Context: an optimization exercise on an open-source flow, tuned for small area. The choices shown serve that exercise and are no tape-out recipe.
In this exercise RTL edits were held to simulation tests only and were not proved equivalent to the original.
The series may have gaps, and a smaller design here may also do less where the tests do not look.
With no activity given, the tool overestimates toggling in this design, so its power and IR-drop figures are unreliable.

### config.mk
export PLATFORM = sky130hd
export DESIGN_NAME = cpu
export DESIGN_NICKNAME = cpu
export VERILOG_FILES = /design/flow/design.v
export SDC_FILE = /design/flow/constraint.sdc
export NUM_CORES = 4
export LEC_CHECK = 0
export CAP_MARGIN = 20
export CORE_AREA = 10 10 240 240
export DIE_AREA = 0 0 250 250
export PLACE_DENSITY = 0.6
export SLEW_MARGIN = 20
### constraint.sdc
create_clock -name core_clock -period 9.0 [get_ports {CLK}]
set_input_delay 1.8000 -clock core_clock [delete_from_list [all_inputs] [get_ports {CLK}]]
set_output_delay 1.8000 -clock core_clock [all_outputs]
set_load 0.01 [all_outputs]
### design.v
module adder (
  input  wire a,  
  input  wire b,  
  input  wire ci,  
  output wire s,  
  output wire co  
  );
  assign s = (a^b)^ci;
  assign co = ((a^b)&ci)|(a&b);
endmodule
module mux_1_4 (
  input  wire in_a,
  input  wire in_b,
  input  wire in_c,
  input  wire in_d,
  input  wire [1:0] sel,
  output wire out
  );
  wire ab;
  wire cd;
  assign ab = sel == 0 ? in_a : in_b;
  assign cd = sel == 2 ? in_c : in_d;
  assign out = (sel == 0 || sel == 1) ? ab : cd;
endmodule
module alu_cell (
  input  wire a_invert,  
  input  wire b_invert,  
  input  wire ci,        
  input  wire [1:0] op,  
  input  wire a,         
  input  wire b,         
  input  wire less,      
  output wire result,    
  output wire co         
  );
  wire ainv = a_invert ? ~a : a;
  wire binv = b_invert ? ~b : b;
  wire sum;
  adder adder(.a(ainv), .b(binv), .ci(ci), .s(sum), .co(co));
  mux_1_4 mux(.in_a(ainv & binv),
              .in_b(ainv | binv),
              .in_c(sum),
              .in_d(less),
              .sel(op),
              .out(result));
endmodule
module alu_cell_last (
  input  wire a_invert,  
  input  wire b_invert,  
  input  wire ci,        
  input  wire [1:0] op,  
  input  wire a,         
  input  wire b,         
  input  wire less,      
  output wire result,    
  output wire co,        
  output wire set
  );
  assign set = sum;
  wire ainv = a_invert ? ~a : a;
  wire binv = b_invert ? ~b : b;
  wire sum;
  adder adder(.a(ainv), .b(binv), .ci(ci), .s(sum), .co(co));
  mux_1_4 mux(.in_a(ainv & binv),
              .in_b(ainv | binv),
              .in_c(sum),
              .in_d(less),
              .sel(op),
              .out(result));
endmodule
module alu_16 (
  input  wire [4:0] aluop,    
  input  wire [15:0] a,       
  input  wire [15:0] b,       
  output wire [15:0] result,  
  output wire ovf           
  );
  wire a_invert = aluop[4];    
  wire b_invert = aluop[3];    
  wire ci       = aluop[2];    
  wire [1:0] op = aluop[1:0];  
  wire c_o0_i1;
  wire c_o1_i2;
  wire c_o2_i3;
  wire c_o3_i4;
  wire c_o4_i5;
  wire c_o5_i6;
  wire c_o6_i7;
  wire c_o7_i8;
  wire c_o8_i9;
  wire c_o9_i10;
  wire c_o10_i11;
  wire c_o11_i12;
  wire c_o12_i13;
  wire c_o13_i14;
  wire c_o14_i15;
  wire c_o15;
  wire set;
  assign ovf = c_o14_i15 ^ c_o15;
  alu_cell cell_0(.ci(ci),
                  .a(a[0]),
                  .b(b[0]),
                  .result(result[0]),
                  .a_invert(a_invert),
                  .b_invert(b_invert),
                  .op(op),
                  .less(set),
                  .co(c_o0_i1));
  alu_cell cell_1(.ci(c_o0_i1),
                  .a(a[1]),
                  .b(b[1]),
                  .result(result[1]),
                  .a_invert(a_invert),
                  .b_invert(b_invert),
                  .op(op),
                  .less(1'b0),
                  .co(c_o1_i2));
  alu_cell cell_2(.ci(c_o1_i2),
                  .a(a[2]),
                  .b(b[2]),
                  .result(result[2]),
                  .a_invert(a_invert),
                  .b_invert(b_invert),
                  .op(op),
                  .less(1'b0),
                  .co(c_o2_i3));
  alu_cell cell_3(.ci(c_o2_i3),
                  .a(a[3]),
                  .b(b[3]),
                  .result(result[3]),
                  .a_invert(a_invert),
                  .b_invert(b_invert),
                  .op(op),
                  .less(1'b0),
                  .co(c_o3_i4));
  alu_cell cell_4(.ci(c_o3_i4),
                  .a(a[4]),
                  .b(b[4]),
                  .result(result[4]),
                  .a_invert(a_invert),
                  .b_invert(b_invert),
                  .op(op),
                  .less(1'b0),
                  .co(c_o4_i5));
  alu_cell cell_5(.ci(c_o4_i5),
                  .a(a[5]),
                  .b(b[5]),
                  .result(result[5]),
                  .a_invert(a_invert),
                  .b_invert(b_invert),
                  .op(op),
                  .less(1'b0),
                  .co(c_o5_i6));
  alu_cell cell_6(.ci(c_o5_i6),
                  .a(a[6]),
                  .b(b[6]),
                  .result(result[6]),
                  .a_invert(a_invert),
                  .b_invert(b_invert),
                  .op(op),
                  .less(1'b0),
                  .co(c_o6_i7));
  alu_cell cell_7(.ci(c_o6_i7),
                  .a(a[7]),
                  .b(b[7]),
                  .result(result[7]),
                  .a_invert(a_invert),
                  .b_invert(b_invert),
                  .op(op),
                  .less(1'b0),
                  .co(c_o7_i8));
  alu_cell cell_8(.ci(c_o7_i8),
                  .a(a[8]),
                  .b(b[8]),
                  .result(result[8]),
                  .a_invert(a_invert),
                  .b_invert(b_invert),
                  .op(op),
                  .less(1'b0),
                  .co(c_o8_i9));
  alu_cell cell_9(.ci(c_o8_i9),
                  .a(a[9]),
                  .b(b[9]),
                  .result(result[9]),
                  .a_invert(a_invert),
                  .b_invert(b_invert),
                  .op(op),
                  .less(1'b0),
                  .co(c_o9_i10));
  alu_cell cell_10(.ci(c_o9_i10),
                   .a(a[10]),
                   .b(b[10]),
                   .result(result[10]),
                   .a_invert(a_invert),
                   .b_invert(b_invert),
                   .op(op),
                   .less(1'b0),
                   .co(c_o10_i11));
  alu_cell cell_11(.ci(c_o10_i11),
                   .a(a[11]),
                   .b(b[11]),
                   .result(result[11]),
                   .a_invert(a_invert),
                   .b_invert(b_invert),
                   .op(op),
                   .less(1'b0),
                   .co(c_o11_i12));
  alu_cell cell_12(.ci(c_o11_i12),
                   .a(a[12]),
                   .b(b[12]),
                   .result(result[12]),
                   .a_invert(a_invert),
                   .b_invert(b_invert),
                   .op(op),
                   .less(1'b0),
                   .co(c_o12_i13));
  alu_cell cell_13(.ci(c_o12_i13),
                   .a(a[13]),
                   .b(b[13]),
                   .result(result[13]),
                   .a_invert(a_invert),
                   .b_invert(b_invert),
                   .op(op),
                   .less(1'b0),
                   .co(c_o13_i14));
  alu_cell cell_14(.ci(c_o13_i14),
                   .a(a[14]),
                   .b(b[14]),
                   .result(result[14]),
                   .a_invert(a_invert),
                   .b_invert(b_invert),
                   .op(op),
                   .less(1'b0),
                   .co(c_o14_i15));
  alu_cell_last cell_15(.ci(c_o14_i15),
                        .a(a[15]),
                        .b(b[15]),
                        .result(result[15]),
                        .a_invert(a_invert),
                        .b_invert(b_invert),
                        .op(op),
                        .less(1'b0),
                        .co(c_o15),
                        .set(set));
endmodule
module control (
  input  wire [3:0] opcode,
  output reg        ctl_alusrc,
  output reg        ctl_memsrc,
  output reg  [4:0] ctl_aluop,
  output reg        ctl_regdst,
  output reg        ctl_memwrite,
  output reg        ctl_regwrite,
  output reg        ctl_memtoreg,
  output reg  [2:0] ctl_brop
  );
  always @ (*) begin
    case (opcode)
      4'b0000 : begin  
        ctl_alusrc <=   1'b0;
        ctl_memsrc <=   1'b0;
        ctl_aluop <=    5'b00000;
        ctl_regdst <=   1'b0;
        ctl_memwrite <= 1'b0;
        ctl_regwrite <= 1'b0;
        ctl_memtoreg <= 1'b0;
        ctl_brop <=     3'b000;
      end
      4'b0001 : begin  
        ctl_alusrc <=   1'b0;
        ctl_memsrc <=   1'b0;
        ctl_aluop <=    5'b00010;
        ctl_regdst <=   1'b1;
        ctl_memwrite <= 1'b0;
        ctl_regwrite <= 1'b1;
        ctl_memtoreg <= 1'b0;
        ctl_brop <=     3'b000;
      end
      4'b0010 : begin  
        ctl_alusrc <=   1'b1;
        ctl_memsrc <=   1'b0;
        ctl_aluop <=    5'b00010;
        ctl_regdst <=   1'b0;
        ctl_memwrite <= 1'b0;
        ctl_regwrite <= 1'b1;
        ctl_memtoreg <= 1'b0;
        ctl_brop <=     3'b000;
      end
      4'b0011 : begin  
        ctl_alusrc <=   1'b0;
        ctl_memsrc <=   1'b0;
        ctl_aluop <=    5'b01110;
        ctl_regdst <=   1'b1;
        ctl_memwrite <= 1'b0;
        ctl_regwrite <= 1'b1;
        ctl_memtoreg <= 1'b0;
        ctl_brop <=     3'b000;
      end
      4'b0100 : begin  
        ctl_alusrc <=   1'b0;
        ctl_memsrc <=   1'b0;
        ctl_aluop <=    5'b00000;
        ctl_regdst <=   1'b1;
        ctl_memwrite <= 1'b0;
        ctl_regwrite <= 1'b1;
        ctl_memtoreg <= 1'b0;
        ctl_brop <=     3'b000;
      end
      4'b0101 : begin  
        ctl_alusrc <=   1'b0;
        ctl_memsrc <=   1'b0;
        ctl_aluop <=    5'b00001;
        ctl_regdst <=   1'b1;
        ctl_memwrite <= 1'b0;
        ctl_regwrite <= 1'b1;
        ctl_memtoreg <= 1'b0;
        ctl_brop <=     3'b000;
      end
      4'b0110 : begin  
        ctl_alusrc <=   1'b0;
        ctl_memsrc <=   1'b0;
        ctl_aluop <=    5'b01111;
        ctl_regdst <=   1'b1;
        ctl_memwrite <= 1'b0;
        ctl_regwrite <= 1'b1;
        ctl_memtoreg <= 1'b0;
        ctl_brop <=     3'b000;
      end
      4'b1000 : begin  
        ctl_alusrc <=   1'b0;
        ctl_memsrc <=   1'b0;
        ctl_aluop <=    5'b00000;
        ctl_regdst <=   1'b1;
        ctl_memwrite <= 1'b0;
        ctl_regwrite <= 1'b1;
        ctl_memtoreg <= 1'b1;
        ctl_brop <=     3'b000;
      end
      4'b1001 : begin  
        ctl_alusrc <=   1'b0;
        ctl_memsrc <=   1'b0;
        ctl_aluop <=    5'b00000;
        ctl_regdst <=   1'b0;
        ctl_memwrite <= 1'b1;
        ctl_regwrite <= 1'b0;
        ctl_memtoreg <= 1'b0;
        ctl_brop <=     3'b000;
      end
      4'b1010 : begin  
        ctl_alusrc <=   1'b0;
        ctl_memsrc <=   1'b1;
        ctl_aluop <=    5'b00000;
        ctl_regdst <=   1'b0;
        ctl_memwrite <= 1'b1;
        ctl_regwrite <= 1'b0;
        ctl_memtoreg <= 1'b0;
        ctl_brop <=     3'b000;
      end
      4'b1100 : begin  
        ctl_alusrc <=   1'b0;
        ctl_memsrc <=   1'b0;
        ctl_aluop <=    5'b00000;
        ctl_regdst <=   1'b0;
        ctl_memwrite <= 1'b0;
        ctl_regwrite <= 1'b0;
        ctl_memtoreg <= 1'b0;
        ctl_brop <=     3'b100;
      end
      4'b1101 : begin  
        ctl_alusrc <=   1'b0;
        ctl_memsrc <=   1'b0;
        ctl_aluop <=    5'b00000;
        ctl_regdst <=   1'b0;
        ctl_memwrite <= 1'b0;
        ctl_regwrite <= 1'b0;
        ctl_memtoreg <= 1'b0;
        ctl_brop <=     3'b101;
      end
      4'b1110 : begin  
        ctl_alusrc <=   1'b0;
        ctl_memsrc <=   1'b0;
        ctl_aluop <=    5'b00000;
        ctl_regdst <=   1'b0;
        ctl_memwrite <= 1'b0;
        ctl_regwrite <= 1'b0;
        ctl_memtoreg <= 1'b0;
        ctl_brop <=     3'b110;
      end
      4'b1111 : begin  
        ctl_alusrc <=   1'b0;
        ctl_memsrc <=   1'b0;
        ctl_aluop <=    5'b00000;
        ctl_regdst <=   1'b0;
        ctl_memwrite <= 1'b0;
        ctl_regwrite <= 1'b0;
        ctl_memtoreg <= 1'b0;
        ctl_brop <=     3'b111;
      end
      default : begin  
        ctl_alusrc <=   1'b0;
        ctl_memsrc <=   1'b0;
        ctl_aluop <=    5'b00000;
        ctl_regdst <=   1'b0;
        ctl_memwrite <= 1'b0;
        ctl_regwrite <= 1'b0;
        ctl_memtoreg <= 1'b0;
        ctl_brop <=     3'b000;
      end
    endcase
  end
endmodule
module brctl (
  input  wire [2:0] ctl_brop,
  input  wire       zero,
  output wire [1:0] pc_next,
  output wire       flush
  );
  wire do_branch = ctl_brop[2] & ((~ctl_brop[0] & zero) | (ctl_brop[0] & ~zero));
  assign flush = do_branch;
  assign pc_next = do_branch ? { 1'b1, ctl_brop[1] } : 2'b00;
endmodule  
module register_file_16x16 (
  input  wire        clk, 
  input  wire        rst, 
  input  wire [3:0]  rwa1,
  input  wire [3:0]  ra2,
  output wire [15:0] rd1,
  output wire [15:0] rd2,
  input  wire        we,
  input  wire [15:0] wd
  );
  reg [15:0] ram [15:0];
  always @ (posedge clk) begin
    if (rst) begin
      ram[15] <= 16'h0000;
      ram[14] <= 16'h0000;
      ram[13] <= 16'h0000;
      ram[12] <= 16'h0000;
      ram[11] <= 16'h0000;
      ram[10] <= 16'h0000;
      ram[9] <= 16'h0000;
      ram[8] <= 16'h0000;
      ram[7] <= 16'h0000;
      ram[6] <= 16'h0000;
      ram[5] <= 16'h0000;
      ram[4] <= 16'h0000;
      ram[3] <= 16'h0000;
      ram[2] <= 16'h0000;
      ram[1] <= 16'h0000;
      ram[0] <= 16'h0000;
    end  
    else begin
      if (we)
        ram[rwa1] <= wd;
    end  
  end
  assign rd1 = ram[rwa1];
  assign rd2 = ram[ra2];
endmodule  
`timescale 1ns / 1ps
module debouncer(
  input wire clk,
  input wire rst,
  input wire btn,
  output reg btn_state,
  output wire btn_down,  
  output wire btn_up  
  );
  reg [5:0] db_counter;  
  always @ (posedge clk) begin
    if (rst) begin
      btn_state <= 0;
      db_counter <= 0;
    end
    else if (btn == 0)
      db_counter <= 0;
    else begin
      db_counter <= db_counter + 1;
      if (&db_counter) btn_state <= ~btn_state;
    end
  end
  assign btn_down = btn & (&db_counter) & (~btn_state);
  assign btn_up   = btn & (&db_counter) & btn_state;
endmodule
module cpu (
  input  wire        CLK,  
  input  wire        PAUSE,  
  input  wire        RST,  
  input  wire        STEP,  
  input  wire [15:0] insn,
  input  wire [15:0] mem_rdata,
  output wire [3:0]  cpuout_regfile_ra,
  output wire [15:0] cpuout_regfile_rd,
  output wire [7:0]  cpuout_PC,
  output reg [15:0]  cpuout_IF_insn,
  output reg  [15:0] cpuout_ID_insn,
  output reg  [15:0] cpuout_EX_insn,
  output reg  [15:0] cpuout_MEM_insn,
  output reg  [15:0] cpuout_WB_insn,
  output wire        cpuout_memupdate,
  output wire [7:0]  cpuout_memaddr,
  output wire [15:0] cpuout_memdata
  );
  reg [5:0] counter;
  always @ (posedge CLK) begin
    if (RST) counter <= 0;
    else if (PAUSE) counter <= 0;
    else counter <= counter + 1;
  end  
  wire PCLK = &counter;  
  wire step_btn_state;
  wire step_btn_down;
  wire step_btn_up;
  debouncer debouncer(.clk(CLK),
                      .rst(RST),
                      .btn(STEP),
                      .btn_state(step_btn_state),
                      .btn_down(step_btn_down),
                      .btn_up(step_btn_up));
  reg [1:0] advance_pipeline;
  always @ (posedge CLK) begin
    if (RST) advance_pipeline <= 2'b00;
    else begin
      advance_pipeline[0] <= ((~PAUSE) && PCLK) || (PAUSE && step_btn_down);
      advance_pipeline[1] <= advance_pipeline[0];
    end
  end
  reg [3:0] scanreg_next;
  always @ (posedge CLK) begin
    if (RST) scanreg_next <= 4'h0;
    else scanreg_next <= scanreg_next + 1;
  end
  wire       ID_RD1_zero;
  wire [1:0] ID_PC_next;
  wire       ID_IFID_flush;
  wire [7:0] ID_braddr_imm;
  wire [7:0] ID_braddr_reg;
  wire        WB_CTL_regwrite = MEMWB_CTL_WB_regwrite;
  wire [3:0]  WB_writeaddr = MEMWB_wa;
  wire [15:0] WB_writedata = MEMWB_CTL_WB_memtoreg ? MEMWB_wd_mem : MEMWB_wd_reg;
  reg [7:0] PC;
  wire [15:0] IF_insn = insn;
  reg [15:0] IFID_insn;
  always @ (posedge CLK or posedge RST) begin
    if (RST) begin
      IFID_insn <= 16'h0000;
      PC <= 8'h00;
    end
    else if (advance_pipeline[1]) begin
      if      (ID_PC_next == 2'b00) PC <= PC + 1;
      else if (ID_PC_next == 2'b10) PC <= ID_braddr_imm;
      else if (ID_PC_next == 2'b11) PC <= ID_braddr_reg;
      IFID_insn <= ID_IFID_flush ? 16'h0000 : IF_insn;
    end  
  end
  wire       ID_alusrc;
  wire       ID_memsrc;
  wire [4:0] ID_aluop;
  wire       ID_regdst;
  wire       ID_memwrite;
  wire       ID_regwrite;
  wire       ID_memtoreg;
  wire [2:0] ID_brop;
  control control(.opcode(IFID_insn[15:12]),
                  .ctl_alusrc(ID_alusrc),
                  .ctl_memsrc(ID_memsrc),
                  .ctl_aluop(ID_aluop),
                  .ctl_regdst(ID_regdst),
                  .ctl_memwrite(ID_memwrite),
                  .ctl_regwrite(ID_regwrite),
                  .ctl_memtoreg(ID_memtoreg),
                  .ctl_brop(ID_brop));
  brctl brctl(.ctl_brop(ID_brop),
              .zero(ID_RD1_zero),
              .pc_next(ID_PC_next),
              .flush(ID_IFID_flush));
  wire [3:0]  ID_rs = IFID_insn[11:8];
  wire [3:0]  ID_rt = IFID_insn[7:4];
  wire [15:0] ID_RD1;
  wire [15:0] ID_RD2;
  reg ID_writewindow;
  always @ (posedge CLK) begin
    if (RST) ID_writewindow <= 0;
    else if (advance_pipeline[1]) ID_writewindow <= 1;
    else ID_writewindow <= 0;
  end
  wire WB_regwrite = WB_CTL_regwrite & ID_writewindow;
  wire [3:0] ID_rwa1 = WB_regwrite ? WB_writeaddr : ID_rs;
  wire [3:0] ID_rwa1_or_scanreg = (|advance_pipeline | ID_writewindow) ? ID_rwa1 : scanreg_next;
  register_file_16x16 regfile(.clk(CLK),
                              .rst(RST),
                              .rwa1(ID_rwa1_or_scanreg),  
                              .ra2(ID_rt),  
                              .rd1(ID_RD1),
                              .rd2(ID_RD2),
                              .we(WB_regwrite),  
                              .wd(WB_writedata));
  assign ID_RD1_zero = ~(|ID_RD1);
  assign ID_braddr_imm = IFID_insn[7:0];
  assign ID_braddr_reg = ID_RD2[7:0];
  reg        IDEX_CTL_EX_alusrc;
  reg        IDEX_CTL_EX_memsrc;
  reg [4:0]  IDEX_CTL_EX_aluop;
  reg        IDEX_CTL_EX_regdst;
  reg        IDEX_CTL_MEM_memwrite;
  reg        IDEX_CTL_WB_regwrite;
  reg        IDEX_CTL_WB_memtoreg;
  reg [15:0] IDEX_RD1;
  reg [15:0] IDEX_RD2;
  reg [7:0]  IDEX_imm;
  reg [3:0]  IDEX_rs;  
  reg [3:0]  IDEX_rd;  
  always @ (posedge CLK or posedge RST) begin
    if (RST) begin
      IDEX_CTL_EX_alusrc <= 0;
      IDEX_CTL_EX_memsrc <= 0;
      IDEX_CTL_EX_aluop <= 0;
      IDEX_CTL_EX_regdst <= 0;
      IDEX_CTL_MEM_memwrite <= 0;
      IDEX_CTL_WB_regwrite <= 0;
      IDEX_CTL_WB_memtoreg <= 0;
      IDEX_RD1 <= 0;
      IDEX_RD2 <= 0;
      IDEX_imm <= 0;
      IDEX_rs <= 0;
      IDEX_rd <= 0;
    end
    else if (advance_pipeline[1]) begin
      IDEX_CTL_EX_alusrc <= ID_alusrc;
      IDEX_CTL_EX_memsrc <= ID_memsrc;
      IDEX_CTL_EX_aluop <= ID_aluop;
      IDEX_CTL_EX_regdst <= ID_regdst;
      IDEX_CTL_MEM_memwrite <= ID_memwrite;
      IDEX_CTL_WB_regwrite <= ID_regwrite;
      IDEX_CTL_WB_memtoreg <= ID_memtoreg;
      IDEX_RD1 <= ID_RD1;
      IDEX_RD2 <= ID_RD2;
      IDEX_imm <= IFID_insn[7:0];
      IDEX_rs <= IFID_insn[11:8];
      IDEX_rd <= IFID_insn[3:0];
    end
  end
  wire [15:0] EX_sext_imm = { {8{IDEX_imm[7]}}, IDEX_imm[7:0] };
  wire [15:0] EX_aluin_b = IDEX_CTL_EX_alusrc == 0 ? IDEX_RD2 : EX_sext_imm;
  wire [15:0] EX_aluout;
  alu_16 alu(.aluop(IDEX_CTL_EX_aluop),
             .a(IDEX_RD1),
             .b(EX_aluin_b),
             .result(EX_aluout),
             .ovf());
  reg        EXMEM_CTL_MEM_memwrite;
  reg        EXMEM_CTL_WB_regwrite;
  reg        EXMEM_CTL_WB_memtoreg;
  reg [15:0] EXMEM_aluout;
  reg [15:0] EXMEM_mem_wd;
  reg [7:0]  EXMEM_mem_rwa;
  reg [15:0] EXMEM_reg_wa;
  always @ (posedge CLK or posedge RST) begin
    if (RST) begin
      EXMEM_CTL_MEM_memwrite <= 0;
      EXMEM_CTL_WB_regwrite <= 0;
      EXMEM_CTL_WB_memtoreg <= 0;
      EXMEM_aluout <= 0;
      EXMEM_mem_wd <= 0;
      EXMEM_mem_rwa <= 0;
      EXMEM_reg_wa <= 0;
    end
    else if (advance_pipeline[1]) begin
      EXMEM_CTL_MEM_memwrite <= IDEX_CTL_MEM_memwrite;
      EXMEM_CTL_WB_regwrite <= IDEX_CTL_WB_regwrite;
      EXMEM_CTL_WB_memtoreg <= IDEX_CTL_WB_memtoreg;
      EXMEM_aluout <= EX_aluout;
      EXMEM_mem_wd <= IDEX_RD1;
      EXMEM_mem_rwa <= IDEX_CTL_EX_memsrc ? IDEX_imm : IDEX_RD2;
      EXMEM_reg_wa <= IDEX_CTL_EX_regdst ? IDEX_rd : IDEX_rs;
    end
  end
  wire [15:0] MEM_data;
  wire MEM_memwrite = EXMEM_CTL_MEM_memwrite & ID_writewindow;
  assign MEM_data = mem_rdata;
  assign cpuout_memupdate = MEM_memwrite;
  assign cpuout_memaddr = EXMEM_mem_rwa;
  assign cpuout_memdata = EXMEM_mem_wd;
  reg        MEMWB_CTL_WB_regwrite;
  reg        MEMWB_CTL_WB_memtoreg;
  reg [15:0] MEMWB_wd_mem;
  reg [15:0] MEMWB_wd_reg;
  reg [3:0]  MEMWB_wa;
  always @ (posedge CLK or posedge RST) begin
    if (RST) begin
      MEMWB_CTL_WB_regwrite <= 0;
      MEMWB_CTL_WB_memtoreg <= 0;
      MEMWB_wd_mem <= 0;
      MEMWB_wd_reg <= 0;
      MEMWB_wa <= 0;
    end
    else if (advance_pipeline[1]) begin
      MEMWB_CTL_WB_regwrite <= EXMEM_CTL_WB_regwrite;
      MEMWB_CTL_WB_memtoreg <= EXMEM_CTL_WB_memtoreg;
      MEMWB_wd_mem <= MEM_data;
      MEMWB_wd_reg <= EXMEM_aluout;
      MEMWB_wa <= EXMEM_reg_wa;
    end
  end
  assign cpuout_PC = PC;
  always @ (posedge CLK or posedge RST) begin
    if (RST) begin
      cpuout_IF_insn <= 0;
      cpuout_ID_insn <= 0;
      cpuout_EX_insn <= 0;
      cpuout_MEM_insn <= 0;
      cpuout_WB_insn <= 0;
    end
    else if (advance_pipeline[1]) begin
      cpuout_IF_insn <= ID_IFID_flush ? 16'h0000 : IF_insn;
      cpuout_ID_insn <= cpuout_IF_insn;
      cpuout_EX_insn <= cpuout_ID_insn;
      cpuout_MEM_insn <= cpuout_EX_insn;
      cpuout_WB_insn <= cpuout_MEM_insn;
    end
  end
  assign cpuout_regfile_ra = scanreg_next;
  assign cpuout_regfile_rd = ID_RD1;
endmodule  
### run.sh
#!/bin/bash
# synth_recipe.tcl (not shown) runs the flow's synth.tcl, then flattens the netlist and writes it again
# the make line also repeats each setting of config.mk as NAME=value (left out here)
make -C /OpenROAD-flow-scripts/flow DESIGN_CONFIG=/design/flow/config.mk WORK_HOME=/design/flow/orfs CLKGATE_MAP_FILE= SYNTH_SCRIPT=/design/flow/synth_recipe.tcl finish
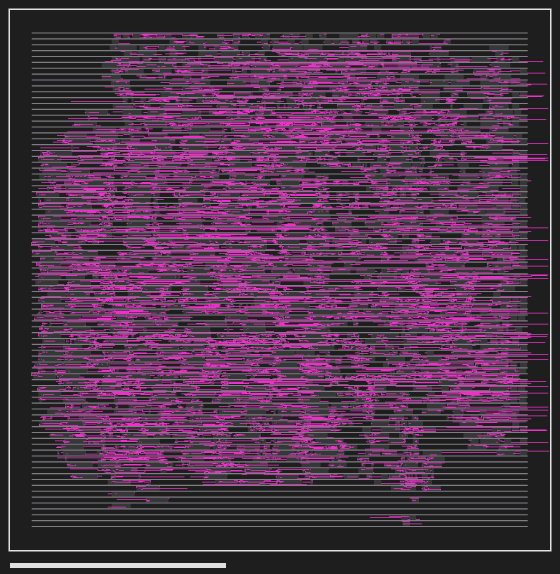
Run 1: metal 1
Scale bar: 100 um. Supply wires on this layer in grey. Cells faint in the background.
The longest straight run is 87.4 um. 2001 nets have wire on it.

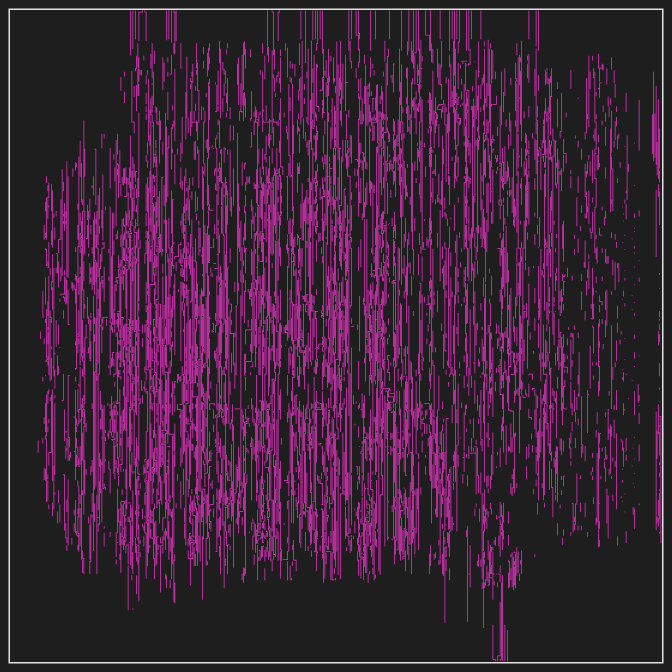
Run 1: signal wires on met2
The longest straight run is 97.6 um. The layer carries 34.3 mm of wire. 1880 nets have wire on it.

==> results.cfg, run 1 <==
[cells_and_area]
final_area_um2 = 28100
largest_register_ffs = 256
nNetsFinal = 2188
drive_above_1_share = 0.169
utilization = 0.537
area_growth_pct = 17.5

[job]
max_cap_viol_count = 0

[worst_setup_path]
path_depth = 19
crit_path_top_delay_cell = dfrtp_1
critPathMaxStageDelay_ps = 570
endpoint_kind = register
startpoint_type = register
critPathBufInv = 0
cp.required_ps = 9490
crit_chain = mux2i_1 -> o21ai_0 -> fa_1 -> fa_1 -> fa_1 -> fa_1 -> fa_1 -> fa_1 -> fa_1 -> fa_1 -> fa_1 -> fa_1 -> fa_1 -> fa_1 -> fa_1 -> fa_1 -> xor2_1 -> mux4_2 -> mux2_2

[timing]
max-slew-margin-rel = 0.201
hold_violations = 0
clock_skew_ps = 23.5
setup_tns_ps = 0
setup_viol = 0
worst_slew_pin_slew_ps = 1190

[drt]
viasPerCell = 5.98
post-route-drc-count = 0
antenna_left = 0
wire_per_inst_um = 25.7

[clock_tree]
clock_path_buffers = 3
clk_pin_slew_ps = 60
cts_setup_buffers = 0
cts_buffers = 54
worstSkewPairLatency_ps = 610
root_buffer = clkbuf_16

[yosys]
ys_types = 63
yosys_warnings = 4
synth-seq-cells = 490
syn_area_um2 = 24000
yosysTopAreaCell = edfxtp_1
synth_most_common_cell = nor2_1

[floorplanning]
pin_count = 169
rows = 84

[hold_path]
holdPathStages = 1
hold_path_startpoint = counter[0]

[grt]
grt_overflow = 0
grt_use_total = 0.227

[status]
run_status = finished clean

[place]
placed_area_um2 = 26300
gp_congestion = 0.860
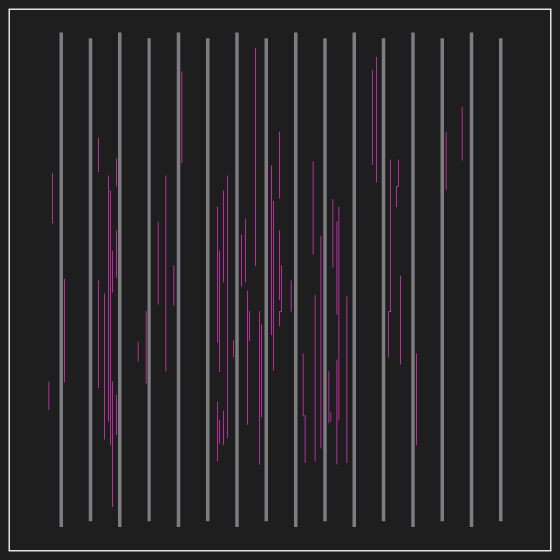
Run 1: the metal 4 layer
Supply wires on this layer in grey.
The longest straight run is 121 um. The layer holds 3.7% of the routed length. 44 nets have wire on it.
WL final: 72800 um
via count: 16900

==> run 1: layout by cell type (no fill, tap or decap), drive strengths merged, types with 39 or more instances in the layout <==
master / synthesis / final
inv: 64 / 66
edfxtp: 256 / 256
mux2i: 89 / 89
mux4: 77 / 77
buf: 27 / 44
nand2: 151 / 151
clkbuf: 116 / 81
dfrtp: 214 / 214
ha: 39 / 39
clkdlybuf4s50: 0 / 168
nor2: 321 / 321
a21oi: 64 / 64
o21ai: 44 / 44
o22ai: 39 / 39
mux2: 134 / 134
a22oi: 42 / 42
and3: 79 / 79
==> run 1: per-layer routing <==
layer	routed length, um	vias to the layer above	global-route usage
met1	29900	8575	0.302
met5	0	-	0
met4	2700	0	0.0898
met3	5870	137	0.0428
met2	34300	799	0.363
li1	-	7425	-
==> run 1: final timing paths <==
check | slack, ps | end
worst max-delay path | 790 | EXMEM_aluout[0]
worst min-delay path | 440 | counter[0]
worst max register to register | 790 | EXMEM_aluout[0]
worst min register to register | 440 | counter[0]
max in group asynchronous | 5200 | MEMWB_wd_mem[10]
min in group asynchronous | 2390 | IDEX_RD2[14]
==> run 1: kinds of logic after synthesis <==
group,share of synthesized area
fa+ha+maj,0.0321
mux,0.173
xor+xnor,0.0106
simple gates,0.114
compound gates,0.0748
buf+inv,0.0346
flops,0.561
==> run 1: cell type report <==
class	instances	area, um2
multi-input cells	1273	9730
inverters	68	263
clock buffers	81	1640
flip-flops and latches	490	13500
well taps	688	861
repair buffers	212	2020
clock inverters	19	174
fillers	4375	24300
==> run 1: through the flow <==
| step | worst slack (ps) | hold WS (ps) | instances |
|---|---|---|---|
| floorplan | 727 | 413 | 1974 |
| CTS | 737 | 439 | 2831 |
| global route | 422 | 459 | 2831 |
| detailed placement | 784 | 431 | 2731 |
| global placement | 796 | 424 | 2731 |
| finish | 787 | 436 | 2831 |
Run 1, worst path highlighted:
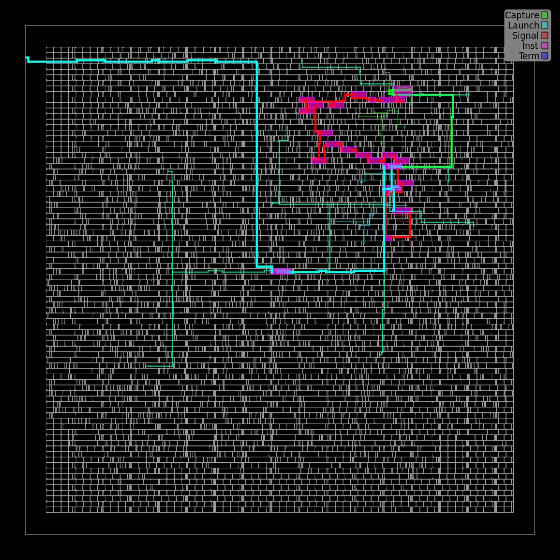

--- run 2 (changed files replaced; the others as in run 1) ---
==> design.v <==
module cpu (
  input  wire        CLK,
  input  wire        PAUSE,
  input  wire        RST,
  input  wire        STEP,
  input  wire [15:0] insn,
  input  wire [15:0] mem_rdata,
  output wire [3:0]  cpuout_regfile_ra,
  output wire [15:0] cpuout_regfile_rd,
  output wire [7:0]  cpuout_PC,
  output reg  [15:0] cpuout_IF_insn,
  output reg  [15:0] cpuout_ID_insn,
  output reg  [15:0] cpuout_EX_insn,
  output reg  [15:0] cpuout_MEM_insn,
  output reg  [15:0] cpuout_WB_insn,
  output wire        cpuout_memupdate,
  output wire [7:0]  cpuout_memaddr,
  output wire [15:0] cpuout_memdata
  );
  reg [5:0] counter;
  always @ (posedge CLK) begin
    if (RST | PAUSE) counter <= 6'd0;
    else counter <= counter + 6'd1;
  end
  reg [5:0] db_counter;
  reg       btn_state;
  always @ (posedge CLK) begin
    if (RST) begin
      btn_state <= 1'b0;
      db_counter <= 6'd0;
    end
    else if (!STEP)
      db_counter <= 6'd0;
    else begin
      db_counter <= db_counter + 6'd1;
      if (&db_counter) btn_state <= ~btn_state;
    end
  end
  wire step_down = STEP & (&db_counter) & ~btn_state;
  reg adv0, adv1, writewindow;
  always @ (posedge CLK) begin
    if (RST) begin
      adv0 <= 1'b0;
      adv1 <= 1'b0;
      writewindow <= 1'b0;
    end
    else begin
      adv0 <= PAUSE ? step_down : (&counter);
      adv1 <= adv0;
      writewindow <= adv1;
    end
  end
  reg [3:0] scanreg;
  always @ (posedge CLK) begin
    if (RST) scanreg <= 4'h0;
    else scanreg <= scanreg + 4'h1;
  end
  wire [3:0] id_op = cpuout_IF_insn[15:12];
  wire [3:0] id_rs = cpuout_IF_insn[11:8];
  wire [3:0] id_rt = cpuout_IF_insn[7:4];
  wire [7:0] id_imm = cpuout_IF_insn[7:0];
  wire [3:0] mem_op = cpuout_EX_insn[15:12];    
  wire [3:0] wb_op = cpuout_MEM_insn[15:12];    
  wire wb_regwrite = (wb_op != 4'b0000) & (wb_op != 4'b0111) & ~wb_op[3]
                   | (wb_op == 4'b1000);
  wire [3:0] wb_wa = (wb_op == 4'b0010) ? cpuout_MEM_insn[11:8] : cpuout_MEM_insn[3:0];
  reg [15:0] wb_val;
  wire we = wb_regwrite & writewindow;
  wire [3:0] rwa1 = (adv0 | adv1 | writewindow) ? (we ? wb_wa : id_rs) : scanreg;
  reg [15:0] ram [0:15];
  wire [15:0] wd = RST ? 16'h0000 : wb_val;
  genvar gi;
  generate
    for (gi = 0; gi < 16; gi = gi + 1) begin : rf
      always @ (posedge CLK) begin
        if (RST | (we & (rwa1 == gi))) ram[gi] <= wd;
      end
    end
  endgenerate
  wire [15:0] rd1 = ram[rwa1];
  wire [15:0] rd2 = ram[id_rt];
  reg [7:0] PC;
  wire zero = ~(|rd1);
  wire taken = (id_op[3:2] == 2'b11) & (id_op[0] ^ zero);
  wire [7:0] pc_next = taken ? (id_op[1] ? rd2[7:0] : id_imm) : PC + 8'd1;
  wire is_sub = (id_op == 4'b0011) | (id_op == 4'b0110);
  wire [15:0] b = (id_op == 4'b0010) ? {{8{id_imm[7]}}, id_imm} : rd2;
  wire [15:0] sum = rd1 + (b ^ {16{is_sub}}) + {15'd0, is_sub};
  reg [15:0] alu;
  always @ (*) begin
    case (id_op)
      4'b0100: alu = rd1 & rd2;
      4'b0101: alu = rd1 | rd2;
      4'b0110: alu = {15'd0, sum[15]};
      4'b1001, 4'b1010: alu = rd1;
      default: alu = sum;
    endcase
  end
  wire [7:0] id_addr = (id_op == 4'b1010) ? id_imm : rd2[7:0];
  always @ (posedge CLK or posedge RST) begin
    if (RST) begin
      PC <= 8'h00;
      cpuout_IF_insn <= 16'h0000;
      cpuout_ID_insn <= 16'h0000;
      cpuout_EX_insn <= 16'h0000;
      cpuout_MEM_insn <= 16'h0000;
      cpuout_WB_insn <= 16'h0000;
    end
    else if (adv1) begin
      PC <= pc_next;
      cpuout_IF_insn <= taken ? 16'h0000 : insn;
      cpuout_ID_insn <= cpuout_IF_insn;
      cpuout_EX_insn <= cpuout_ID_insn;
      cpuout_MEM_insn <= cpuout_EX_insn;
      cpuout_WB_insn <= cpuout_MEM_insn;
    end
  end
  reg [15:0] ex_val;
  reg [7:0]  ex_addr;
  reg [15:0] mem_val;
  reg [7:0]  mem_addr;
  always @ (posedge CLK) begin
    if (adv1) begin
      ex_val <= alu;
      ex_addr <= id_addr;
      mem_val <= ex_val;
      mem_addr <= ex_addr;
      wb_val <= (mem_op == 4'b1000) ? mem_rdata : mem_val;
    end
  end
  assign cpuout_memupdate = writewindow & ((mem_op == 4'b1001) | (mem_op == 4'b1010));
  assign cpuout_memaddr = mem_addr;
  assign cpuout_memdata = mem_val;
  assign cpuout_PC = PC;
  assign cpuout_regfile_ra = scanreg;
  assign cpuout_regfile_rd = rd1;
endmodule
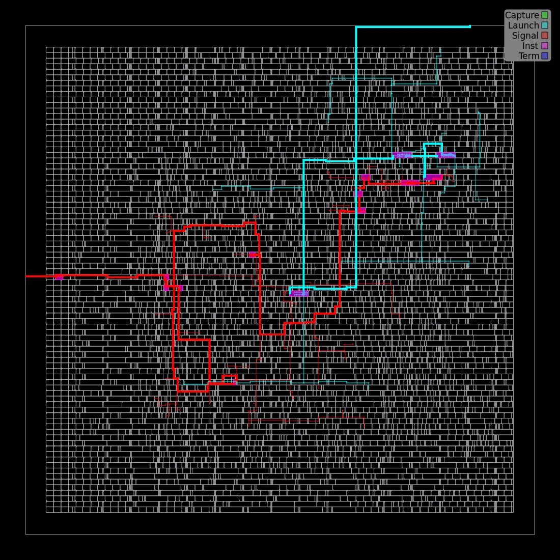
Run 2: worst path highlighted
Final min period: 7330 ps
Worst Setup Slack, final: 1670 ps
Final Util: 0.473

==> results.cfg, run 2 <==
[hold_path]
hold_class = register to register

[cells_and_area]
largest_register_ffs = 256
final_common_cell = edfxtp_1
drive_above_1_share = 0.139
area_growth_pct = 19.6
fillers = 4667
multi_input_area_um2 = 7930
nNetsFinal = 1968
layout_common_cells = edfxtp_1 (320), clkdlybuf4s50_1 (168), nand2_1 (153), a21oi_1 (98), mux2_2 (90)
antennaDiodeCount = 0
top_register = ram
final-seq-area_um2 = 12200

[drt]
viasPerCell = 6.36
wire_per_inst_um = 30.8
antenna_left = 0
num_vias = 16800
post-route-drc-count = 0
drtPass1Iterations = 8
wl_um = 81400
drt_iter0_markers = 2366

[clock_tree]
cts_tree = yes
worstSkewPairLatency_ps = 610
cts_setup_buffers = 0
cts_resized = 0
root_buffer = clkbuf_16
cts_buffers = 45
clk_pin_slew_ps = 60
clock_sinks = 428
holdBufCountCts = 0
htree_levels = 2
clock_path_buffers = 3

[yosys]
synth.net_count = 1792
synth_edf_count = 320
synth-seq-cells = 428
ys_seq_area_frac = 0.588
ys_top_cells_by_area = edfxtp_1 (46%), dfrtp_1 (11%), mux2_2 (4.9%), a22oi_1 (2.9%), nand2_1 (2.8%)
synth_most_common_cell = edfxtp_1
ys_top_cells_by_count = edfxtp_1 (320), nand2_1 (153), a21oi_1 (98)
yosys_warnings = 2
syn_inst = 1741
synthArstFlopShare = 0.206
syn_area_um2 = 20800
synth-main-ff-cell = edfxtp_1
yosysTopAreaCell = edfxtp_1
synth_top_area_frac = 0.463
ys_types = 86
syn_avg_cell_area_um2 = 11.9

[timing]
period_share = 0.815
fmax_ghz = 0.136
hold_violations = 0
max-slew-margin-rel = 0.211
slew_violations = 0
setup_viol = 0
worst_slew_pin_slew_ps = 1180
clock_skew_ps = 29.5
rsz0062_at_grt = no
setup_tns_ps = 0

[job]
max_cap_viol_count = 0

[floorplanning]
die_w_um = 250
core_area_um2 = 52400
initial_core_util = 0.396
rows = 84
die_y_um = 250
pin_count = 169
dieArea_um2 = 62500

[worst_setup_path]
cp.required_ps = 7200
cp_data_arrival_time_ps = 5530
r2r_slack_ps = 2170
timing_worst_setup_path_type = register to output pin
endpoint_kind = output pin
startpoint_type = register
cp_max_fo = 32

[grt]
grt_use_total = 0.250
first_global_vias = 16500
grt_overflow = 0
antenna_found_initial = 0
grt_max_degree = 80
grt_pass1_wl_um = 117000

[place]
dpl.hpwl_um = 54800
gp_congestion = 0.954
portBuffers = 168

[status]
run_status = finished clean
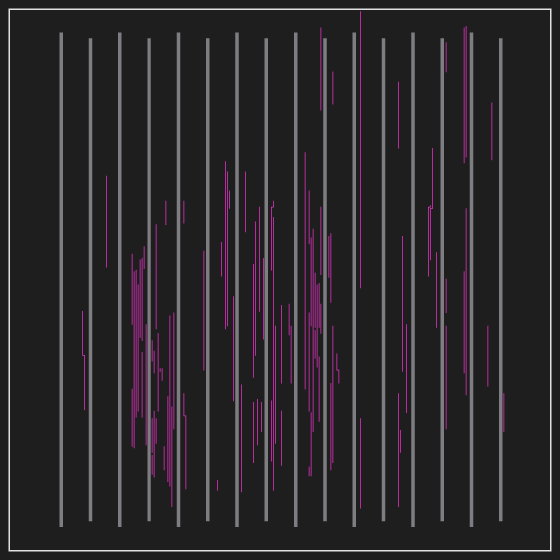
Run 2: the metal 4 layer
Supply wires on this layer in grey.
The layer holds 4.4% of the routed length. The longest straight run is 128 um. 66 nets have wire on it. The wires run mostly vertical. The layer carries 3600 um of wire.

## run 2: cell types whose count changed after synthesis, sizes merged, moves of 42 or more
cell    before  now
and3        79   22
clkbuf     116   61
dfrtp      214   88
edfxtp     256  320
mux2       134   91
mux4        77    0
nand3       20   83
nor2       321   88
o21ai       44   86
## run 2: worst paths after layout
check	cells after the start	endpoint	from
min	0	mem_val[11]	ex_val[11]
max	10	cpuout_regfile_rd[4]	cpuout_MEM_insn[14]
max in group asynchronous	4	cpuout_EX_insn[7]	RST
min in group asynchronous	3	cpuout_EX_insn[15]	RST
min reg2reg	0	mem_val[11]	ex_val[11]
max reg2reg	19	ex_val[12]	cpuout_MEM_insn[14]
## run 2: logic make-up (layout without fill, tap and decap cells)
kind of cell / after synthesis / after routing / synth area share
simple gates: 481 / 481 / 0.115
xor+xnor: 41 / 41 / 0.0173
mux: 146 / 146 / 0.0759
fa+ha+maj: 19 / 19 / 0.0115
compound gates: 478 / 478 / 0.159
buf+inv: 148 / 361 / 0.0333
flops: 428 / 428 / 0.588
## run 2: area by class of cell
class	count	share of cell area
sequential	428	0.492
multi-input combinational	1165	0.319
timing repair buffer	240	0.0897
clock buffer	51	0.0471
tap	688	0.0347
clock inverter	33	0.0114
inverter	37	0.00570
## run 2: metal layers
layer,track usage,share of wire
met1,0.321,0.39
met2,0.397,0.46
met3,0.0610,0.10
met4,0.103,0.044
met5,0,0
## run 2: stage by stage
step / instances / setup WS (ps) / utilization / hold slack [ps] / area [um2]
2_1_floorplan: 1741 / 1910 / - / 400 / 20800
3_3_place_gp: 2558 / 2550 / 0.445 / 402 / 23300
3_5_place_dp: 2558 / 2390 / 0.445 / 405 / 23300
4_1_cts: 2642 / 1790 / 0.473 / 417 / 24800
5_1_grt: 2642 / 1580 / 0.473 / 421 / 24800
6_report: 2642 / 1670 / 0.473 / 416 / 24800
## run 2: worst max-delay path, cell delays in order (launching register included)
cell and delay (ps):
dfrtp_1 510, nor4b_4 480, mux2_2 400, and3_4 170, nor2_4 610, buf_4 500, nand2_1 410, a21oi_1 260
nor4_1 80, a31oi_1 760, clkdlybuf4s50_1 710
Run 2, layout detail:
Scale bar: 10 um. Region (168, 168) to (208, 208) um. Cells in grey, sequential cells in the stronger grey; small squares are vias.
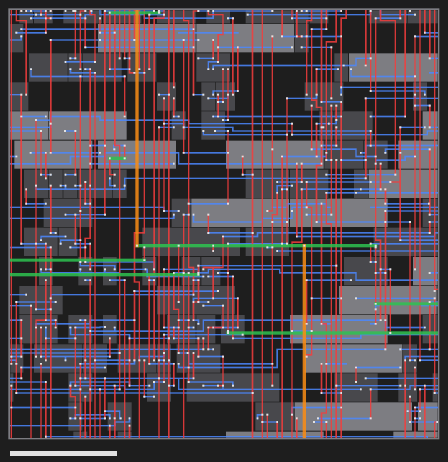

==> run 3: changes to the inputs <==
==> flow/run.sh (new file) <==
#!/bin/bash
# Own layout flow: the standard flow (standard.sh) with
#  - an area-oriented ABC script in synthesis (flow/synth.tcl, flow/abc.script),
#  - the smallest buffer on the ports,
#  - CTS and power-recovery settings below.
# make's full output goes to flow.log in the work folder; ORFS keeps each
# step's own log under orfs/logs.
set -euo pipefail
W=$(pwd)
export AREA_ABC_SCRIPT=$W/flow/abc.script
export FLOW_SYNTH_TCL=$W/synth_recipe.tcl
export BUFFER_PORTS_ARGS="-buffer_cell sky130_fd_sc_hd__buf_1"
export RECOVER_POWER=100
export CTS_ARGS="-sink_clustering_enable -repair_clock_nets -buf_list {sky130_fd_sc_hd__clkbuf_4 sky130_fd_sc_hd__clkbuf_8 sky130_fd_sc_hd__clkbuf_16}"
sed "s#SYNTH_SCRIPT=[^ ]*#SYNTH_SCRIPT=$W/flow/synth.tcl#" standard.sh > own_standard.sh
grep -q "SYNTH_SCRIPT=$W/flow/synth.tcl" own_standard.sh
bash own_standard.sh finish > $W/flow.log 2>&1
==> flow/abc.script (new file) <==
strash
&get -n
&fraig -x
&put
scorr
dc2
strash
&get -n
&dch -f
&nf -R 1000
&put
topo
==> flow/synth.tcl (new file) <==
# The standard flow's synthesis (synth_recipe.tcl), with the final ABC mapping run on an
# area-oriented script instead of ORFS's delay-oriented one.
proc abc {args} {
  set i [lsearch -exact $args -script]
  if {$i >= 0} { lset args [expr {$i + 1}] $::env(AREA_ABC_SCRIPT) }
  yosys abc {*}$args
}
source $::env(FLOW_SYNTH_TCL)
==> standard.sh (new file) <==
#!/bin/bash
# synth_recipe.tcl (not shown) runs the flow's synth.tcl, then flattens the netlist and writes it again
# the make line also repeats each setting of config.mk as NAME=value (left out here)
make -C /OpenROAD-flow-scripts/flow DESIGN_CONFIG=/design/flow/config.mk WORK_HOME=/design/flow/orfs CLKGATE_MAP_FILE= SYNTH_SCRIPT=/design/flow/synth_recipe.tcl "${@:-finish}"
removed: run.sh
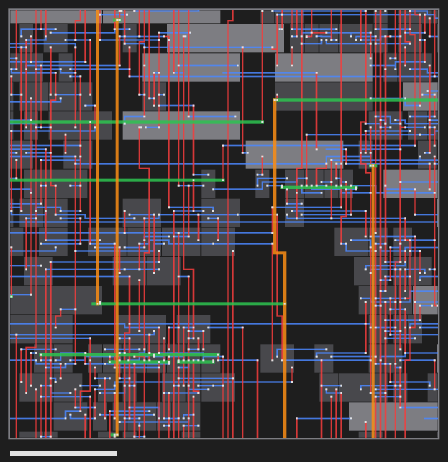
Run 3: layout detail
Scale bar: 10 um. Region (168, 168) to (208, 208) um. Cells in grey, sequential cells in the stronger grey; small squares are vias.
Key: green = metal 3; red = metal 2; orange = metal 4; blue = metal 1
100 logic cells have their middle in the window. Sequential cells in the window: 7. Most frequent: nand2_1 (11), nor2_1 (11), a21oi_1 (11). Netlist names of flops here include `PC` (4), `ex_val` (2).

==> results.cfg, run 3 <==
[cells_and_area]
fillers = 4872
nNetsFinal = 1655
drive_above_1_share = 0.0757
largest_register_ffs = 256
top_register = ram
layout_common_cells = edfxtp_1 (320), buf_1 (166), nand2_1 (133), nor2_1 (103), a21oi_1 (94)
area_growth_pct = 18.5
antennaDiodeCount = 0
final_common_cell = edfxtp_1

[yosys]
synthArstFlopShare = 0.206
yosysTopAreaCell = edfxtp_1
ys_top_cells_by_count = edfxtp_1 (320), nand2_1 (133), nor2_1 (109)
synth.net_count = 1394
synth_edf_count = 320
synth-seq-cells = 428
synth_most_common_cell = edfxtp_1
synth_top_area_frac = 0.529
syn_inst = 1343
ys_seq_area_frac = 0.672
syn_area_um2 = 18200
ys_types = 44
synth-main-ff-cell = edfxtp_1
syn_avg_cell_area_um2 = 13.5
yosys_warnings = 2
ys_top_cells_by_area = edfxtp_1 (53%), dfrtp_1 (12%), mux2_1 (4.1%), a222oi_1 (4.1%), nand2_1 (2.7%)

[floorplanning]
dieArea_um2 = 62500
initial_core_util = 0.347
pin_count = 169
rows = 84
die_y_um = 250
die_w_um = 250
core_area_um2 = 52400

[timing]
hold_violations = 0
min_period_ps = 7850
rsz0062_at_grt = no
fmax_ghz = 0.127
layout_setup_ws_ps = 1150
clock_skew_ps = 37.7
slew_violations = 310
setup_tns_ps = 0
worst_slew_pin_slew_ps = 3400
max-slew-margin-rel = -1.27
period_share = 0.873
setup_viol = 0

[clock_tree]
cts_buffers = 43
clk_pin_slew_ps = 60
cts_resized = 0
clock_path_buffers = 3
htree_levels = 2
cts_tree = yes
holdBufCountCts = 0
cts_setup_buffers = 0
clock_sinks = 428
root_buffer = clkbuf_16
worstSkewPairLatency_ps = 580

[status]
violatedChecks = max-capacitance violations, max-slew violations
run_status = complete, but fails checks

[place]
gp_congestion = 0.933
dpl.hpwl_um = 41400
pre_cts_ws_ps = 1940
portBuffers = 168

[drt]
wire_per_inst_um = 27.7
num_vias = 14300
wl_um = 64400
post-route-drc-count = 0
drtPass1Iterations = 14
drt_iter0_markers = 3146
antenna_left = 0
viasPerCell = 6.13

[grt]
grt_overflow = 0
first_global_vias = 14100
grt_pass1_wl_um = 93400
antenna_found_initial = 0
grt_use_total = 0.195
grt_max_degree = 77

[worst_setup_path]
crit_path_top_delay_cell = a211oi_1
cp_data_arrival_time_ps = 8150
path_depth = 21
critPathBufInv = 2
rr_startpoint = cpuout_MEM_insn[14]
cp.required_ps = 9300
critPathMaxStageDelay_ps = 1440
crit_chain = nor3_1 -> xnor2_1 -> and3_1 -> mux2i_1 -> o21ai_0 -> or2_0 -> nor2_1 -> clkbuf_1 -> a22o_1 -> a221oi_1 -> and4_1 -> nand3_1 -> nor4_1 -> nand4_1 -> nor4_1 -> o21ai_0 -> a211oi_1 -> buf_4 -> o21ai_0 -> a21oi_1 -> o22ai_1
critPathTopFamily = simple AND/OR/NAND/NOR gates
critPathMostFrequentCell = o21ai_0
r2r_cells = 21
startpoint_type = register
startpoint = cpuout_MEM_insn[14]
timing_worst_setup_path_type = register to register
crit_end = PC[3]
endpoint_kind = register
cp_max_fo = 23
r2r_slack_ps = 1150
r2r-end = PC[3]

[hold_path]
hold_class = register to register

[job]
max_cap_viol_count = 7
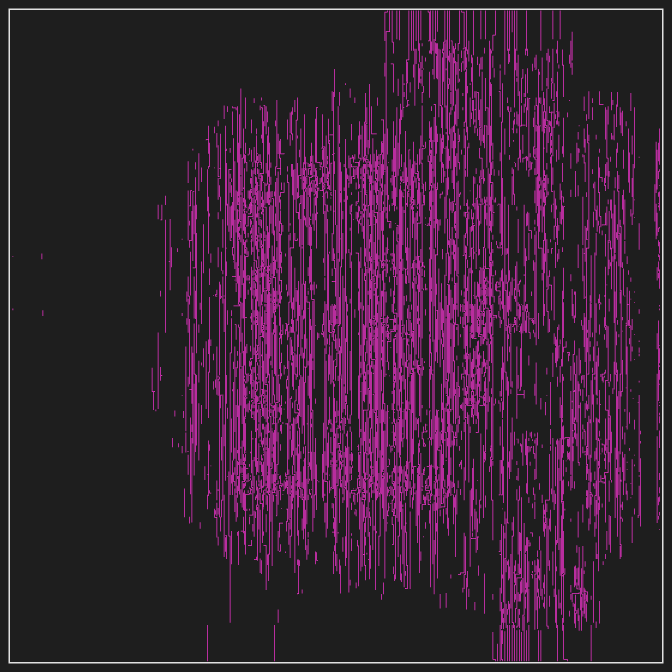
Run 3: signal wires on met2
The longest straight run is 136 um. 1425 nets have wire on it.

[run 3: changes by cell type after synthesis, sizes merged, moves of 24 or more]
| cell | change |
|---|---|
| buf | -50 |
| nand3 | -68 |
| clkbuf | -61 |
| inv | -35 |
| a222oi | +71 |
| mux2i | -46 |
| a22oi | -24 |
| mux2 | -25 |
| o21ai | -39 |
[run 3: area by class of cell]
cell class,count,area [um2],share of cell area
flip-flops and latches,428,12200,0.567
multi-input cells,890,5960,0.277
clock buffers,57,1230,0.0573
repair buffers,216,950,0.0441
well taps,688,861,0.0399
clock inverters,21,233,0.0108
inverters,25,95.1,0.00441
[run 3: metrics by stage]
stage	util	instance area (um2)	cells	hold slack, ps
after floorplan	-	18200	1343	400
after global placement	0.383	20100	2243	403
after detailed placement	0.384	20100	2244	406
after CTS	0.412	21600	2322	412
after global routing	0.411	21600	2325	417
final	0.411	21600	2325	410
[run 3: worst min-delay path by stage]
stage / start / endpoint / slack [ps] / cells past startpoint
2_1_floorplan: ex_addr[0] / mem_addr[0] / 400 / 0
3_3_place_gp: ex_addr[6] / mem_addr[6] / 400 / 0
6_report: ex_addr[7] / mem_addr[7] / 410 / 0
5_1_grt: ex_addr[7] / mem_addr[7] / 420 / 0
4_1_cts: ex_addr[7] / mem_addr[7] / 410 / 0
3_5_place_dp: ex_addr[5] / mem_addr[5] / 410 / 0
[run 3: worst register-to-register path: stages, from the launching register on]
cell      delay [ps]
dfrtp_1          430
nor3_1           260
xnor2_1          140
and3_1           770
mux2i_1          190
o21ai_0          450
or2_0            270
nor2_1           270
clkbuf_1         420
a22o_1           290
a221oi_1         200
and4_1           230
nand3_1          320
nor4_1           420
nand4_1          150
nor4_1           410
o21ai_0          150
a211oi_1        1440
buf_4            450
o21ai_0          120
a21oi_1          130
o22ai_1          100
[run 3: cell families (layout without fill, tap and decap cells)]
group,count (synthesis),in the layout,synth area share
buffers and inverters,25,319,0.00516
XOR/XNOR,31,31,0.0149
adder cells (fa/ha/maj),15,15,0.0107
AO/OA/AOI/OAI,402,402,0.160
flip-flops,428,428,0.672
multiplexers,75,75,0.0458
AND/OR/NAND/NOR,367,367,0.0919
[run 3: metal layers]
metal,global-route usage,part of all wire,routed length (um)
met5,0,0,0
met3,0.0562,0.12,7770
met4,0.0828,0.044,2830
met2,0.306,0.45,28800
met1,0.248,0.39,25000
Run 3, metal 1:
Scale bar: 100 um. Supply wires on this layer in grey. Cells faint in the background.
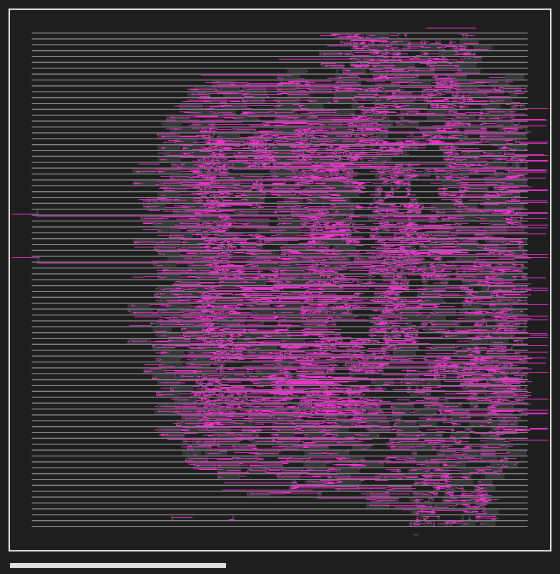

==> run 4: changes to the inputs <==
==> flow/run.sh (replaced) <==
#!/bin/bash
# Own layout flow: the standard flow (standard.sh) with
#  - an area-oriented ABC script in synthesis (flow/synth.tcl, flow/abc.script),
#  - the smallest buffer on the ports,
#  - a clock tree of small buffers, without dummy loads (CTS_ARGS).
# make's full output goes to flow.log in the work folder; ORFS keeps each
# step's own log under orfs/logs.
set -euo pipefail
W=$(pwd)
export AREA_ABC_SCRIPT=$W/flow/abc.script
export FLOW_SYNTH_TCL=$W/synth_recipe.tcl
export BUFFER_PORTS_ARGS="-buffer_cell sky130_fd_sc_hd__buf_1"
export CTS_ARGS="-sink_clustering_enable -repair_clock_nets -dont_use_dummy_load -buf_list sky130_fd_sc_hd__clkbuf_4 -sink_clustering_size 10 -sink_clustering_max_diameter 40"
sed "s#SYNTH_SCRIPT=[^ ]*#SYNTH_SCRIPT=$W/flow/synth.tcl#" standard.sh > own_standard.sh
grep -q "SYNTH_SCRIPT=$W/flow/synth.tcl" own_standard.sh
bash own_standard.sh finish > $W/flow.log 2>&1
--- a/config.mk
+++ b/config.mk
@@ -6,7 +6,7 @@
 export NUM_CORES = 4
 export LEC_CHECK = 0
 export CAP_MARGIN = 20
-export CORE_AREA = 10 10 240 240
-export DIE_AREA = 0 0 250 250
+export CORE_AREA = 5 5 225 225
+export DIE_AREA = 0 0 230 230
 export PLACE_DENSITY = 0.6
 export SLEW_MARGIN = 20
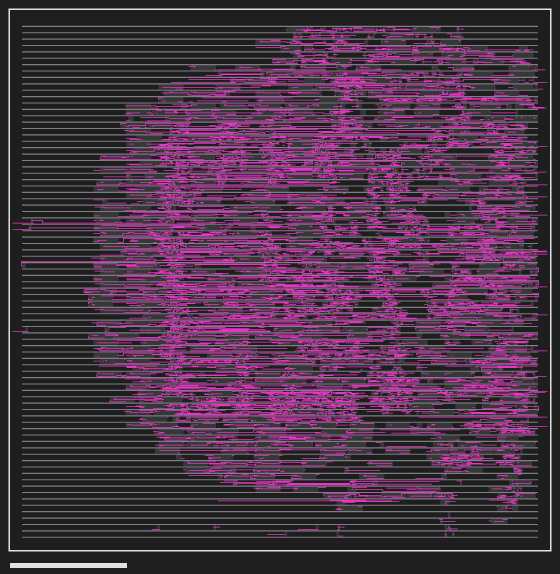
Run 4: metal 1
Scale bar: 50 um. Supply wires on this layer in grey. Cells faint in the background.
The layer holds 38% of the routed length. The longest straight run is 74.1 um. 1536 nets have wire on it.

==> results.cfg, run 4 <==
[drt]
post-route-drc-count = 0
drt_iter0_markers = 2577
antenna_left = 0
viasPerCell = 6.39
drtPass1Iterations = 17
num_vias = 14300
wire_per_inst_um = 28.3
wl_um = 63300

[timing]
hold_violations = 0
layout_setup_ws_ps = 1630
max-slew-margin-rel = 0.200
rsz0062_at_grt = no
slew_violations = 0
clock_skew_ps = 108
worst_slew_pin_slew_ps = 1200
period_share = 0.819
setup_viol = 0
min_period_ps = 7370

[place]
portBuffers = 168
pre_cts_ws_ps = 2110
placed_area_um2 = 20100
dp.cells = 2178
dpl.hpwl_um = 40100
gp_congestion = 0.934

[hold_path]
hold_class = register to register

[cells_and_area]
final_area_um2 = 20500
largest_register_ffs = 256
nNetsFinal = 1677
top_register = ram
final_common_cell = edfxtp_1
area_growth_pct = 13.0
layout_common_cells = edfxtp_1 (320), buf_1 (167), nand2_1 (129), nor2_1 (103), a21oi_1 (94)
drive_above_1_share = 0.0837
fillers = 4359

[yosys]
yosys_warnings = 2
synth_edf_count = 320
synth.net_count = 1394
syn_avg_cell_area_um2 = 13.5
synth-main-ff-cell = edfxtp_1
synth_most_common_cell = edfxtp_1
ys_top_cells_by_area = edfxtp_1 (53%), dfrtp_1 (12%), mux2_1 (4.1%), a222oi_1 (4.1%), nand2_1 (2.7%)
syn_area_um2 = 18200
synth-seq-cells = 428
yosysTopAreaCell = edfxtp_1
synthArstFlopShare = 0.206
ys_seq_area_frac = 0.672
ys_top_cells_by_count = edfxtp_1 (320), nand2_1 (133), nor2_1 (109)
ys_types = 44
synth_top_area_frac = 0.529

[worst_setup_path]
r2r_slack_ps = 1730
startpoint_type = register
cp_max_fo = 23
cp.required_ps = 7200
cp_data_arrival_time_ps = 5570
critPathMaxStageDelay_ps = 850
endpoint_kind = output pin
crit_path_top_delay_cell = nor2_1
timing_worst_setup_path_type = register to output pin
crit_chain = nor3_1 -> xnor2_1 -> and3_1 -> mux2i_1 -> o21ai_0 -> nand2_1 -> nor2_1 -> buf_4 -> a22oi_1 -> nand2_1 -> a21oi_1 -> nand4_1 -> a21oi_1 -> nor2_1 -> buf_1

[clock_tree]
root_buffer = clkbuf_4
cts_buffers = 61
holdBufCountCts = 0
worstSkewPairLatency_ps = 850
cts_resized = 0
clock_sinks = 428
htree_levels = 2
cts_setup_buffers = 0
clock_path_buffers = 3
clk_pin_slew_ps = 110

[grt]
grt_use_total = 0.231
grt_max_degree = 101
antenna_found_initial = 2
grt_overflow = 0
grt_pass1_wl_um = 92300

[floorplanning]
die_w_um = 230
dieArea_um2 = 52900
die_y_um = 230
rows = 80
initial_core_util = 0.380
core_area_um2 = 47800
pin_count = 169

[job]
max_cap_viol_count = 0

[status]
run_status = finished clean
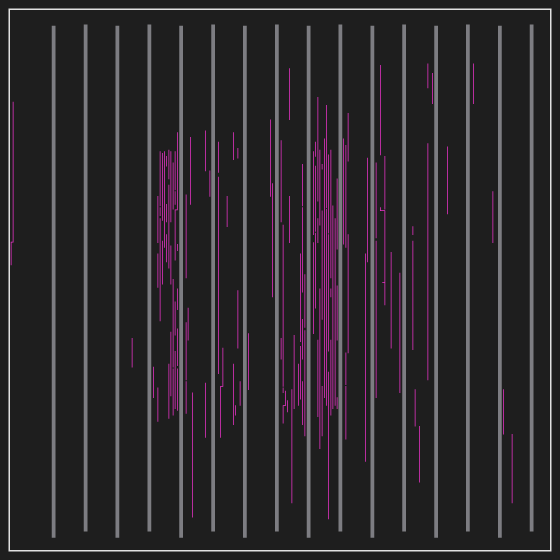
Run 4: the metal 4 layer
Supply wires on this layer in grey.
73 nets have wire on it. The longest straight run is 110 um. The wires run mostly vertical. The layer holds 6.0% of the routed length. The layer carries 3790 um of wire.

==> run 4: cells by family after synthesis <==
family	synth area share
adders and majority gates	0.0107
DFF	0.672
xor gates and xnor gates	0.0149
buffers and inverters	0.00516
AOI/OAI and AO/OA	0.160
muxes	0.0458
and+or+nand+nor	0.0919
==> run 4: cell type report <==
type | instances | area, um2 | share of cell area
inverters | 25 | 96.3 | 0.00469
repair buffers | 220 | 1030 | 0.0503
flip-flops and latches | 428 | 12200 | 0.594
well taps | 615 | 769 | 0.0374
diodes | 2 | 5.00 | 0.000244
multi-input cells | 890 | 5970 | 0.291
clock buffers | 61 | 458 | 0.0223
==> run 4: layer usage <==
metal / vias up / global-route usage / wire, um
met1: 6865 / 0.298 / 23900
met5: - / 0 / 0
met2: 1115 / 0.353 / 27300
met4: 0 / 0.112 / 3790
met3: 308 / 0.0735 / 8320
li1: 6043 / - / -
==> run 4: worst paths after layout <==
| path | startpoint | endpoint | cells past startpoint |
|---|---|---|---|
| setup / recovery | cpuout_MEM_insn[14] | cpuout_regfile_rd[7] | 15 |
| max in group asynchronous | RST | cpuout_IF_insn[2] | 4 |
| setup reg to reg | cpuout_MEM_insn[14] | ex_val[15] | 32 |
| hold reg to reg | ex_val[4] | mem_val[4] | 0 |
| hold / removal | ex_val[4] | mem_val[4] | 0 |
| min in group asynchronous | RST | cpuout_EX_insn[7] | 3 |
==> run 4: per-stage QoR <==
stage / util / hold slack, ps
final: 0.429 / 373
after global routing: 0.429 / 377
after CTS: 0.429 / 379
after detailed placement: 0.420 / 405
after global placement: 0.419 / 400
after floorplan: - / 400
==> run 4: critical path: cells and delay by family (launching register included) <==
| kind | cells | cell delay [ps] |
|---|---|---|
| simple gates | 7 | 2710 |
| compound gates | 4 | 730 |
| buf+inv | 2 | 590 |
| flops | 1 | 440 |
| xor+xnor | 1 | 150 |
| mux | 1 | 150 |
Run 4, worst path highlighted:
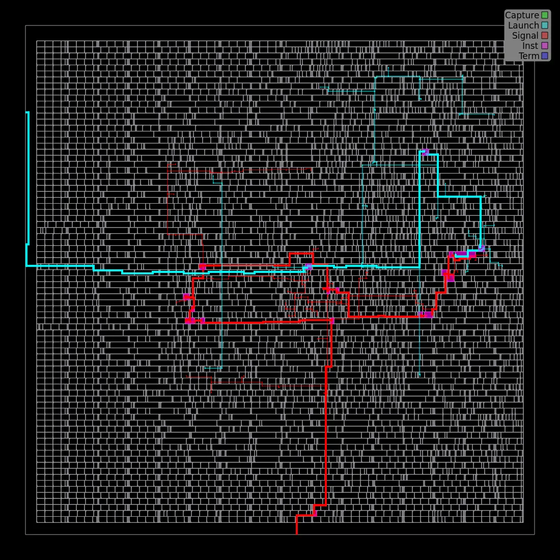

==> run 5: changes to the inputs <==
--- a/config.mk
+++ b/config.mk
@@ -5,8 +5,8 @@
 export SDC_FILE = /design/flow/constraint.sdc
 export NUM_CORES = 4
 export LEC_CHECK = 0
-export CAP_MARGIN = 20
+export CAP_MARGIN = 5
 export CORE_AREA = 5 5 225 225
 export DIE_AREA = 0 0 230 230
 export PLACE_DENSITY = 0.6
-export SLEW_MARGIN = 20
+export SLEW_MARGIN = 5
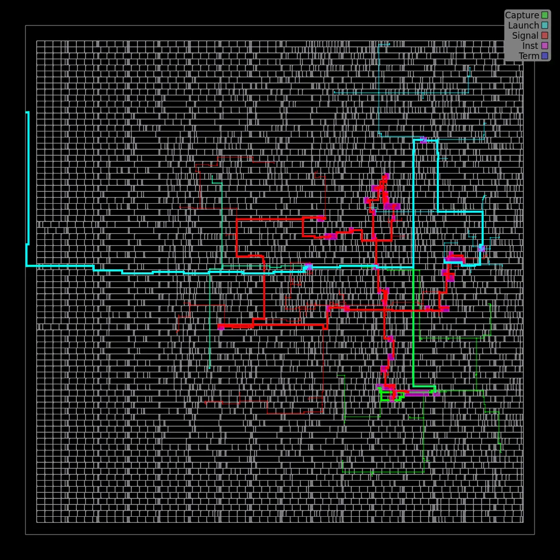
Run 5: worst path highlighted
Final Util: 0.428
Final min period: 7330 ps
Post-Layout Cell Count: 2236
Worst Setup Slack, final: 1670 ps
setup_tns: 0 ps

==> results.cfg, run 5 <==
[status]
run_status = finished clean

[clock_tree]
cts_resized = 0
holdBufCountCts = 0
worstSkewPairLatency_ps = 840
cts_buffers = 58
root_buffer = clkbuf_4
htree_levels = 2
clk_pin_slew_ps = 120
clock_sinks = 428

[yosys]
yosys_warnings = 2
ys_seq_area_frac = 0.672
yosys.area_share.simple = 0.0919
synthMuxAreaShare = 0.0458
synth_edf_count = 320
ys_top_cells_by_area = edfxtp_1 (53%), dfrtp_1 (12%), mux2_1 (4.1%), a222oi_1 (4.1%), nand2_1 (2.7%)
ys_types = 44
synth_fa_ha_area_frac = 0.0107
synth-seq-cells = 428
synth.net_count = 1394
ys_top_cells_by_count = edfxtp_1 (320), nand2_1 (133), nor2_1 (109)
synth_compound_area_frac = 0.160
synth_most_common_cell = edfxtp_1
yosysTopAreaCell = edfxtp_1
syn_avg_cell_area_um2 = 13.5
syn_area_um2 = 18200
synth-xor-area-share = 0.0149
synth_top_family_by_area = compound AO/OA/AOI/OAI gates
synthArstFlopShare = 0.206
synth_top_area_frac = 0.529
synth-main-ff-cell = edfxtp_1

[grt]
antenna_found_initial = 1
first_global_vias = 14100
grt_overflow = 0
grt_pass1_wl_um = 92000
grt_max_degree = 101
grt_use_total = 0.230

[worst_setup_path]
cp_max_fo = 23
timing_worst_setup_path_type = register to register
startpoint_type = register
crit_path_top_delay_cell = and3_1
cp_data_arrival_time_ps = 7860
cp.required_ps = 9530
critPathTopFamily = simple AND/OR/NAND/NOR gates
rr_startpoint = cpuout_MEM_insn[14]
critPathMaxStageDelay_ps = 740
r2r_slack_ps = 1670
r2r_cells = 33
critPathBufInv = 2
r2r-end = ex_val[14]
endpoint_kind = register
path_depth = 33

[timing]
worst_slew_pin_slew_ps = 1270
setup_viol = 0
slew_violations = 0
rsz0062_at_grt = no
clock_skew_ps = 101
hold_violations = 0
max-slew-margin-rel = 0.148
period_share = 0.814

[drt]
wire_per_inst_um = 28.5
drt_iter0_markers = 2428
viasPerCell = 6.43
drtPass1Iterations = 19
post-route-drc-count = 0
antenna_left = 0

[cells_and_area]
layout_common_cells = edfxtp_1 (320), buf_1 (167), nand2_1 (133), nor2_1 (104), a21oi_1 (94)
top_register = ram
multi_input_area_um2 = 5960
nNetsFinal = 1673
final_area_um2 = 20500
fillers = 4432
final_common_cell = edfxtp_1
drive_above_1_share = 0.0784
area_growth_pct = 12.7
final-seq-area_um2 = 12200
largest_register_ffs = 256

[floorplanning]
pin_count = 169
initial_core_util = 0.380
rows = 80
die_y_um = 230
dieArea_um2 = 52900
die_w_um = 230

[job]
max_cap_viol_count = 0

[place]
pre_cts_ws_ps = 2060
gp_congestion = 0.934
dp.cells = 2177
portBuffers = 168
dpl.hpwl_um = 40000
placed_area_um2 = 20100

[hold_path]
min_to = mem_val[4]
holdPathStages = 0
hold_class = register to register
hold_path_startpoint = ex_val[4]
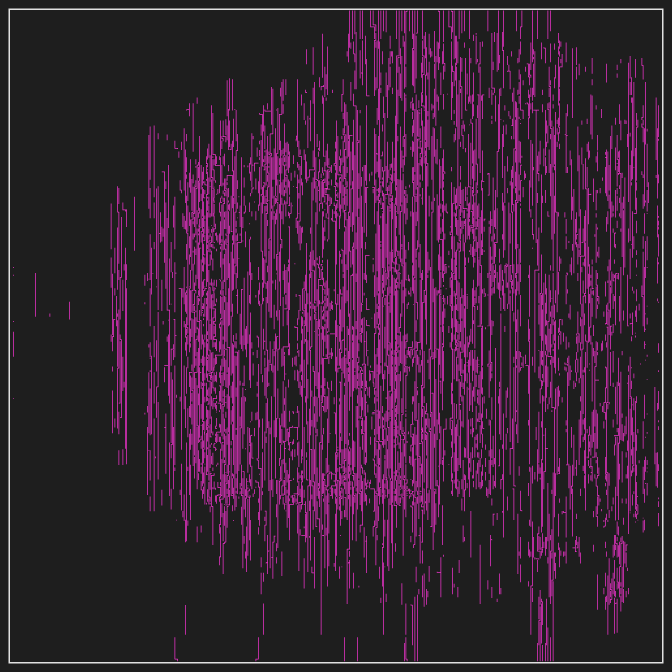
Run 5: signal wires on met2
The wires run mostly vertical. The longest straight run is 76.0 um. The layer carries 27.5 mm of wire.
via count: 14400
WL final: 63700 um
met2 layer usage reported by global route: 0.352

-- run 5: layer usage --
metal / part of all wire / routed length, um / global-route usage / up-vias
met5: 0 / 0 / 0 / -
met4: 0.054 / 3470 / 0.108 / 0
met3: 0.13 / 8260 / 0.0659 / 277
met2: 0.43 / 27500 / 0.352 / 1130
met1: 0.38 / 24500 / 0.305 / 6933
li1: - / - / - / 6028
-- run 5: how the worst max path moves through the flow --
stage | from | to
6_report | cpuout_MEM_insn[14] | ex_val[14]
2_1_floorplan | adv1 | PC[1]
3_3_place_gp | cpuout_MEM_insn[14] | ex_val[15]
4_1_cts | cpuout_MEM_insn[14] | cpuout_regfile_rd[7]
3_5_place_dp | cpuout_MEM_insn[14] | ex_val[14]
5_1_grt | cpuout_MEM_insn[14] | ex_val[15]
-- run 5: cell families (layout without fill, tap and decap cells) --
| logic type | after synthesis | in the layout |
|---|---|---|
| buf+inv | 25 | 302 |
| compound gates | 402 | 402 |
| xor+xnor | 31 | 31 |
| simple gates | 367 | 367 |
| mux | 75 | 75 |
| fa+ha+maj | 15 | 15 |
| other cells | 0 | 1 |
| flops | 428 | 428 |
-- run 5: per-stage QoR --
stage	hold WS, ps
floorplan	400
global placement	400
detailed placement	405
CTS	369
global route	368
finish	365
-- run 5: final cells by class --
cell class / instances / area share
Antenna cell: 1 / 0.000122
Clock buffer: 58 / 0.0212
Sequential cell: 428 / 0.596
Inverter: 25 / 0.00470
Tap cell: 615 / 0.0375
Timing Repair Buffer: 219 / 0.0495
Multi-Input combinational cell: 890 / 0.291
Run 5, metal 1:
Scale bar: 50 um. Supply wires on this layer in grey. Cells faint in the background.
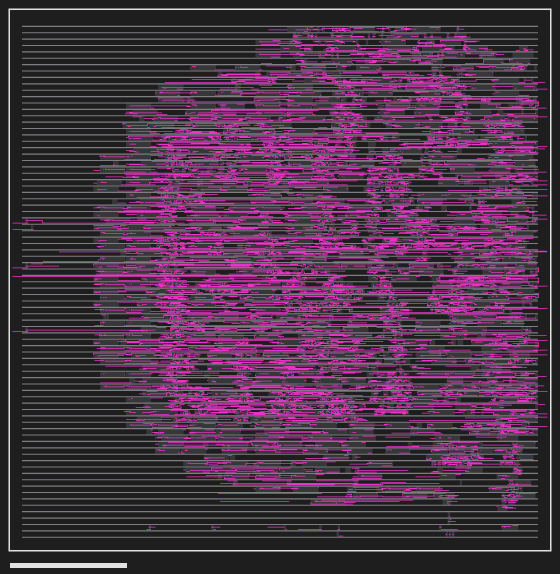

==> run 6: changes to the inputs <==
==> config.mk (replaced) <==
export PLATFORM = sky130hd
export DESIGN_NAME = cpu
export DESIGN_NICKNAME = cpu
export VERILOG_FILES = /design/flow/design.v
export SDC_FILE = /design/flow/constraint.sdc
export NUM_CORES = 4
export LEC_CHECK = 0
export CAP_MARGIN = 20
export CORE_AREA = 5 5 185 185
export DIE_AREA = 0 0 190 190
export PLACE_DENSITY = 0.7
export SLEW_MARGIN = 20
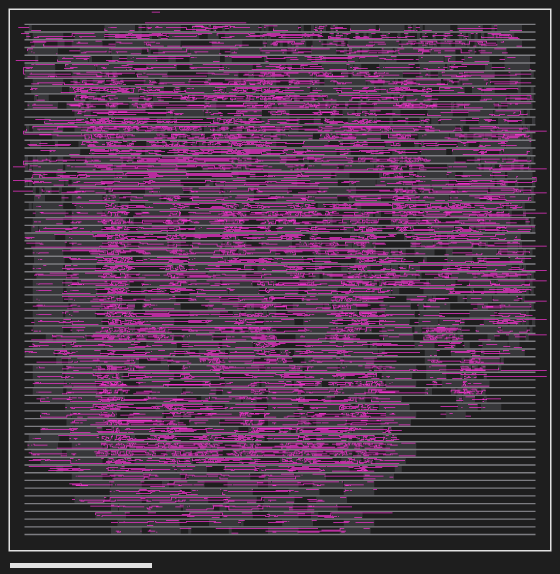
Run 6: metal 1
Scale bar: 50 um. Supply wires on this layer in grey. Cells faint in the background.
The wires run mostly horizontal. The layer carries 21.0 mm of wire.

==> results.cfg, run 6 <==
[clock_tree]
cts_tree = yes
holdBufCountCts = 0
clock_sinks = 428
worstSkewPairLatency_ps = 740
clock_path_buffers = 3
cts_setup_buffers = 0
cts_resized = 0
root_buffer = clkbuf_4
clk_pin_slew_ps = 110
cts_buffers = 54
htree_levels = 2

[yosys]
synth_edf_count = 320
ys_top_cells_by_count = edfxtp_1 (320), nand2_1 (133), nor2_1 (109)
yosysTopAreaCell = edfxtp_1
syn_area_um2 = 18200
synthArstFlopShare = 0.206
ys_top_cells_by_area = edfxtp_1 (53%), dfrtp_1 (12%), mux2_1 (4.1%), a222oi_1 (4.1%), nand2_1 (2.7%)
ys_seq_area_frac = 0.672
syn_avg_cell_area_um2 = 13.5
synth_most_common_cell = edfxtp_1
synth-main-ff-cell = edfxtp_1
yosys_warnings = 2
ys_types = 44
synth.net_count = 1394
syn_inst = 1343
synth-seq-cells = 428
synth_top_area_frac = 0.529

[hold_path]
hold_path_startpoint = ex_addr[4]
hold_class = register to register

[place]
dpl.hpwl_um = 36800
gp_congestion = 0.989
pre_cts_ws_ps = 1810
portBuffers = 168
placed_area_um2 = 19800

[grt]
antenna_found_initial = 1
first_global_vias = 13500
grt_pass1_wl_um = 85000
grt_overflow = 0
grt_max_degree = 95
grt_use_total = 0.315

[floorplanning]
core_area_um2 = 32300
dieArea_um2 = 36100
initial_core_util = 0.563
die_y_um = 190
die_w_um = 190
pin_count = 169
rows = 66

[worst_setup_path]
cp.required_ps = 9480
r2r-end = ex_val[14]
crit_path_top_delay_cell = nor2_1
cp_data_arrival_time_ps = 8040
crit_end = ex_val[14]
endpoint_kind = register
critPathMostFrequentCell = nand2_1
rr_startpoint = cpuout_MEM_insn[14]
r2r_cells = 33
timing_worst_setup_path_type = register to register
startpoint = cpuout_MEM_insn[14]
cp_max_fo = 23
r2r_slack_ps = 1440
startpoint_type = register
critPathMaxStageDelay_ps = 990

[timing]
layout_setup_ws_ps = 1440
setup_viol = 0
period_share = 0.840
clock_skew_ps = 95.8
fmax_ghz = 0.132
worst_slew_pin_slew_ps = 1270
setup_tns_ps = 0
max-slew-margin-rel = 0.153
rsz0062_at_grt = no
slew_violations = 0
hold_violations = 0

[drt]
drt_iter0_markers = 3064
viasPerCell = 6.94
drtPass1Iterations = 13
antenna_left = 0
num_vias = 14200
post-route-drc-count = 0
wl_um = 58500
wire_per_inst_um = 28.5

[job]
max_cap_viol_count = 0

[cells_and_area]
layout_common_cells = edfxtp_1 (320), buf_1 (168), nand2_1 (130), nor2_1 (100), a21oi_1 (94)
drive_above_1_share = 0.0770
nNetsFinal = 1663
top_register = ram
area_growth_pct = 11.4
final_common_cell = edfxtp_1
largest_register_ffs = 256
final_area_um2 = 20300

[status]
run_status = finished clean
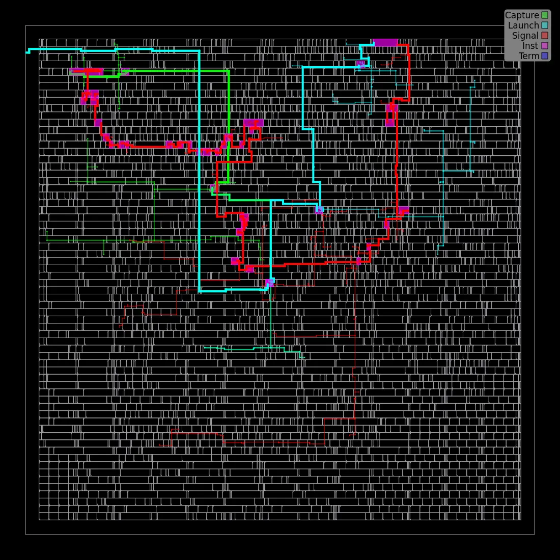
Run 6: worst path highlighted
Post-Layout Cell Count: 2053
Final Util: 0.627
Final min period: 7560 ps

-- run 6: kinds of logic after synthesis --
| group | count (synthesis) | synth area share |
|---|---|---|
| simple gates | 367 | 0.0919 |
| xor+xnor | 31 | 0.0149 |
| mux | 75 | 0.0458 |
| buf+inv | 25 | 0.00516 |
| compound gates | 402 | 0.160 |
| flops | 428 | 0.672 |
| fa+ha+maj | 15 | 0.0107 |
-- run 6: area by class of cell --
type,count,area (um2)
antenna,1,2.50
multi-input combinational,890,5980
timing repair buffer,213,1000
sequential,428,12200
fill,2531,12000
inverter,25,96.3
tap,442,553
clock buffer,54,405
-- run 6: per-stage QoR --
stage | hold WS [ps] | utilization | cells
6_report | 409 | 0.627 | 2053
5_1_grt | 414 | 0.627 | 2053
4_1_cts | 405 | 0.626 | 2050
3_5_place_dp | 407 | 0.613 | 1996
3_3_place_gp | 401 | 0.612 | 1995
2_1_floorplan | 400 | - | 1343
-- run 6: worst min path at each step --
stage                   to  depth (start not counted)
2_1_floorplan  mem_addr[0]                          0
3_3_place_gp   mem_addr[4]                          0
3_5_place_dp   mem_addr[7]                          0
4_1_cts        mem_addr[4]                          0
5_1_grt        mem_addr[4]                          0
6_report       mem_addr[4]                          0
-- run 6: worst max-delay path, delay by kind of cell (launching register included) --
| family | cells | cell delay, ps |
|---|---|---|
| AO/OA/AOI/OAI | 14 | 2270 |
| buffers and inverters | 2 | 540 |
| multiplexers | 1 | 170 |
| XOR/XNOR | 1 | 140 |
| AND/OR/NAND/NOR | 14 | 3320 |
| flip-flops | 1 | 470 |
| adder cells (fa/ha/maj) | 1 | 410 |
-- run 6: layer usage --
| metal | vias to the layer above | wire [um] | GRT usage | share of wire |
|---|---|---|---|---|
| li1 | 5995 | - | - | - |
| met4 | 0 | 3780 | 0.168 | 0.065 |
| met5 | - | 0 | 0 | 0 |
| met3 | 296 | 8400 | 0.0890 | 0.14 |
| met1 | 6726 | 21000 | 0.428 | 0.36 |
| met2 | 1232 | 25400 | 0.466 | 0.43 |
Run 6, layout detail:
Scale bar: 10 um. Region (122, 122) to (162, 162) um. Cells in grey, sequential cells in the stronger grey; small squares are vias.
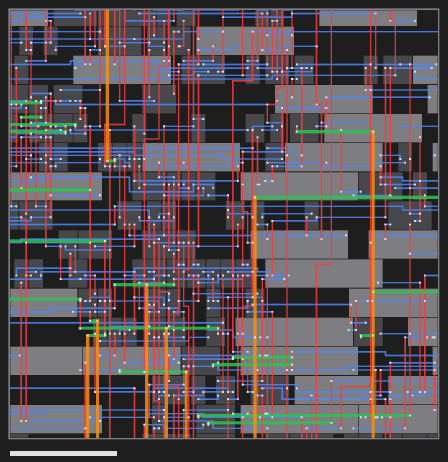

==> run 7: changes to the inputs <==
--- a/design.v
+++ b/design.v
@@ -125,8 +125,10 @@
       ex_addr <= id_addr;
       mem_val <= ex_val;
       mem_addr <= ex_addr;
-      wb_val <= (mem_op == 4'b1000) ? mem_rdata : mem_val;
     end
+  end
+  always @ (posedge CLK) begin
+    wb_val <= (mem_op == 4'b1000) ? mem_rdata : mem_val;
   end
   assign cpuout_memupdate = writewindow & ((mem_op == 4'b1001) | (mem_op == 4'b1010));
   assign cpuout_memaddr = mem_addr;
--- a/config.mk
+++ b/config.mk
@@ -5,8 +5,8 @@
 export SDC_FILE = /design/flow/constraint.sdc
 export NUM_CORES = 4
 export LEC_CHECK = 0
-export CAP_MARGIN = 20
+export CAP_MARGIN = 5
 export CORE_AREA = 5 5 185 185
 export DIE_AREA = 0 0 190 190
 export PLACE_DENSITY = 0.7
-export SLEW_MARGIN = 20
+export SLEW_MARGIN = 5
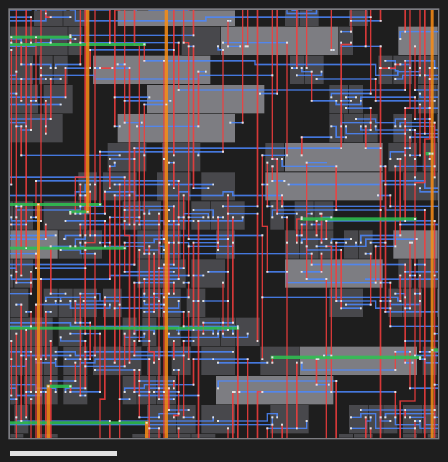
Run 7: layout detail
Scale bar: 10 um. Region (122, 122) to (162, 162) um. Cells in grey, sequential cells in the stronger grey; small squares are vias.
Key: red = metal 2; orange = metal 4; blue = metal 1; green = metal 3
Sequential cells in the window: 11. Netlist names of flops here include `ex_val` (4), `mem_val` (3), `PC` (2). Most frequent: a21oi_1 (24), nor2_1 (15), nand2_1 (14). 115 logic cells have their middle in the window.

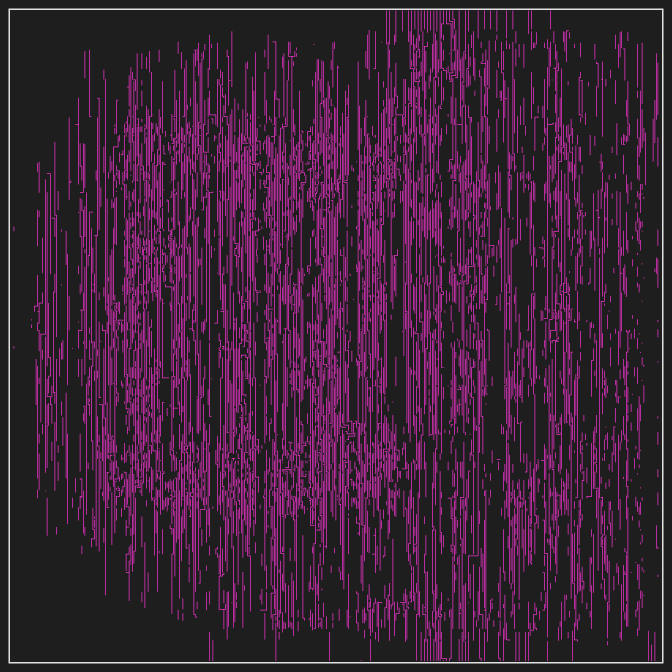
Run 7: signal wires on met2
The layer holds 43% of the routed length. The wires run mostly vertical.
via count: 14100
WL final: 59100 um
met2 layer usage reported by global route: 0.473

==> results.cfg, run 7 <==
[drt]
wire_per_inst_um = 28.8
viasPerCell = 6.85
drtPass1Iterations = 11
post-route-drc-count = 0

[yosys]
yosys_warnings = 2
synth-xor-area-share = 0.0146
syn_inst = 1344
synthArstFlopShare = 0.206
ys_types = 43
yosysTopAreaCell = edfxtp_1
ys_top_cells_by_area = edfxtp_1 (51%), dfrtp_1 (12%), a222oi_1 (4.8%), mux2_1 (4.1%), dfxtp_1 (4.0%)
synth.net_count = 1395
synth_fa_ha_area_frac = 0.0108
synth_edf_count = 304
synth_top_family_by_area = compound AO/OA/AOI/OAI gates
synth_compound_area_frac = 0.157
ys_seq_area_frac = 0.669
synthMuxAreaShare = 0.0468
ys_top_cells_by_count = edfxtp_1 (304), nand2_1 (148), nor2_1 (99)
yosys.area_share.simple = 0.0954
synth_most_common_cell = edfxtp_1

[worst_setup_path]
endpoint_kind = output pin
cp.required_ps = 7200
startpoint_type = register
cp_max_fo = 24

[place]
placed_area_um2 = 19600
dpl.hpwl_um = 36700
gp_congestion = 0.959
pre_cts_ws_ps = 2180
portBuffers = 168

[timing]
clock_skew_ps = 67.2
period_share = 0.812
hold_violations = 0
max-slew-margin-rel = 0.0965
rsz0062_at_grt = no
slew_violations = 0
setup_viol = 0
worst_slew_pin_slew_ps = 1350
layout_setup_ws_ps = 1690
holdWs_ps = 403

[clock_tree]
htree_levels = 2
holdBufCountCts = 0
cts_tree = yes
worstSkewPairLatency_ps = 750
clk_pin_slew_ps = 110
cts_resized = 0
clock_path_buffers = 3
root_buffer = clkbuf_4
cts_buffers = 55

[floorplanning]
core_area_um2 = 32300
dieArea_um2 = 36100
pin_count = 169
die_y_um = 190

[cells_and_area]
final_common_cell = edfxtp_1
layout_common_cells = edfxtp_1 (304), buf_1 (167), nand2_1 (148), a21oi_1 (97), nor2_1 (90)
final-seq-area_um2 = 12100
largest_register_ffs = 256
utilization = 0.621
fin_cells = 2054
area_growth_pct = 11.4
drive_above_1_share = 0.0758
top_register = ram

[grt]
first_global_vias = 13600
met3_usage = 0.103
grt_pass1_wl_um = 86300
met1_usage = 0.429
grt_overflow = 0

[job]
max_cap_viol_count = 0

[status]
run_status = finished clean

[hold_path]
hold_class = register to register
run 7: cell types whose count changed in the layout (fill, tap and decap cells not counted), sizes merged, moves of 5 or more:
cell,before,now
edfxtp,320,304
dfxtp,20,36
nand3,15,24
a222oi,74,86
nand4,31,25
a22o,21,12
nor2,109,99
a22oi,57,48
nand2,133,148
o211ai,1,6
run 7: final cells by class:
type / count / share of cell area
Clock buffer: 55 / 0.0206
Timing Repair Buffer: 211 / 0.0476
Sequential cell: 428 / 0.601
Multi-Input combinational cell: 889 / 0.297
Tap cell: 442 / 0.0276
Inverter: 27 / 0.00518
Antenna cell: 2 / 0.000250
run 7: kinds of logic after synthesis:
| family | after synthesis |
|---|---|
| flip-flops | 428 |
| AO/OA/AOI/OAI | 389 |
| AND/OR/NAND/NOR | 379 |
| adder cells (fa/ha/maj) | 15 |
| XOR/XNOR | 30 |
| buffers and inverters | 27 |
| multiplexers | 76 |
run 7: final timing paths:
check | from | cells past startpoint | to | slack (ps)
max in group asynchronous | RST | 4 | cpuout_IF_insn[7] | 6380
min in group asynchronous | RST | 3 | cpuout_IF_insn[8] | 1450
setup reg to reg | cpuout_MEM_insn[14] | 29 | ex_val[14] | 1870
hold reg to reg | ex_val[7] | 0 | mem_val[7] | 400
setup / recovery | cpuout_MEM_insn[14] | 15 | cpuout_regfile_rd[15] | 1690
hold / removal | ex_val[7] | 0 | mem_val[7] | 400
run 7: routing by layer:
layer	share of wire	vias up
met5	0	-
met4	0.058	0
met3	0.14	304
met2	0.43	1164
met1	0.38	6632
li1	-	5980
run 7: worst max-delay path: stages (launching register included):
cell	delay [ps]
dfrtp_1	450
nor3_1	250
xnor2_1	140
and3_1	670
nand2_1	90
o21ai_0	100
o21ai_0	170
or2_0	360
nor2_1	950
buf_4	370
a22o_1	160
a221oi_1	50
nand4_1	110
a221oi_1	60
a21oi_1	620
buf_1	220
Run 7, the metal 4 layer:
Supply wires on this layer in grey.
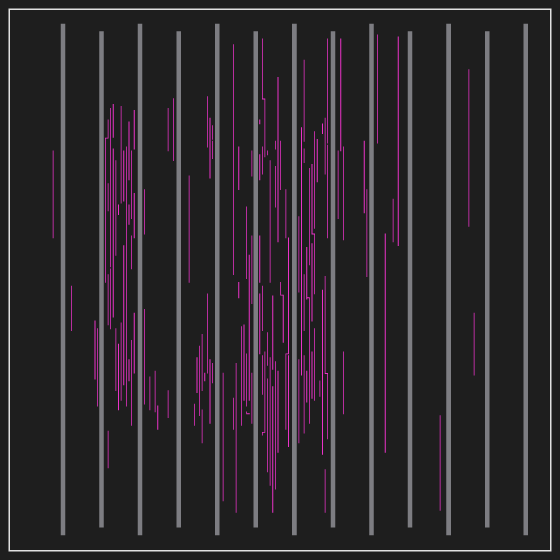

==> run 8: changes to the inputs <==
--- a/config.mk
+++ b/config.mk
@@ -8,5 +8,6 @@
 export CAP_MARGIN = 5
 export CORE_AREA = 5 5 185 185
 export DIE_AREA = 0 0 190 190
+export GPL_TIMING_DRIVEN = 0
 export PLACE_DENSITY = 0.7
 export SLEW_MARGIN = 5
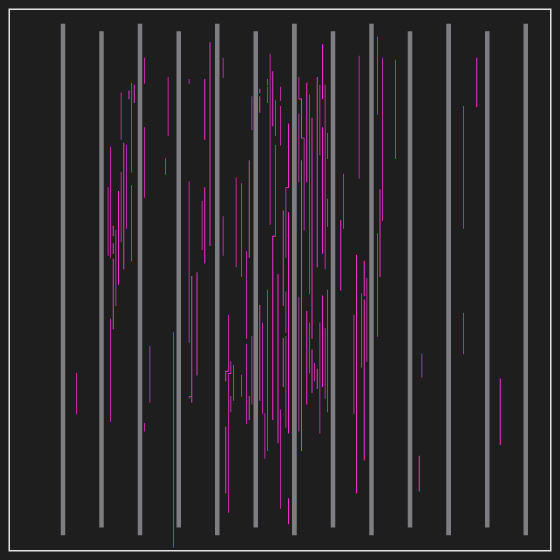
Run 8: the metal 4 layer
Supply wires on this layer in grey.
78 nets have wire on it. The longest straight run is 102 um. The layer holds 5.6% of the routed length. The wires run mostly vertical. The layer carries 3340 um of wire.
WL final: 59300 um
via count: 14300

==> results.cfg, run 8 <==
[status]
run_status = finished clean

[place]
dpl.hpwl_um = 39100
gp_congestion = 0.917
portBuffers = 168

[worst_setup_path]
cp.required_ps = 9460
cp_max_fo = 24
r2r-end = ex_val[15]
cp_data_arrival_time_ps = 8080
r2r_cells = 29
critPathMaxStageDelay_ps = 770
crit_end = ex_val[15]
rr_startpoint = cpuout_MEM_insn[14]
crit_path_top_delay_cell = and3_1
path_depth = 29
startpoint_type = register
critPathMostFrequentCell = o21ai_0
endpoint_kind = register
r2r_slack_ps = 1380
critPathBufInv = 1
critPathTopFamily = compound AO/OA/AOI/OAI gates
startpoint = cpuout_MEM_insn[14]

[clock_tree]
root_buffer = clkbuf_4
cts_tree = yes
clock_path_buffers = 3
clk_pin_slew_ps = 110
cts_buffers = 55
clock_sinks = 428
holdBufCountCts = 0
htree_levels = 2
worstSkewPairLatency_ps = 790
cts_resized = 0

[yosys]
synth_most_common_cell = edfxtp_1
synth-xor-area-share = 0.0146
syn_inst = 1344
yosys_warnings = 2
ys_seq_area_frac = 0.669
ys_types = 43
synth_compound_area_frac = 0.157
yosysTopAreaCell = edfxtp_1
synth_top_family_by_area = compound AO/OA/AOI/OAI gates
ys_top_cells_by_area = edfxtp_1 (51%), dfrtp_1 (12%), a222oi_1 (4.8%), mux2_1 (4.1%), dfxtp_1 (4.0%)
synthArstFlopShare = 0.206
synth.net_count = 1395
ys_top_cells_by_count = edfxtp_1 (304), nand2_1 (148), nor2_1 (99)
synth_edf_count = 304
synthMuxAreaShare = 0.0468
synth_fa_ha_area_frac = 0.0108
yosys.area_share.simple = 0.0954

[drt]
viasPerCell = 6.96
wire_per_inst_um = 28.8
drtPass1Iterations = 10
post-route-drc-count = 0

[cells_and_area]
top_register = ram
area_growth_pct = 13.6
largest_register_ffs = 256
layout_common_cells = edfxtp_1 (304), buf_1 (167), nand2_1 (148), a21oi_1 (97), dfrtp_1 (88)
final_common_cell = edfxtp_1
drive_above_1_share = 0.0892

[timing]
worst_slew_pin_slew_ps = 1280
period_share = 0.847
clock_skew_ps = 73.4
max-slew-margin-rel = 0.142
setup_viol = 0
rsz0062_at_grt = no
hold_violations = 0
slew_violations = 0

[floorplanning]
pin_count = 169
dieArea_um2 = 36100
rows = 66
core_area_um2 = 32300
die_y_um = 190

[grt]
first_global_vias = 13800
grt_overflow = 0
grt_pass1_wl_um = 86200

[hold_path]
hold_class = register to register
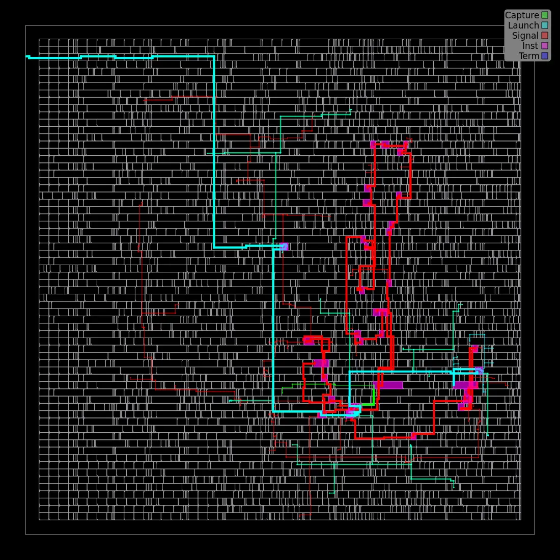
Run 8: worst path highlighted
Worst Setup Slack, final: 1380 ps
Post-Layout Cell Count: 2057
Final Util: 0.633

-- run 8: changes by cell type in the layout (fill, tap and decap cells not counted), moves of 6 or more --
cell    change
buf_8      +19
nor3_2      +6
buf_4      -31
nor2_2     +16
buf_16      +9
nor2_1     -16
buf_6       +7
-- run 8: final cells by class --
type | instances | area [um2] | share of cell area
antenna | 1 | 2.50 | 0.000122
clock buffer | 55 | 413 | 0.0202
inverter | 27 | 106 | 0.00520
multi-input combinational | 889 | 5980 | 0.293
sequential | 428 | 12100 | 0.590
tap | 442 | 553 | 0.0270
timing repair buffer | 215 | 1330 | 0.0652
-- run 8: kinds of logic (layout without fill, tap and decap cells) --
family / after synthesis / count (layout)
mux: 76 / 76
flops: 428 / 428
buf+inv: 27 / 297
other cells: 0 / 1
xor+xnor: 30 / 30
fa+ha+maj: 15 / 15
compound gates: 389 / 389
simple gates: 379 / 379
-- run 8: per-layer routing --
layer | GRT usage | part of all wire | vias up
met3 | 0.0939 | 0.15 | 267
li1 | - | - | 6004
met4 | 0.151 | 0.056 | 0
met1 | 0.426 | 0.36 | 6789
met2 | 0.487 | 0.44 | 1254
met5 | 0 | 0 | -
-- run 8: worst min-delay path by stage --
stage                           from     endpoint  slack (ps)  cells after the start
after floorplan           ex_addr[0]  mem_addr[0]         400                      0
after detailed placement  ex_addr[3]  mem_addr[3]         410                      0
after global placement    ex_val[12]  mem_val[12]         400                      0
final                     ex_val[10]  mem_val[10]         370                      0
after CTS                 ex_val[10]  mem_val[10]         360                      0
after global routing      ex_val[10]  mem_val[10]         370                      0
-- run 8: worst reg2reg max path, delay by kind of cell (launching register included) --
family	cells	cell delay, ps
compound gates	16	3870
xor+xnor	2	350
buf+inv	1	220
flops	1	460
simple gates	10	2430
-- run 8: through the flow --
stage / hold slack, ps / setup TNS [ps] / cell area (um2) / setup slack (ps) / util
after global placement: 401 / -233770 / 19200 / -2060 / 0.594
after CTS: 362 / 0 / 20400 / 1450 / 0.633
after detailed placement: 405 / 0 / 20000 / 1560 / 0.620
final: 367 / 0 / 20400 / 1380 / 0.633
after floorplan: 400 / 0 / 18000 / 1690 / -
after global routing: 370 / 0 / 20400 / 1050 / 0.633
Run 8, static IR drop:
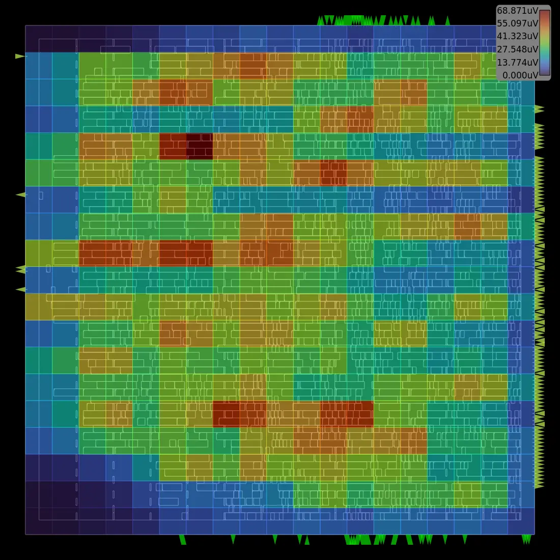

==> run 9: changes to the inputs <==
==> config.mk (replaced) <==
export PLATFORM = sky130hd
export DESIGN_NAME = cpu
export DESIGN_NICKNAME = cpu
export VERILOG_FILES = /design/flow/design.v
export SDC_FILE = /design/flow/constraint.sdc
export NUM_CORES = 4
export LEC_CHECK = 0
export CAP_MARGIN = 5
export CORE_AREA = 5 5 175 175
export DIE_AREA = 0 0 180 180
export PLACE_DENSITY = 0.75
export SLEW_MARGIN = 5
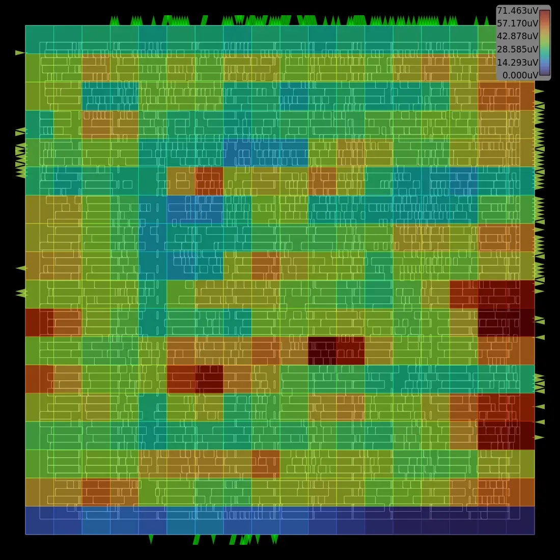
Run 9: static IR drop

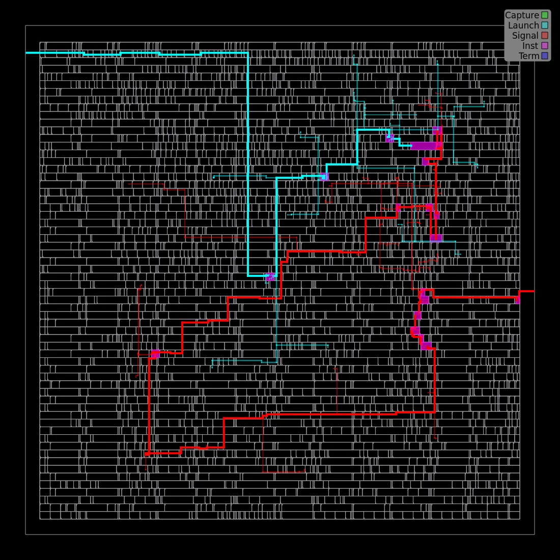
Run 9: worst path highlighted
Final min period: 7410 ps
Final Util: 0.698
Worst Setup Slack, final: 1590 ps
Post-Layout Cell Count: 1998

==> results.cfg, run 9 <==
[status]
run_status = finished clean

[yosys]
syn_area_um2 = 18000
ys_top_cells_by_area = edfxtp_1 (51%), dfrtp_1 (12%), a222oi_1 (4.8%), mux2_1 (4.1%), dfxtp_1 (4.0%)
yosys_warnings = 2
synth-main-ff-cell = edfxtp_1
synth-seq-cells = 428
ys_top_cells_by_count = edfxtp_1 (304), nand2_1 (148), nor2_1 (99)
synth_most_common_cell = edfxtp_1
synthArstFlopShare = 0.206
ys_seq_area_frac = 0.669
yosysTopAreaCell = edfxtp_1
synth.net_count = 1395
syn_avg_cell_area_um2 = 13.4
ys_types = 43
synth_top_area_frac = 0.507
synth_edf_count = 304
syn_inst = 1344

[clock_tree]
htree_levels = 2
cts_resized = 0
clock_path_buffers = 3
root_buffer = clkbuf_4
cts_setup_buffers = 0
cts_buffers = 55
clk_pin_slew_ps = 100
clock_sinks = 428
holdBufCountCts = 0
cts_tree = yes
worstSkewPairLatency_ps = 740

[drt]
viasPerCell = 7.18
num_vias = 14300
drtPass1Iterations = 14
drt_iter0_markers = 2904
wl_um = 59900
wire_per_inst_um = 30.0
antenna_left = 0
post-route-drc-count = 0

[worst_setup_path]
crit_chain = nor3_1 -> xnor2_1 -> and3_1 -> a21oi_1 -> mux2_1 -> or2_0 -> nor2_1 -> buf_4 -> a222oi_1 -> nand2_1 -> a221oi_1 -> nand4_1 -> a221oi_1 -> nor2_1 -> buf_1
timing_worst_setup_path_type = register to output pin
cp.required_ps = 7200
critPathTopFamily = simple AND/OR/NAND/NOR gates
crit_path_top_delay_cell = nor2_1
startpoint_type = register
cp_max_fo = 24
endpoint_kind = output pin
cp_data_arrival_time_ps = 5610
critPathBufInv = 2
r2r_cells = 30
critPathMaxStageDelay_ps = 1020
path_depth = 15

[cells_and_area]
largest_register_ffs = 256
drive_above_1_share = 0.0744
top_register = ram
final_common_cell = edfxtp_1
nNetsFinal = 1666
final_area_um2 = 20000
layout_common_cells = edfxtp_1 (304), buf_1 (167), nand2_1 (148), a21oi_1 (97), nor2_1 (96)
area_growth_pct = 11.0

[timing]
rsz0062_at_grt = no
setup_tns_ps = 0
slew_violations = 0
setup_viol = 0
hold_violations = 0
period_share = 0.823
max-slew-margin-rel = 0.0780
worst_slew_pin_slew_ps = 1380
fmax_ghz = 0.135
clock_skew_ps = 86.3

[place]
portBuffers = 168
placed_area_um2 = 19600
dpl.hpwl_um = 36600
gp_congestion = 0.945

[hold_path]
holdPathStages = 0
hold_class = register to register

[floorplanning]
initial_core_util = 0.629
die_w_um = 180
rows = 62
core_area_um2 = 28600
dieArea_um2 = 32400
pin_count = 169
die_y_um = 180

[grt]
grt_pass1_wl_um = 88100
first_global_vias = 13800
grt_max_degree = 88
grt_use_total = 0.360
grt_overflow = 0
antenna_found_initial = 1

[job]
max_cap_viol_count = 0
## run 9: changes by cell type in the layout (fill, tap and decap cells not counted), moves of 3 or more
cell and change:
buf_16 -9, buf_4 +34, buf_6 -7, buf_8 -19, nor2_1 +22, nor2_2 -22
nor3_2 -3, nor3_4 +3
## run 9: metal layers
metal  wire [um]  global-route usage
met1       20800               0.488
met2       26300               0.541
met3        8980               0.101
met4        3720               0.180
met5           0                   0
## run 9: stage by stage
step | setup slack (ps) | cells | hold slack, ps
after CTS | 1820 | 1997 | 362
after detailed placement | 2030 | 1942 | 405
after floorplan | 1690 | 1344 | 400
after global routing | 1100 | 1998 | 376
after global placement | 2290 | 1942 | 401
final | 1590 | 1998 | 363
## run 9: worst register-to-register path: cells and delay by family (launching register included)
kind / cells / cell delay (ps)
compound gates: 14 / 2440
fa+ha+maj: 1 / 460
simple gates: 13 / 3140
buf+inv: 1 / 390
xor+xnor: 1 / 160
flops: 1 / 450
## run 9: path summary, 6_finish.rpt
kind                       slack (ps)                 from                    end
setup / recovery                 1590  cpuout_MEM_insn[14]  cpuout_regfile_rd[14]
hold / removal                    360            ex_val[7]             mem_val[7]
setup reg to reg                 1740  cpuout_MEM_insn[14]             ex_val[14]
hold reg to reg                   360            ex_val[7]             mem_val[7]
max in group asynchronous        5900                  RST      cpuout_IF_insn[4]
min in group asynchronous        1920                  RST     cpuout_MEM_insn[6]
## run 9: cell type report
cell class,instances,area (um2)
flip-flops and latches,428,12100
fillers,2027,8650
multi-input cells,889,5940
repair buffers,214,977
well taps,384,480
clock buffers,55,413
inverters,27,104
diodes,1,2.50
## run 9: cells by family after synthesis
logic type                 share of synthesized area
and+or+nand+nor                               0.0954
buffers and inverters                        0.00563
adders and majority gates                     0.0108
muxes                                         0.0468
xor gates and xnor gates                      0.0146
AOI/OAI and AO/OA                              0.157
DFF                                            0.669
Run 9, metal 1:
Scale bar: 50 um. Supply wires on this layer in grey. Cells faint in the background.
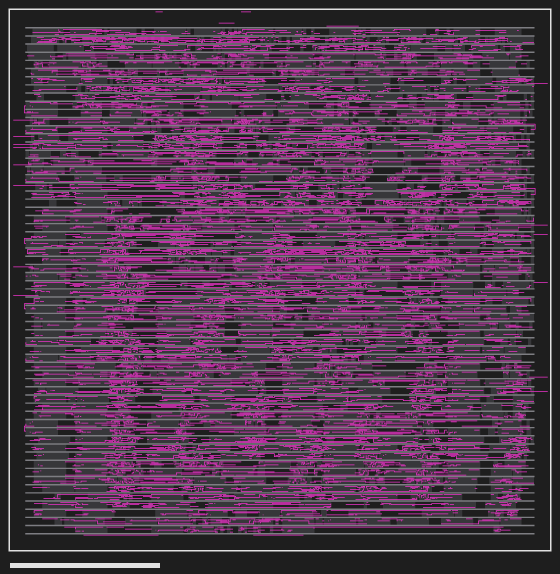

==> run 10: changes to the inputs <==
==> config.mk (replaced) <==
export PLATFORM = sky130hd
export DESIGN_NAME = cpu
export DESIGN_NICKNAME = cpu
export VERILOG_FILES = /design/flow/design.v
export SDC_FILE = /design/flow/constraint.sdc
export NUM_CORES = 4
export LEC_CHECK = 0
export CAP_MARGIN = 20
export CORE_AREA = 5 5 225 225
export DIE_AREA = 0 0 230 230
export PLACE_DENSITY = 0.6
export SLEW_MARGIN = 20
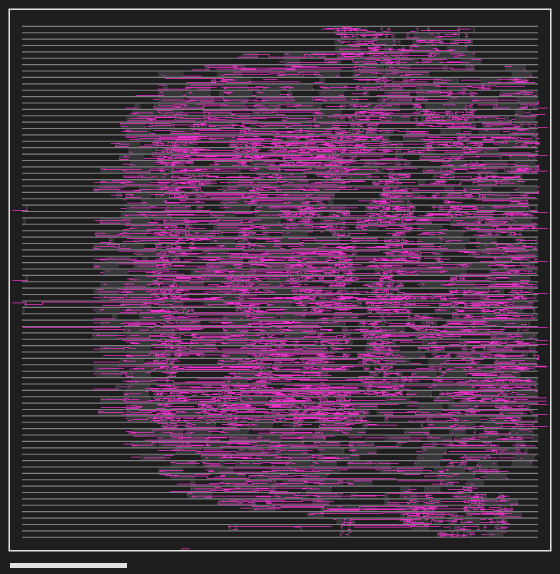
Run 10: metal 1
Scale bar: 50 um. Supply wires on this layer in grey. Cells faint in the background.
The layer carries 24.5 mm of wire. The longest straight run is 64.4 um. The layer holds 39% of the routed length. The wires run mostly horizontal. 1523 nets have wire on it.
WL final: 63500 um
GR Util met1: 0.307
via count: 14300

==> results.cfg, run 10 <==
[place]
placed_area_um2 = 19900
dpl.hpwl_um = 39900
pre_cts_ws_ps = 2090
gp_congestion = 0.936
portBuffers = 168

[timing]
layout_setup_ws_ps = 1520
rsz0062_at_grt = no
worst_slew_pin_slew_ps = 1160
setup_viol = 0
hold_violations = 0
fmax_ghz = 0.134
setup_tns_ps = 0
clock_skew_ps = 100
period_share = 0.831
slew_violations = 0
max-slew-margin-rel = 0.225
min_period_ps = 7480

[drt]
drt_iter0_markers = 2435
drtPass1Iterations = 10
viasPerCell = 6.37
wire_per_inst_um = 28.4
post-route-drc-count = 0
antenna_left = 0

[floorplanning]
initial_core_util = 0.376
die_y_um = 230
die_w_um = 230
rows = 80
core_area_um2 = 47800
pin_count = 169
dieArea_um2 = 52900

[yosys]
yosys_warnings = 2
synth-seq-cells = 428
synth_most_common_cell = edfxtp_1
syn_area_um2 = 18000
ys_seq_area_frac = 0.669
syn_avg_cell_area_um2 = 13.4
synth.net_count = 1395
syn_inst = 1344
synth_edf_count = 304
synth_top_area_frac = 0.507
yosysTopAreaCell = edfxtp_1
synth-main-ff-cell = edfxtp_1
synthArstFlopShare = 0.206
ys_top_cells_by_count = edfxtp_1 (304), nand2_1 (148), nor2_1 (99)
ys_top_cells_by_area = edfxtp_1 (51%), dfrtp_1 (12%), a222oi_1 (4.8%), mux2_1 (4.1%), dfxtp_1 (4.0%)
ys_types = 43

[cells_and_area]
area_growth_pct = 13.2
largest_register_ffs = 256
layout_common_cells = edfxtp_1 (304), buf_1 (167), nand2_1 (143), a21oi_1 (97), nor2_1 (91)
nNetsFinal = 1673
final_area_um2 = 20400
top_register = ram
final_common_cell = edfxtp_1
drive_above_1_share = 0.0870

[grt]
grt_overflow = 0
first_global_vias = 14000
grt_use_total = 0.231
antenna_found_initial = 4
grt_pass1_wl_um = 92000
grt_max_degree = 96

[worst_setup_path]
r2r-end = ex_val[14]
crit_path_top_delay_cell = and3_1
startpoint_type = register
rr_startpoint = cpuout_MEM_insn[14]
critPathMostFrequentCell = o21ai_0
r2r_cells = 29
cp.required_ps = 7200
r2r_slack_ps = 1910
crit_end = cpuout_regfile_rd[15]
startpoint = cpuout_MEM_insn[14]
cp_max_fo = 24
timing_worst_setup_path_type = register to output pin
endpoint_kind = output pin
cp_data_arrival_time_ps = 5680
critPathMaxStageDelay_ps = 730
crit_chain = nor3_1 -> xnor2_1 -> and3_1 -> o21ai_0 -> o21ai_0 -> nand2_1 -> nor2_1 -> buf_4 -> a222oi_1 -> nand4_1 -> a221oi_1 -> a21oi_1 -> buf_1

[status]
run_status = finished clean

[clock_tree]
cts_tree = yes
cts_buffers = 58
htree_levels = 2
worstSkewPairLatency_ps = 840
cts_setup_buffers = 0
root_buffer = clkbuf_4
clock_sinks = 428
holdBufCountCts = 0
clk_pin_slew_ps = 100
clock_path_buffers = 3
cts_resized = 0

[job]
max_cap_viol_count = 0

[hold_path]
hold_class = register to register

[pwr]
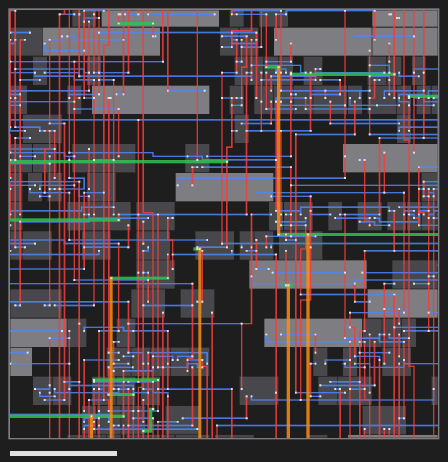
Run 10: layout detail
Scale bar: 10 um. Region (152, 152) to (192, 192) um. Cells in grey, sequential cells in the stronger grey; small squares are vias.
Key: blue = metal 1; red = metal 2; orange = metal 4; green = metal 3
Netlist names of flops here include `PC` (5), `ex_val` (2). Most frequent: a21oi_1 (15), nor2_1 (14), nand2_1 (11). 99 logic cells have their middle in the window. Sequential cells in the window: 11.

==> run 10: cell counts after synthesis <==
No cell type changed its count.
==> run 10: critical path: cells and delay by family (launching register included) <==
| family | cells | cell delay [ps] |
|---|---|---|
| and+or+nand+nor | 5 | 2090 |
| xor gates and xnor gates | 1 | 150 |
| DFF | 1 | 460 |
| buffers and inverters | 2 | 590 |
| AOI/OAI and AO/OA | 5 | 1620 |
==> run 10: layer usage <==
layer	wire, um	share of wire	up-vias	global-route usage
met3	7550	0.12	274	0.0595
met5	14	0.00022	-	0.00276
met2	27900	0.44	1090	0.351
met1	24500	0.39	6887	0.307
li1	-	-	5998	-
met4	3550	0.056	4	0.117
==> run 10: layout make-up <==
cell class / instances / area, um2
inverters: 27 / 104
flip-flops and latches: 428 / 12100
repair buffers: 218 / 1030
clock buffers: 58 / 435
multi-input cells: 889 / 5990
well taps: 615 / 769
fillers: 4494 / 27500
diodes: 1 / 2.50
==> run 10: cells by family after synthesis <==
family                   Yosys count  share of synthesized area
AO/OA/AOI/OAI                    389                      0.157
XOR/XNOR                          30                     0.0146
adder cells (fa/ha/maj)           15                     0.0108
buffers and inverters             27                    0.00563
flip-flops                       428                      0.669
multiplexers                      76                     0.0468
AND/OR/NAND/NOR                  379                     0.0954
==> run 10: per-stage QoR <==
stage          hold WS, ps   util  std cells
6_report               367  0.426       2236
5_1_grt                375  0.426       2236
4_1_cts                366  0.426       2235
3_5_place_dp           405  0.416       2177
3_3_place_gp           401  0.416       2176
2_1_floorplan          400      -       1344
==> run 10: worst min-delay path by stage <==
stage / startpoint / endpoint / slack [ps] / depth (start not counted)
after detailed placement: ex_val[10] / mem_val[10] / 400 / 0
after CTS: ex_val[10] / mem_val[10] / 370 / 0
final: ex_val[10] / mem_val[10] / 370 / 0
after floorplan: ex_addr[0] / mem_addr[0] / 400 / 0
after global placement: ex_val[10] / mem_val[10] / 400 / 0
after global routing: ex_val[10] / mem_val[10] / 370 / 0

-- re-timing with driven ports --
The flow's constraints put no driver on any port. The routed layouts listed below were extracted and timed again, unchanged, in two steps. Step 1, drivers: a clkbuf_16 drives CLK and a buf_2 each remaining input, both assumed. Step 2 moves the port delays by t, midway between the first and last clock arrival at a register: inputs arrive t later, outputs are due t later. That takes back most of the time a late clock gives input paths. Slacks: ideal ports / drivers / drivers and shift; pairs: ideal ports / drivers.
| run | t, ns | slack for setup (ns) | worst hold slack (ns) | pins driven straight from the clock port |
|---|---|---|---|---|
| run 1 | 0.659 | 0.787 / 0.787 / 0.787 | 0.436 / 0.436 / 0.436 | 1 |
| run 2 | 0.653 | 1.666 / 1.605 / 2.170 | 0.416 / 0.416 / 0.416 | 1 |
| run 3 | 0.624 | 1.147 / 1.147 / 0.623 | 0.410 / 0.410 / 0.410 | 1 |
| run 4 | 0.831 | 1.628 / 1.580 / 1.727 | 0.373 / 0.373 / 0.373 | 1 |
| run 5 | 0.839 | 1.672 / 1.652 / 1.672 | 0.365 / 0.365 / 0.365 | 1 |
| run 6 | 0.751 | 1.438 / 1.438 / 1.438 | 0.409 / 0.409 / 0.409 | 1 |
| run 7 | 0.764 | 1.689 / 1.639 / 1.873 | 0.403 / 0.403 / 0.403 | 1 |
| run 8 | 0.796 | 1.380 / 1.380 / 1.380 | 0.367 / 0.367 / 0.367 | 1 |
| run 9 | 0.746 | 1.589 / 1.539 / 1.736 | 0.363 / 0.363 / 0.363 | 1 |
| run 10 | 0.836 | 1.521 / 1.469 / 1.905 | 0.367 / 0.367 / 0.367 | 1 |
For run 3, which loses most, drivers alone change the setup slack by 0.000 ns; drivers and shift together by -0.524 ns.
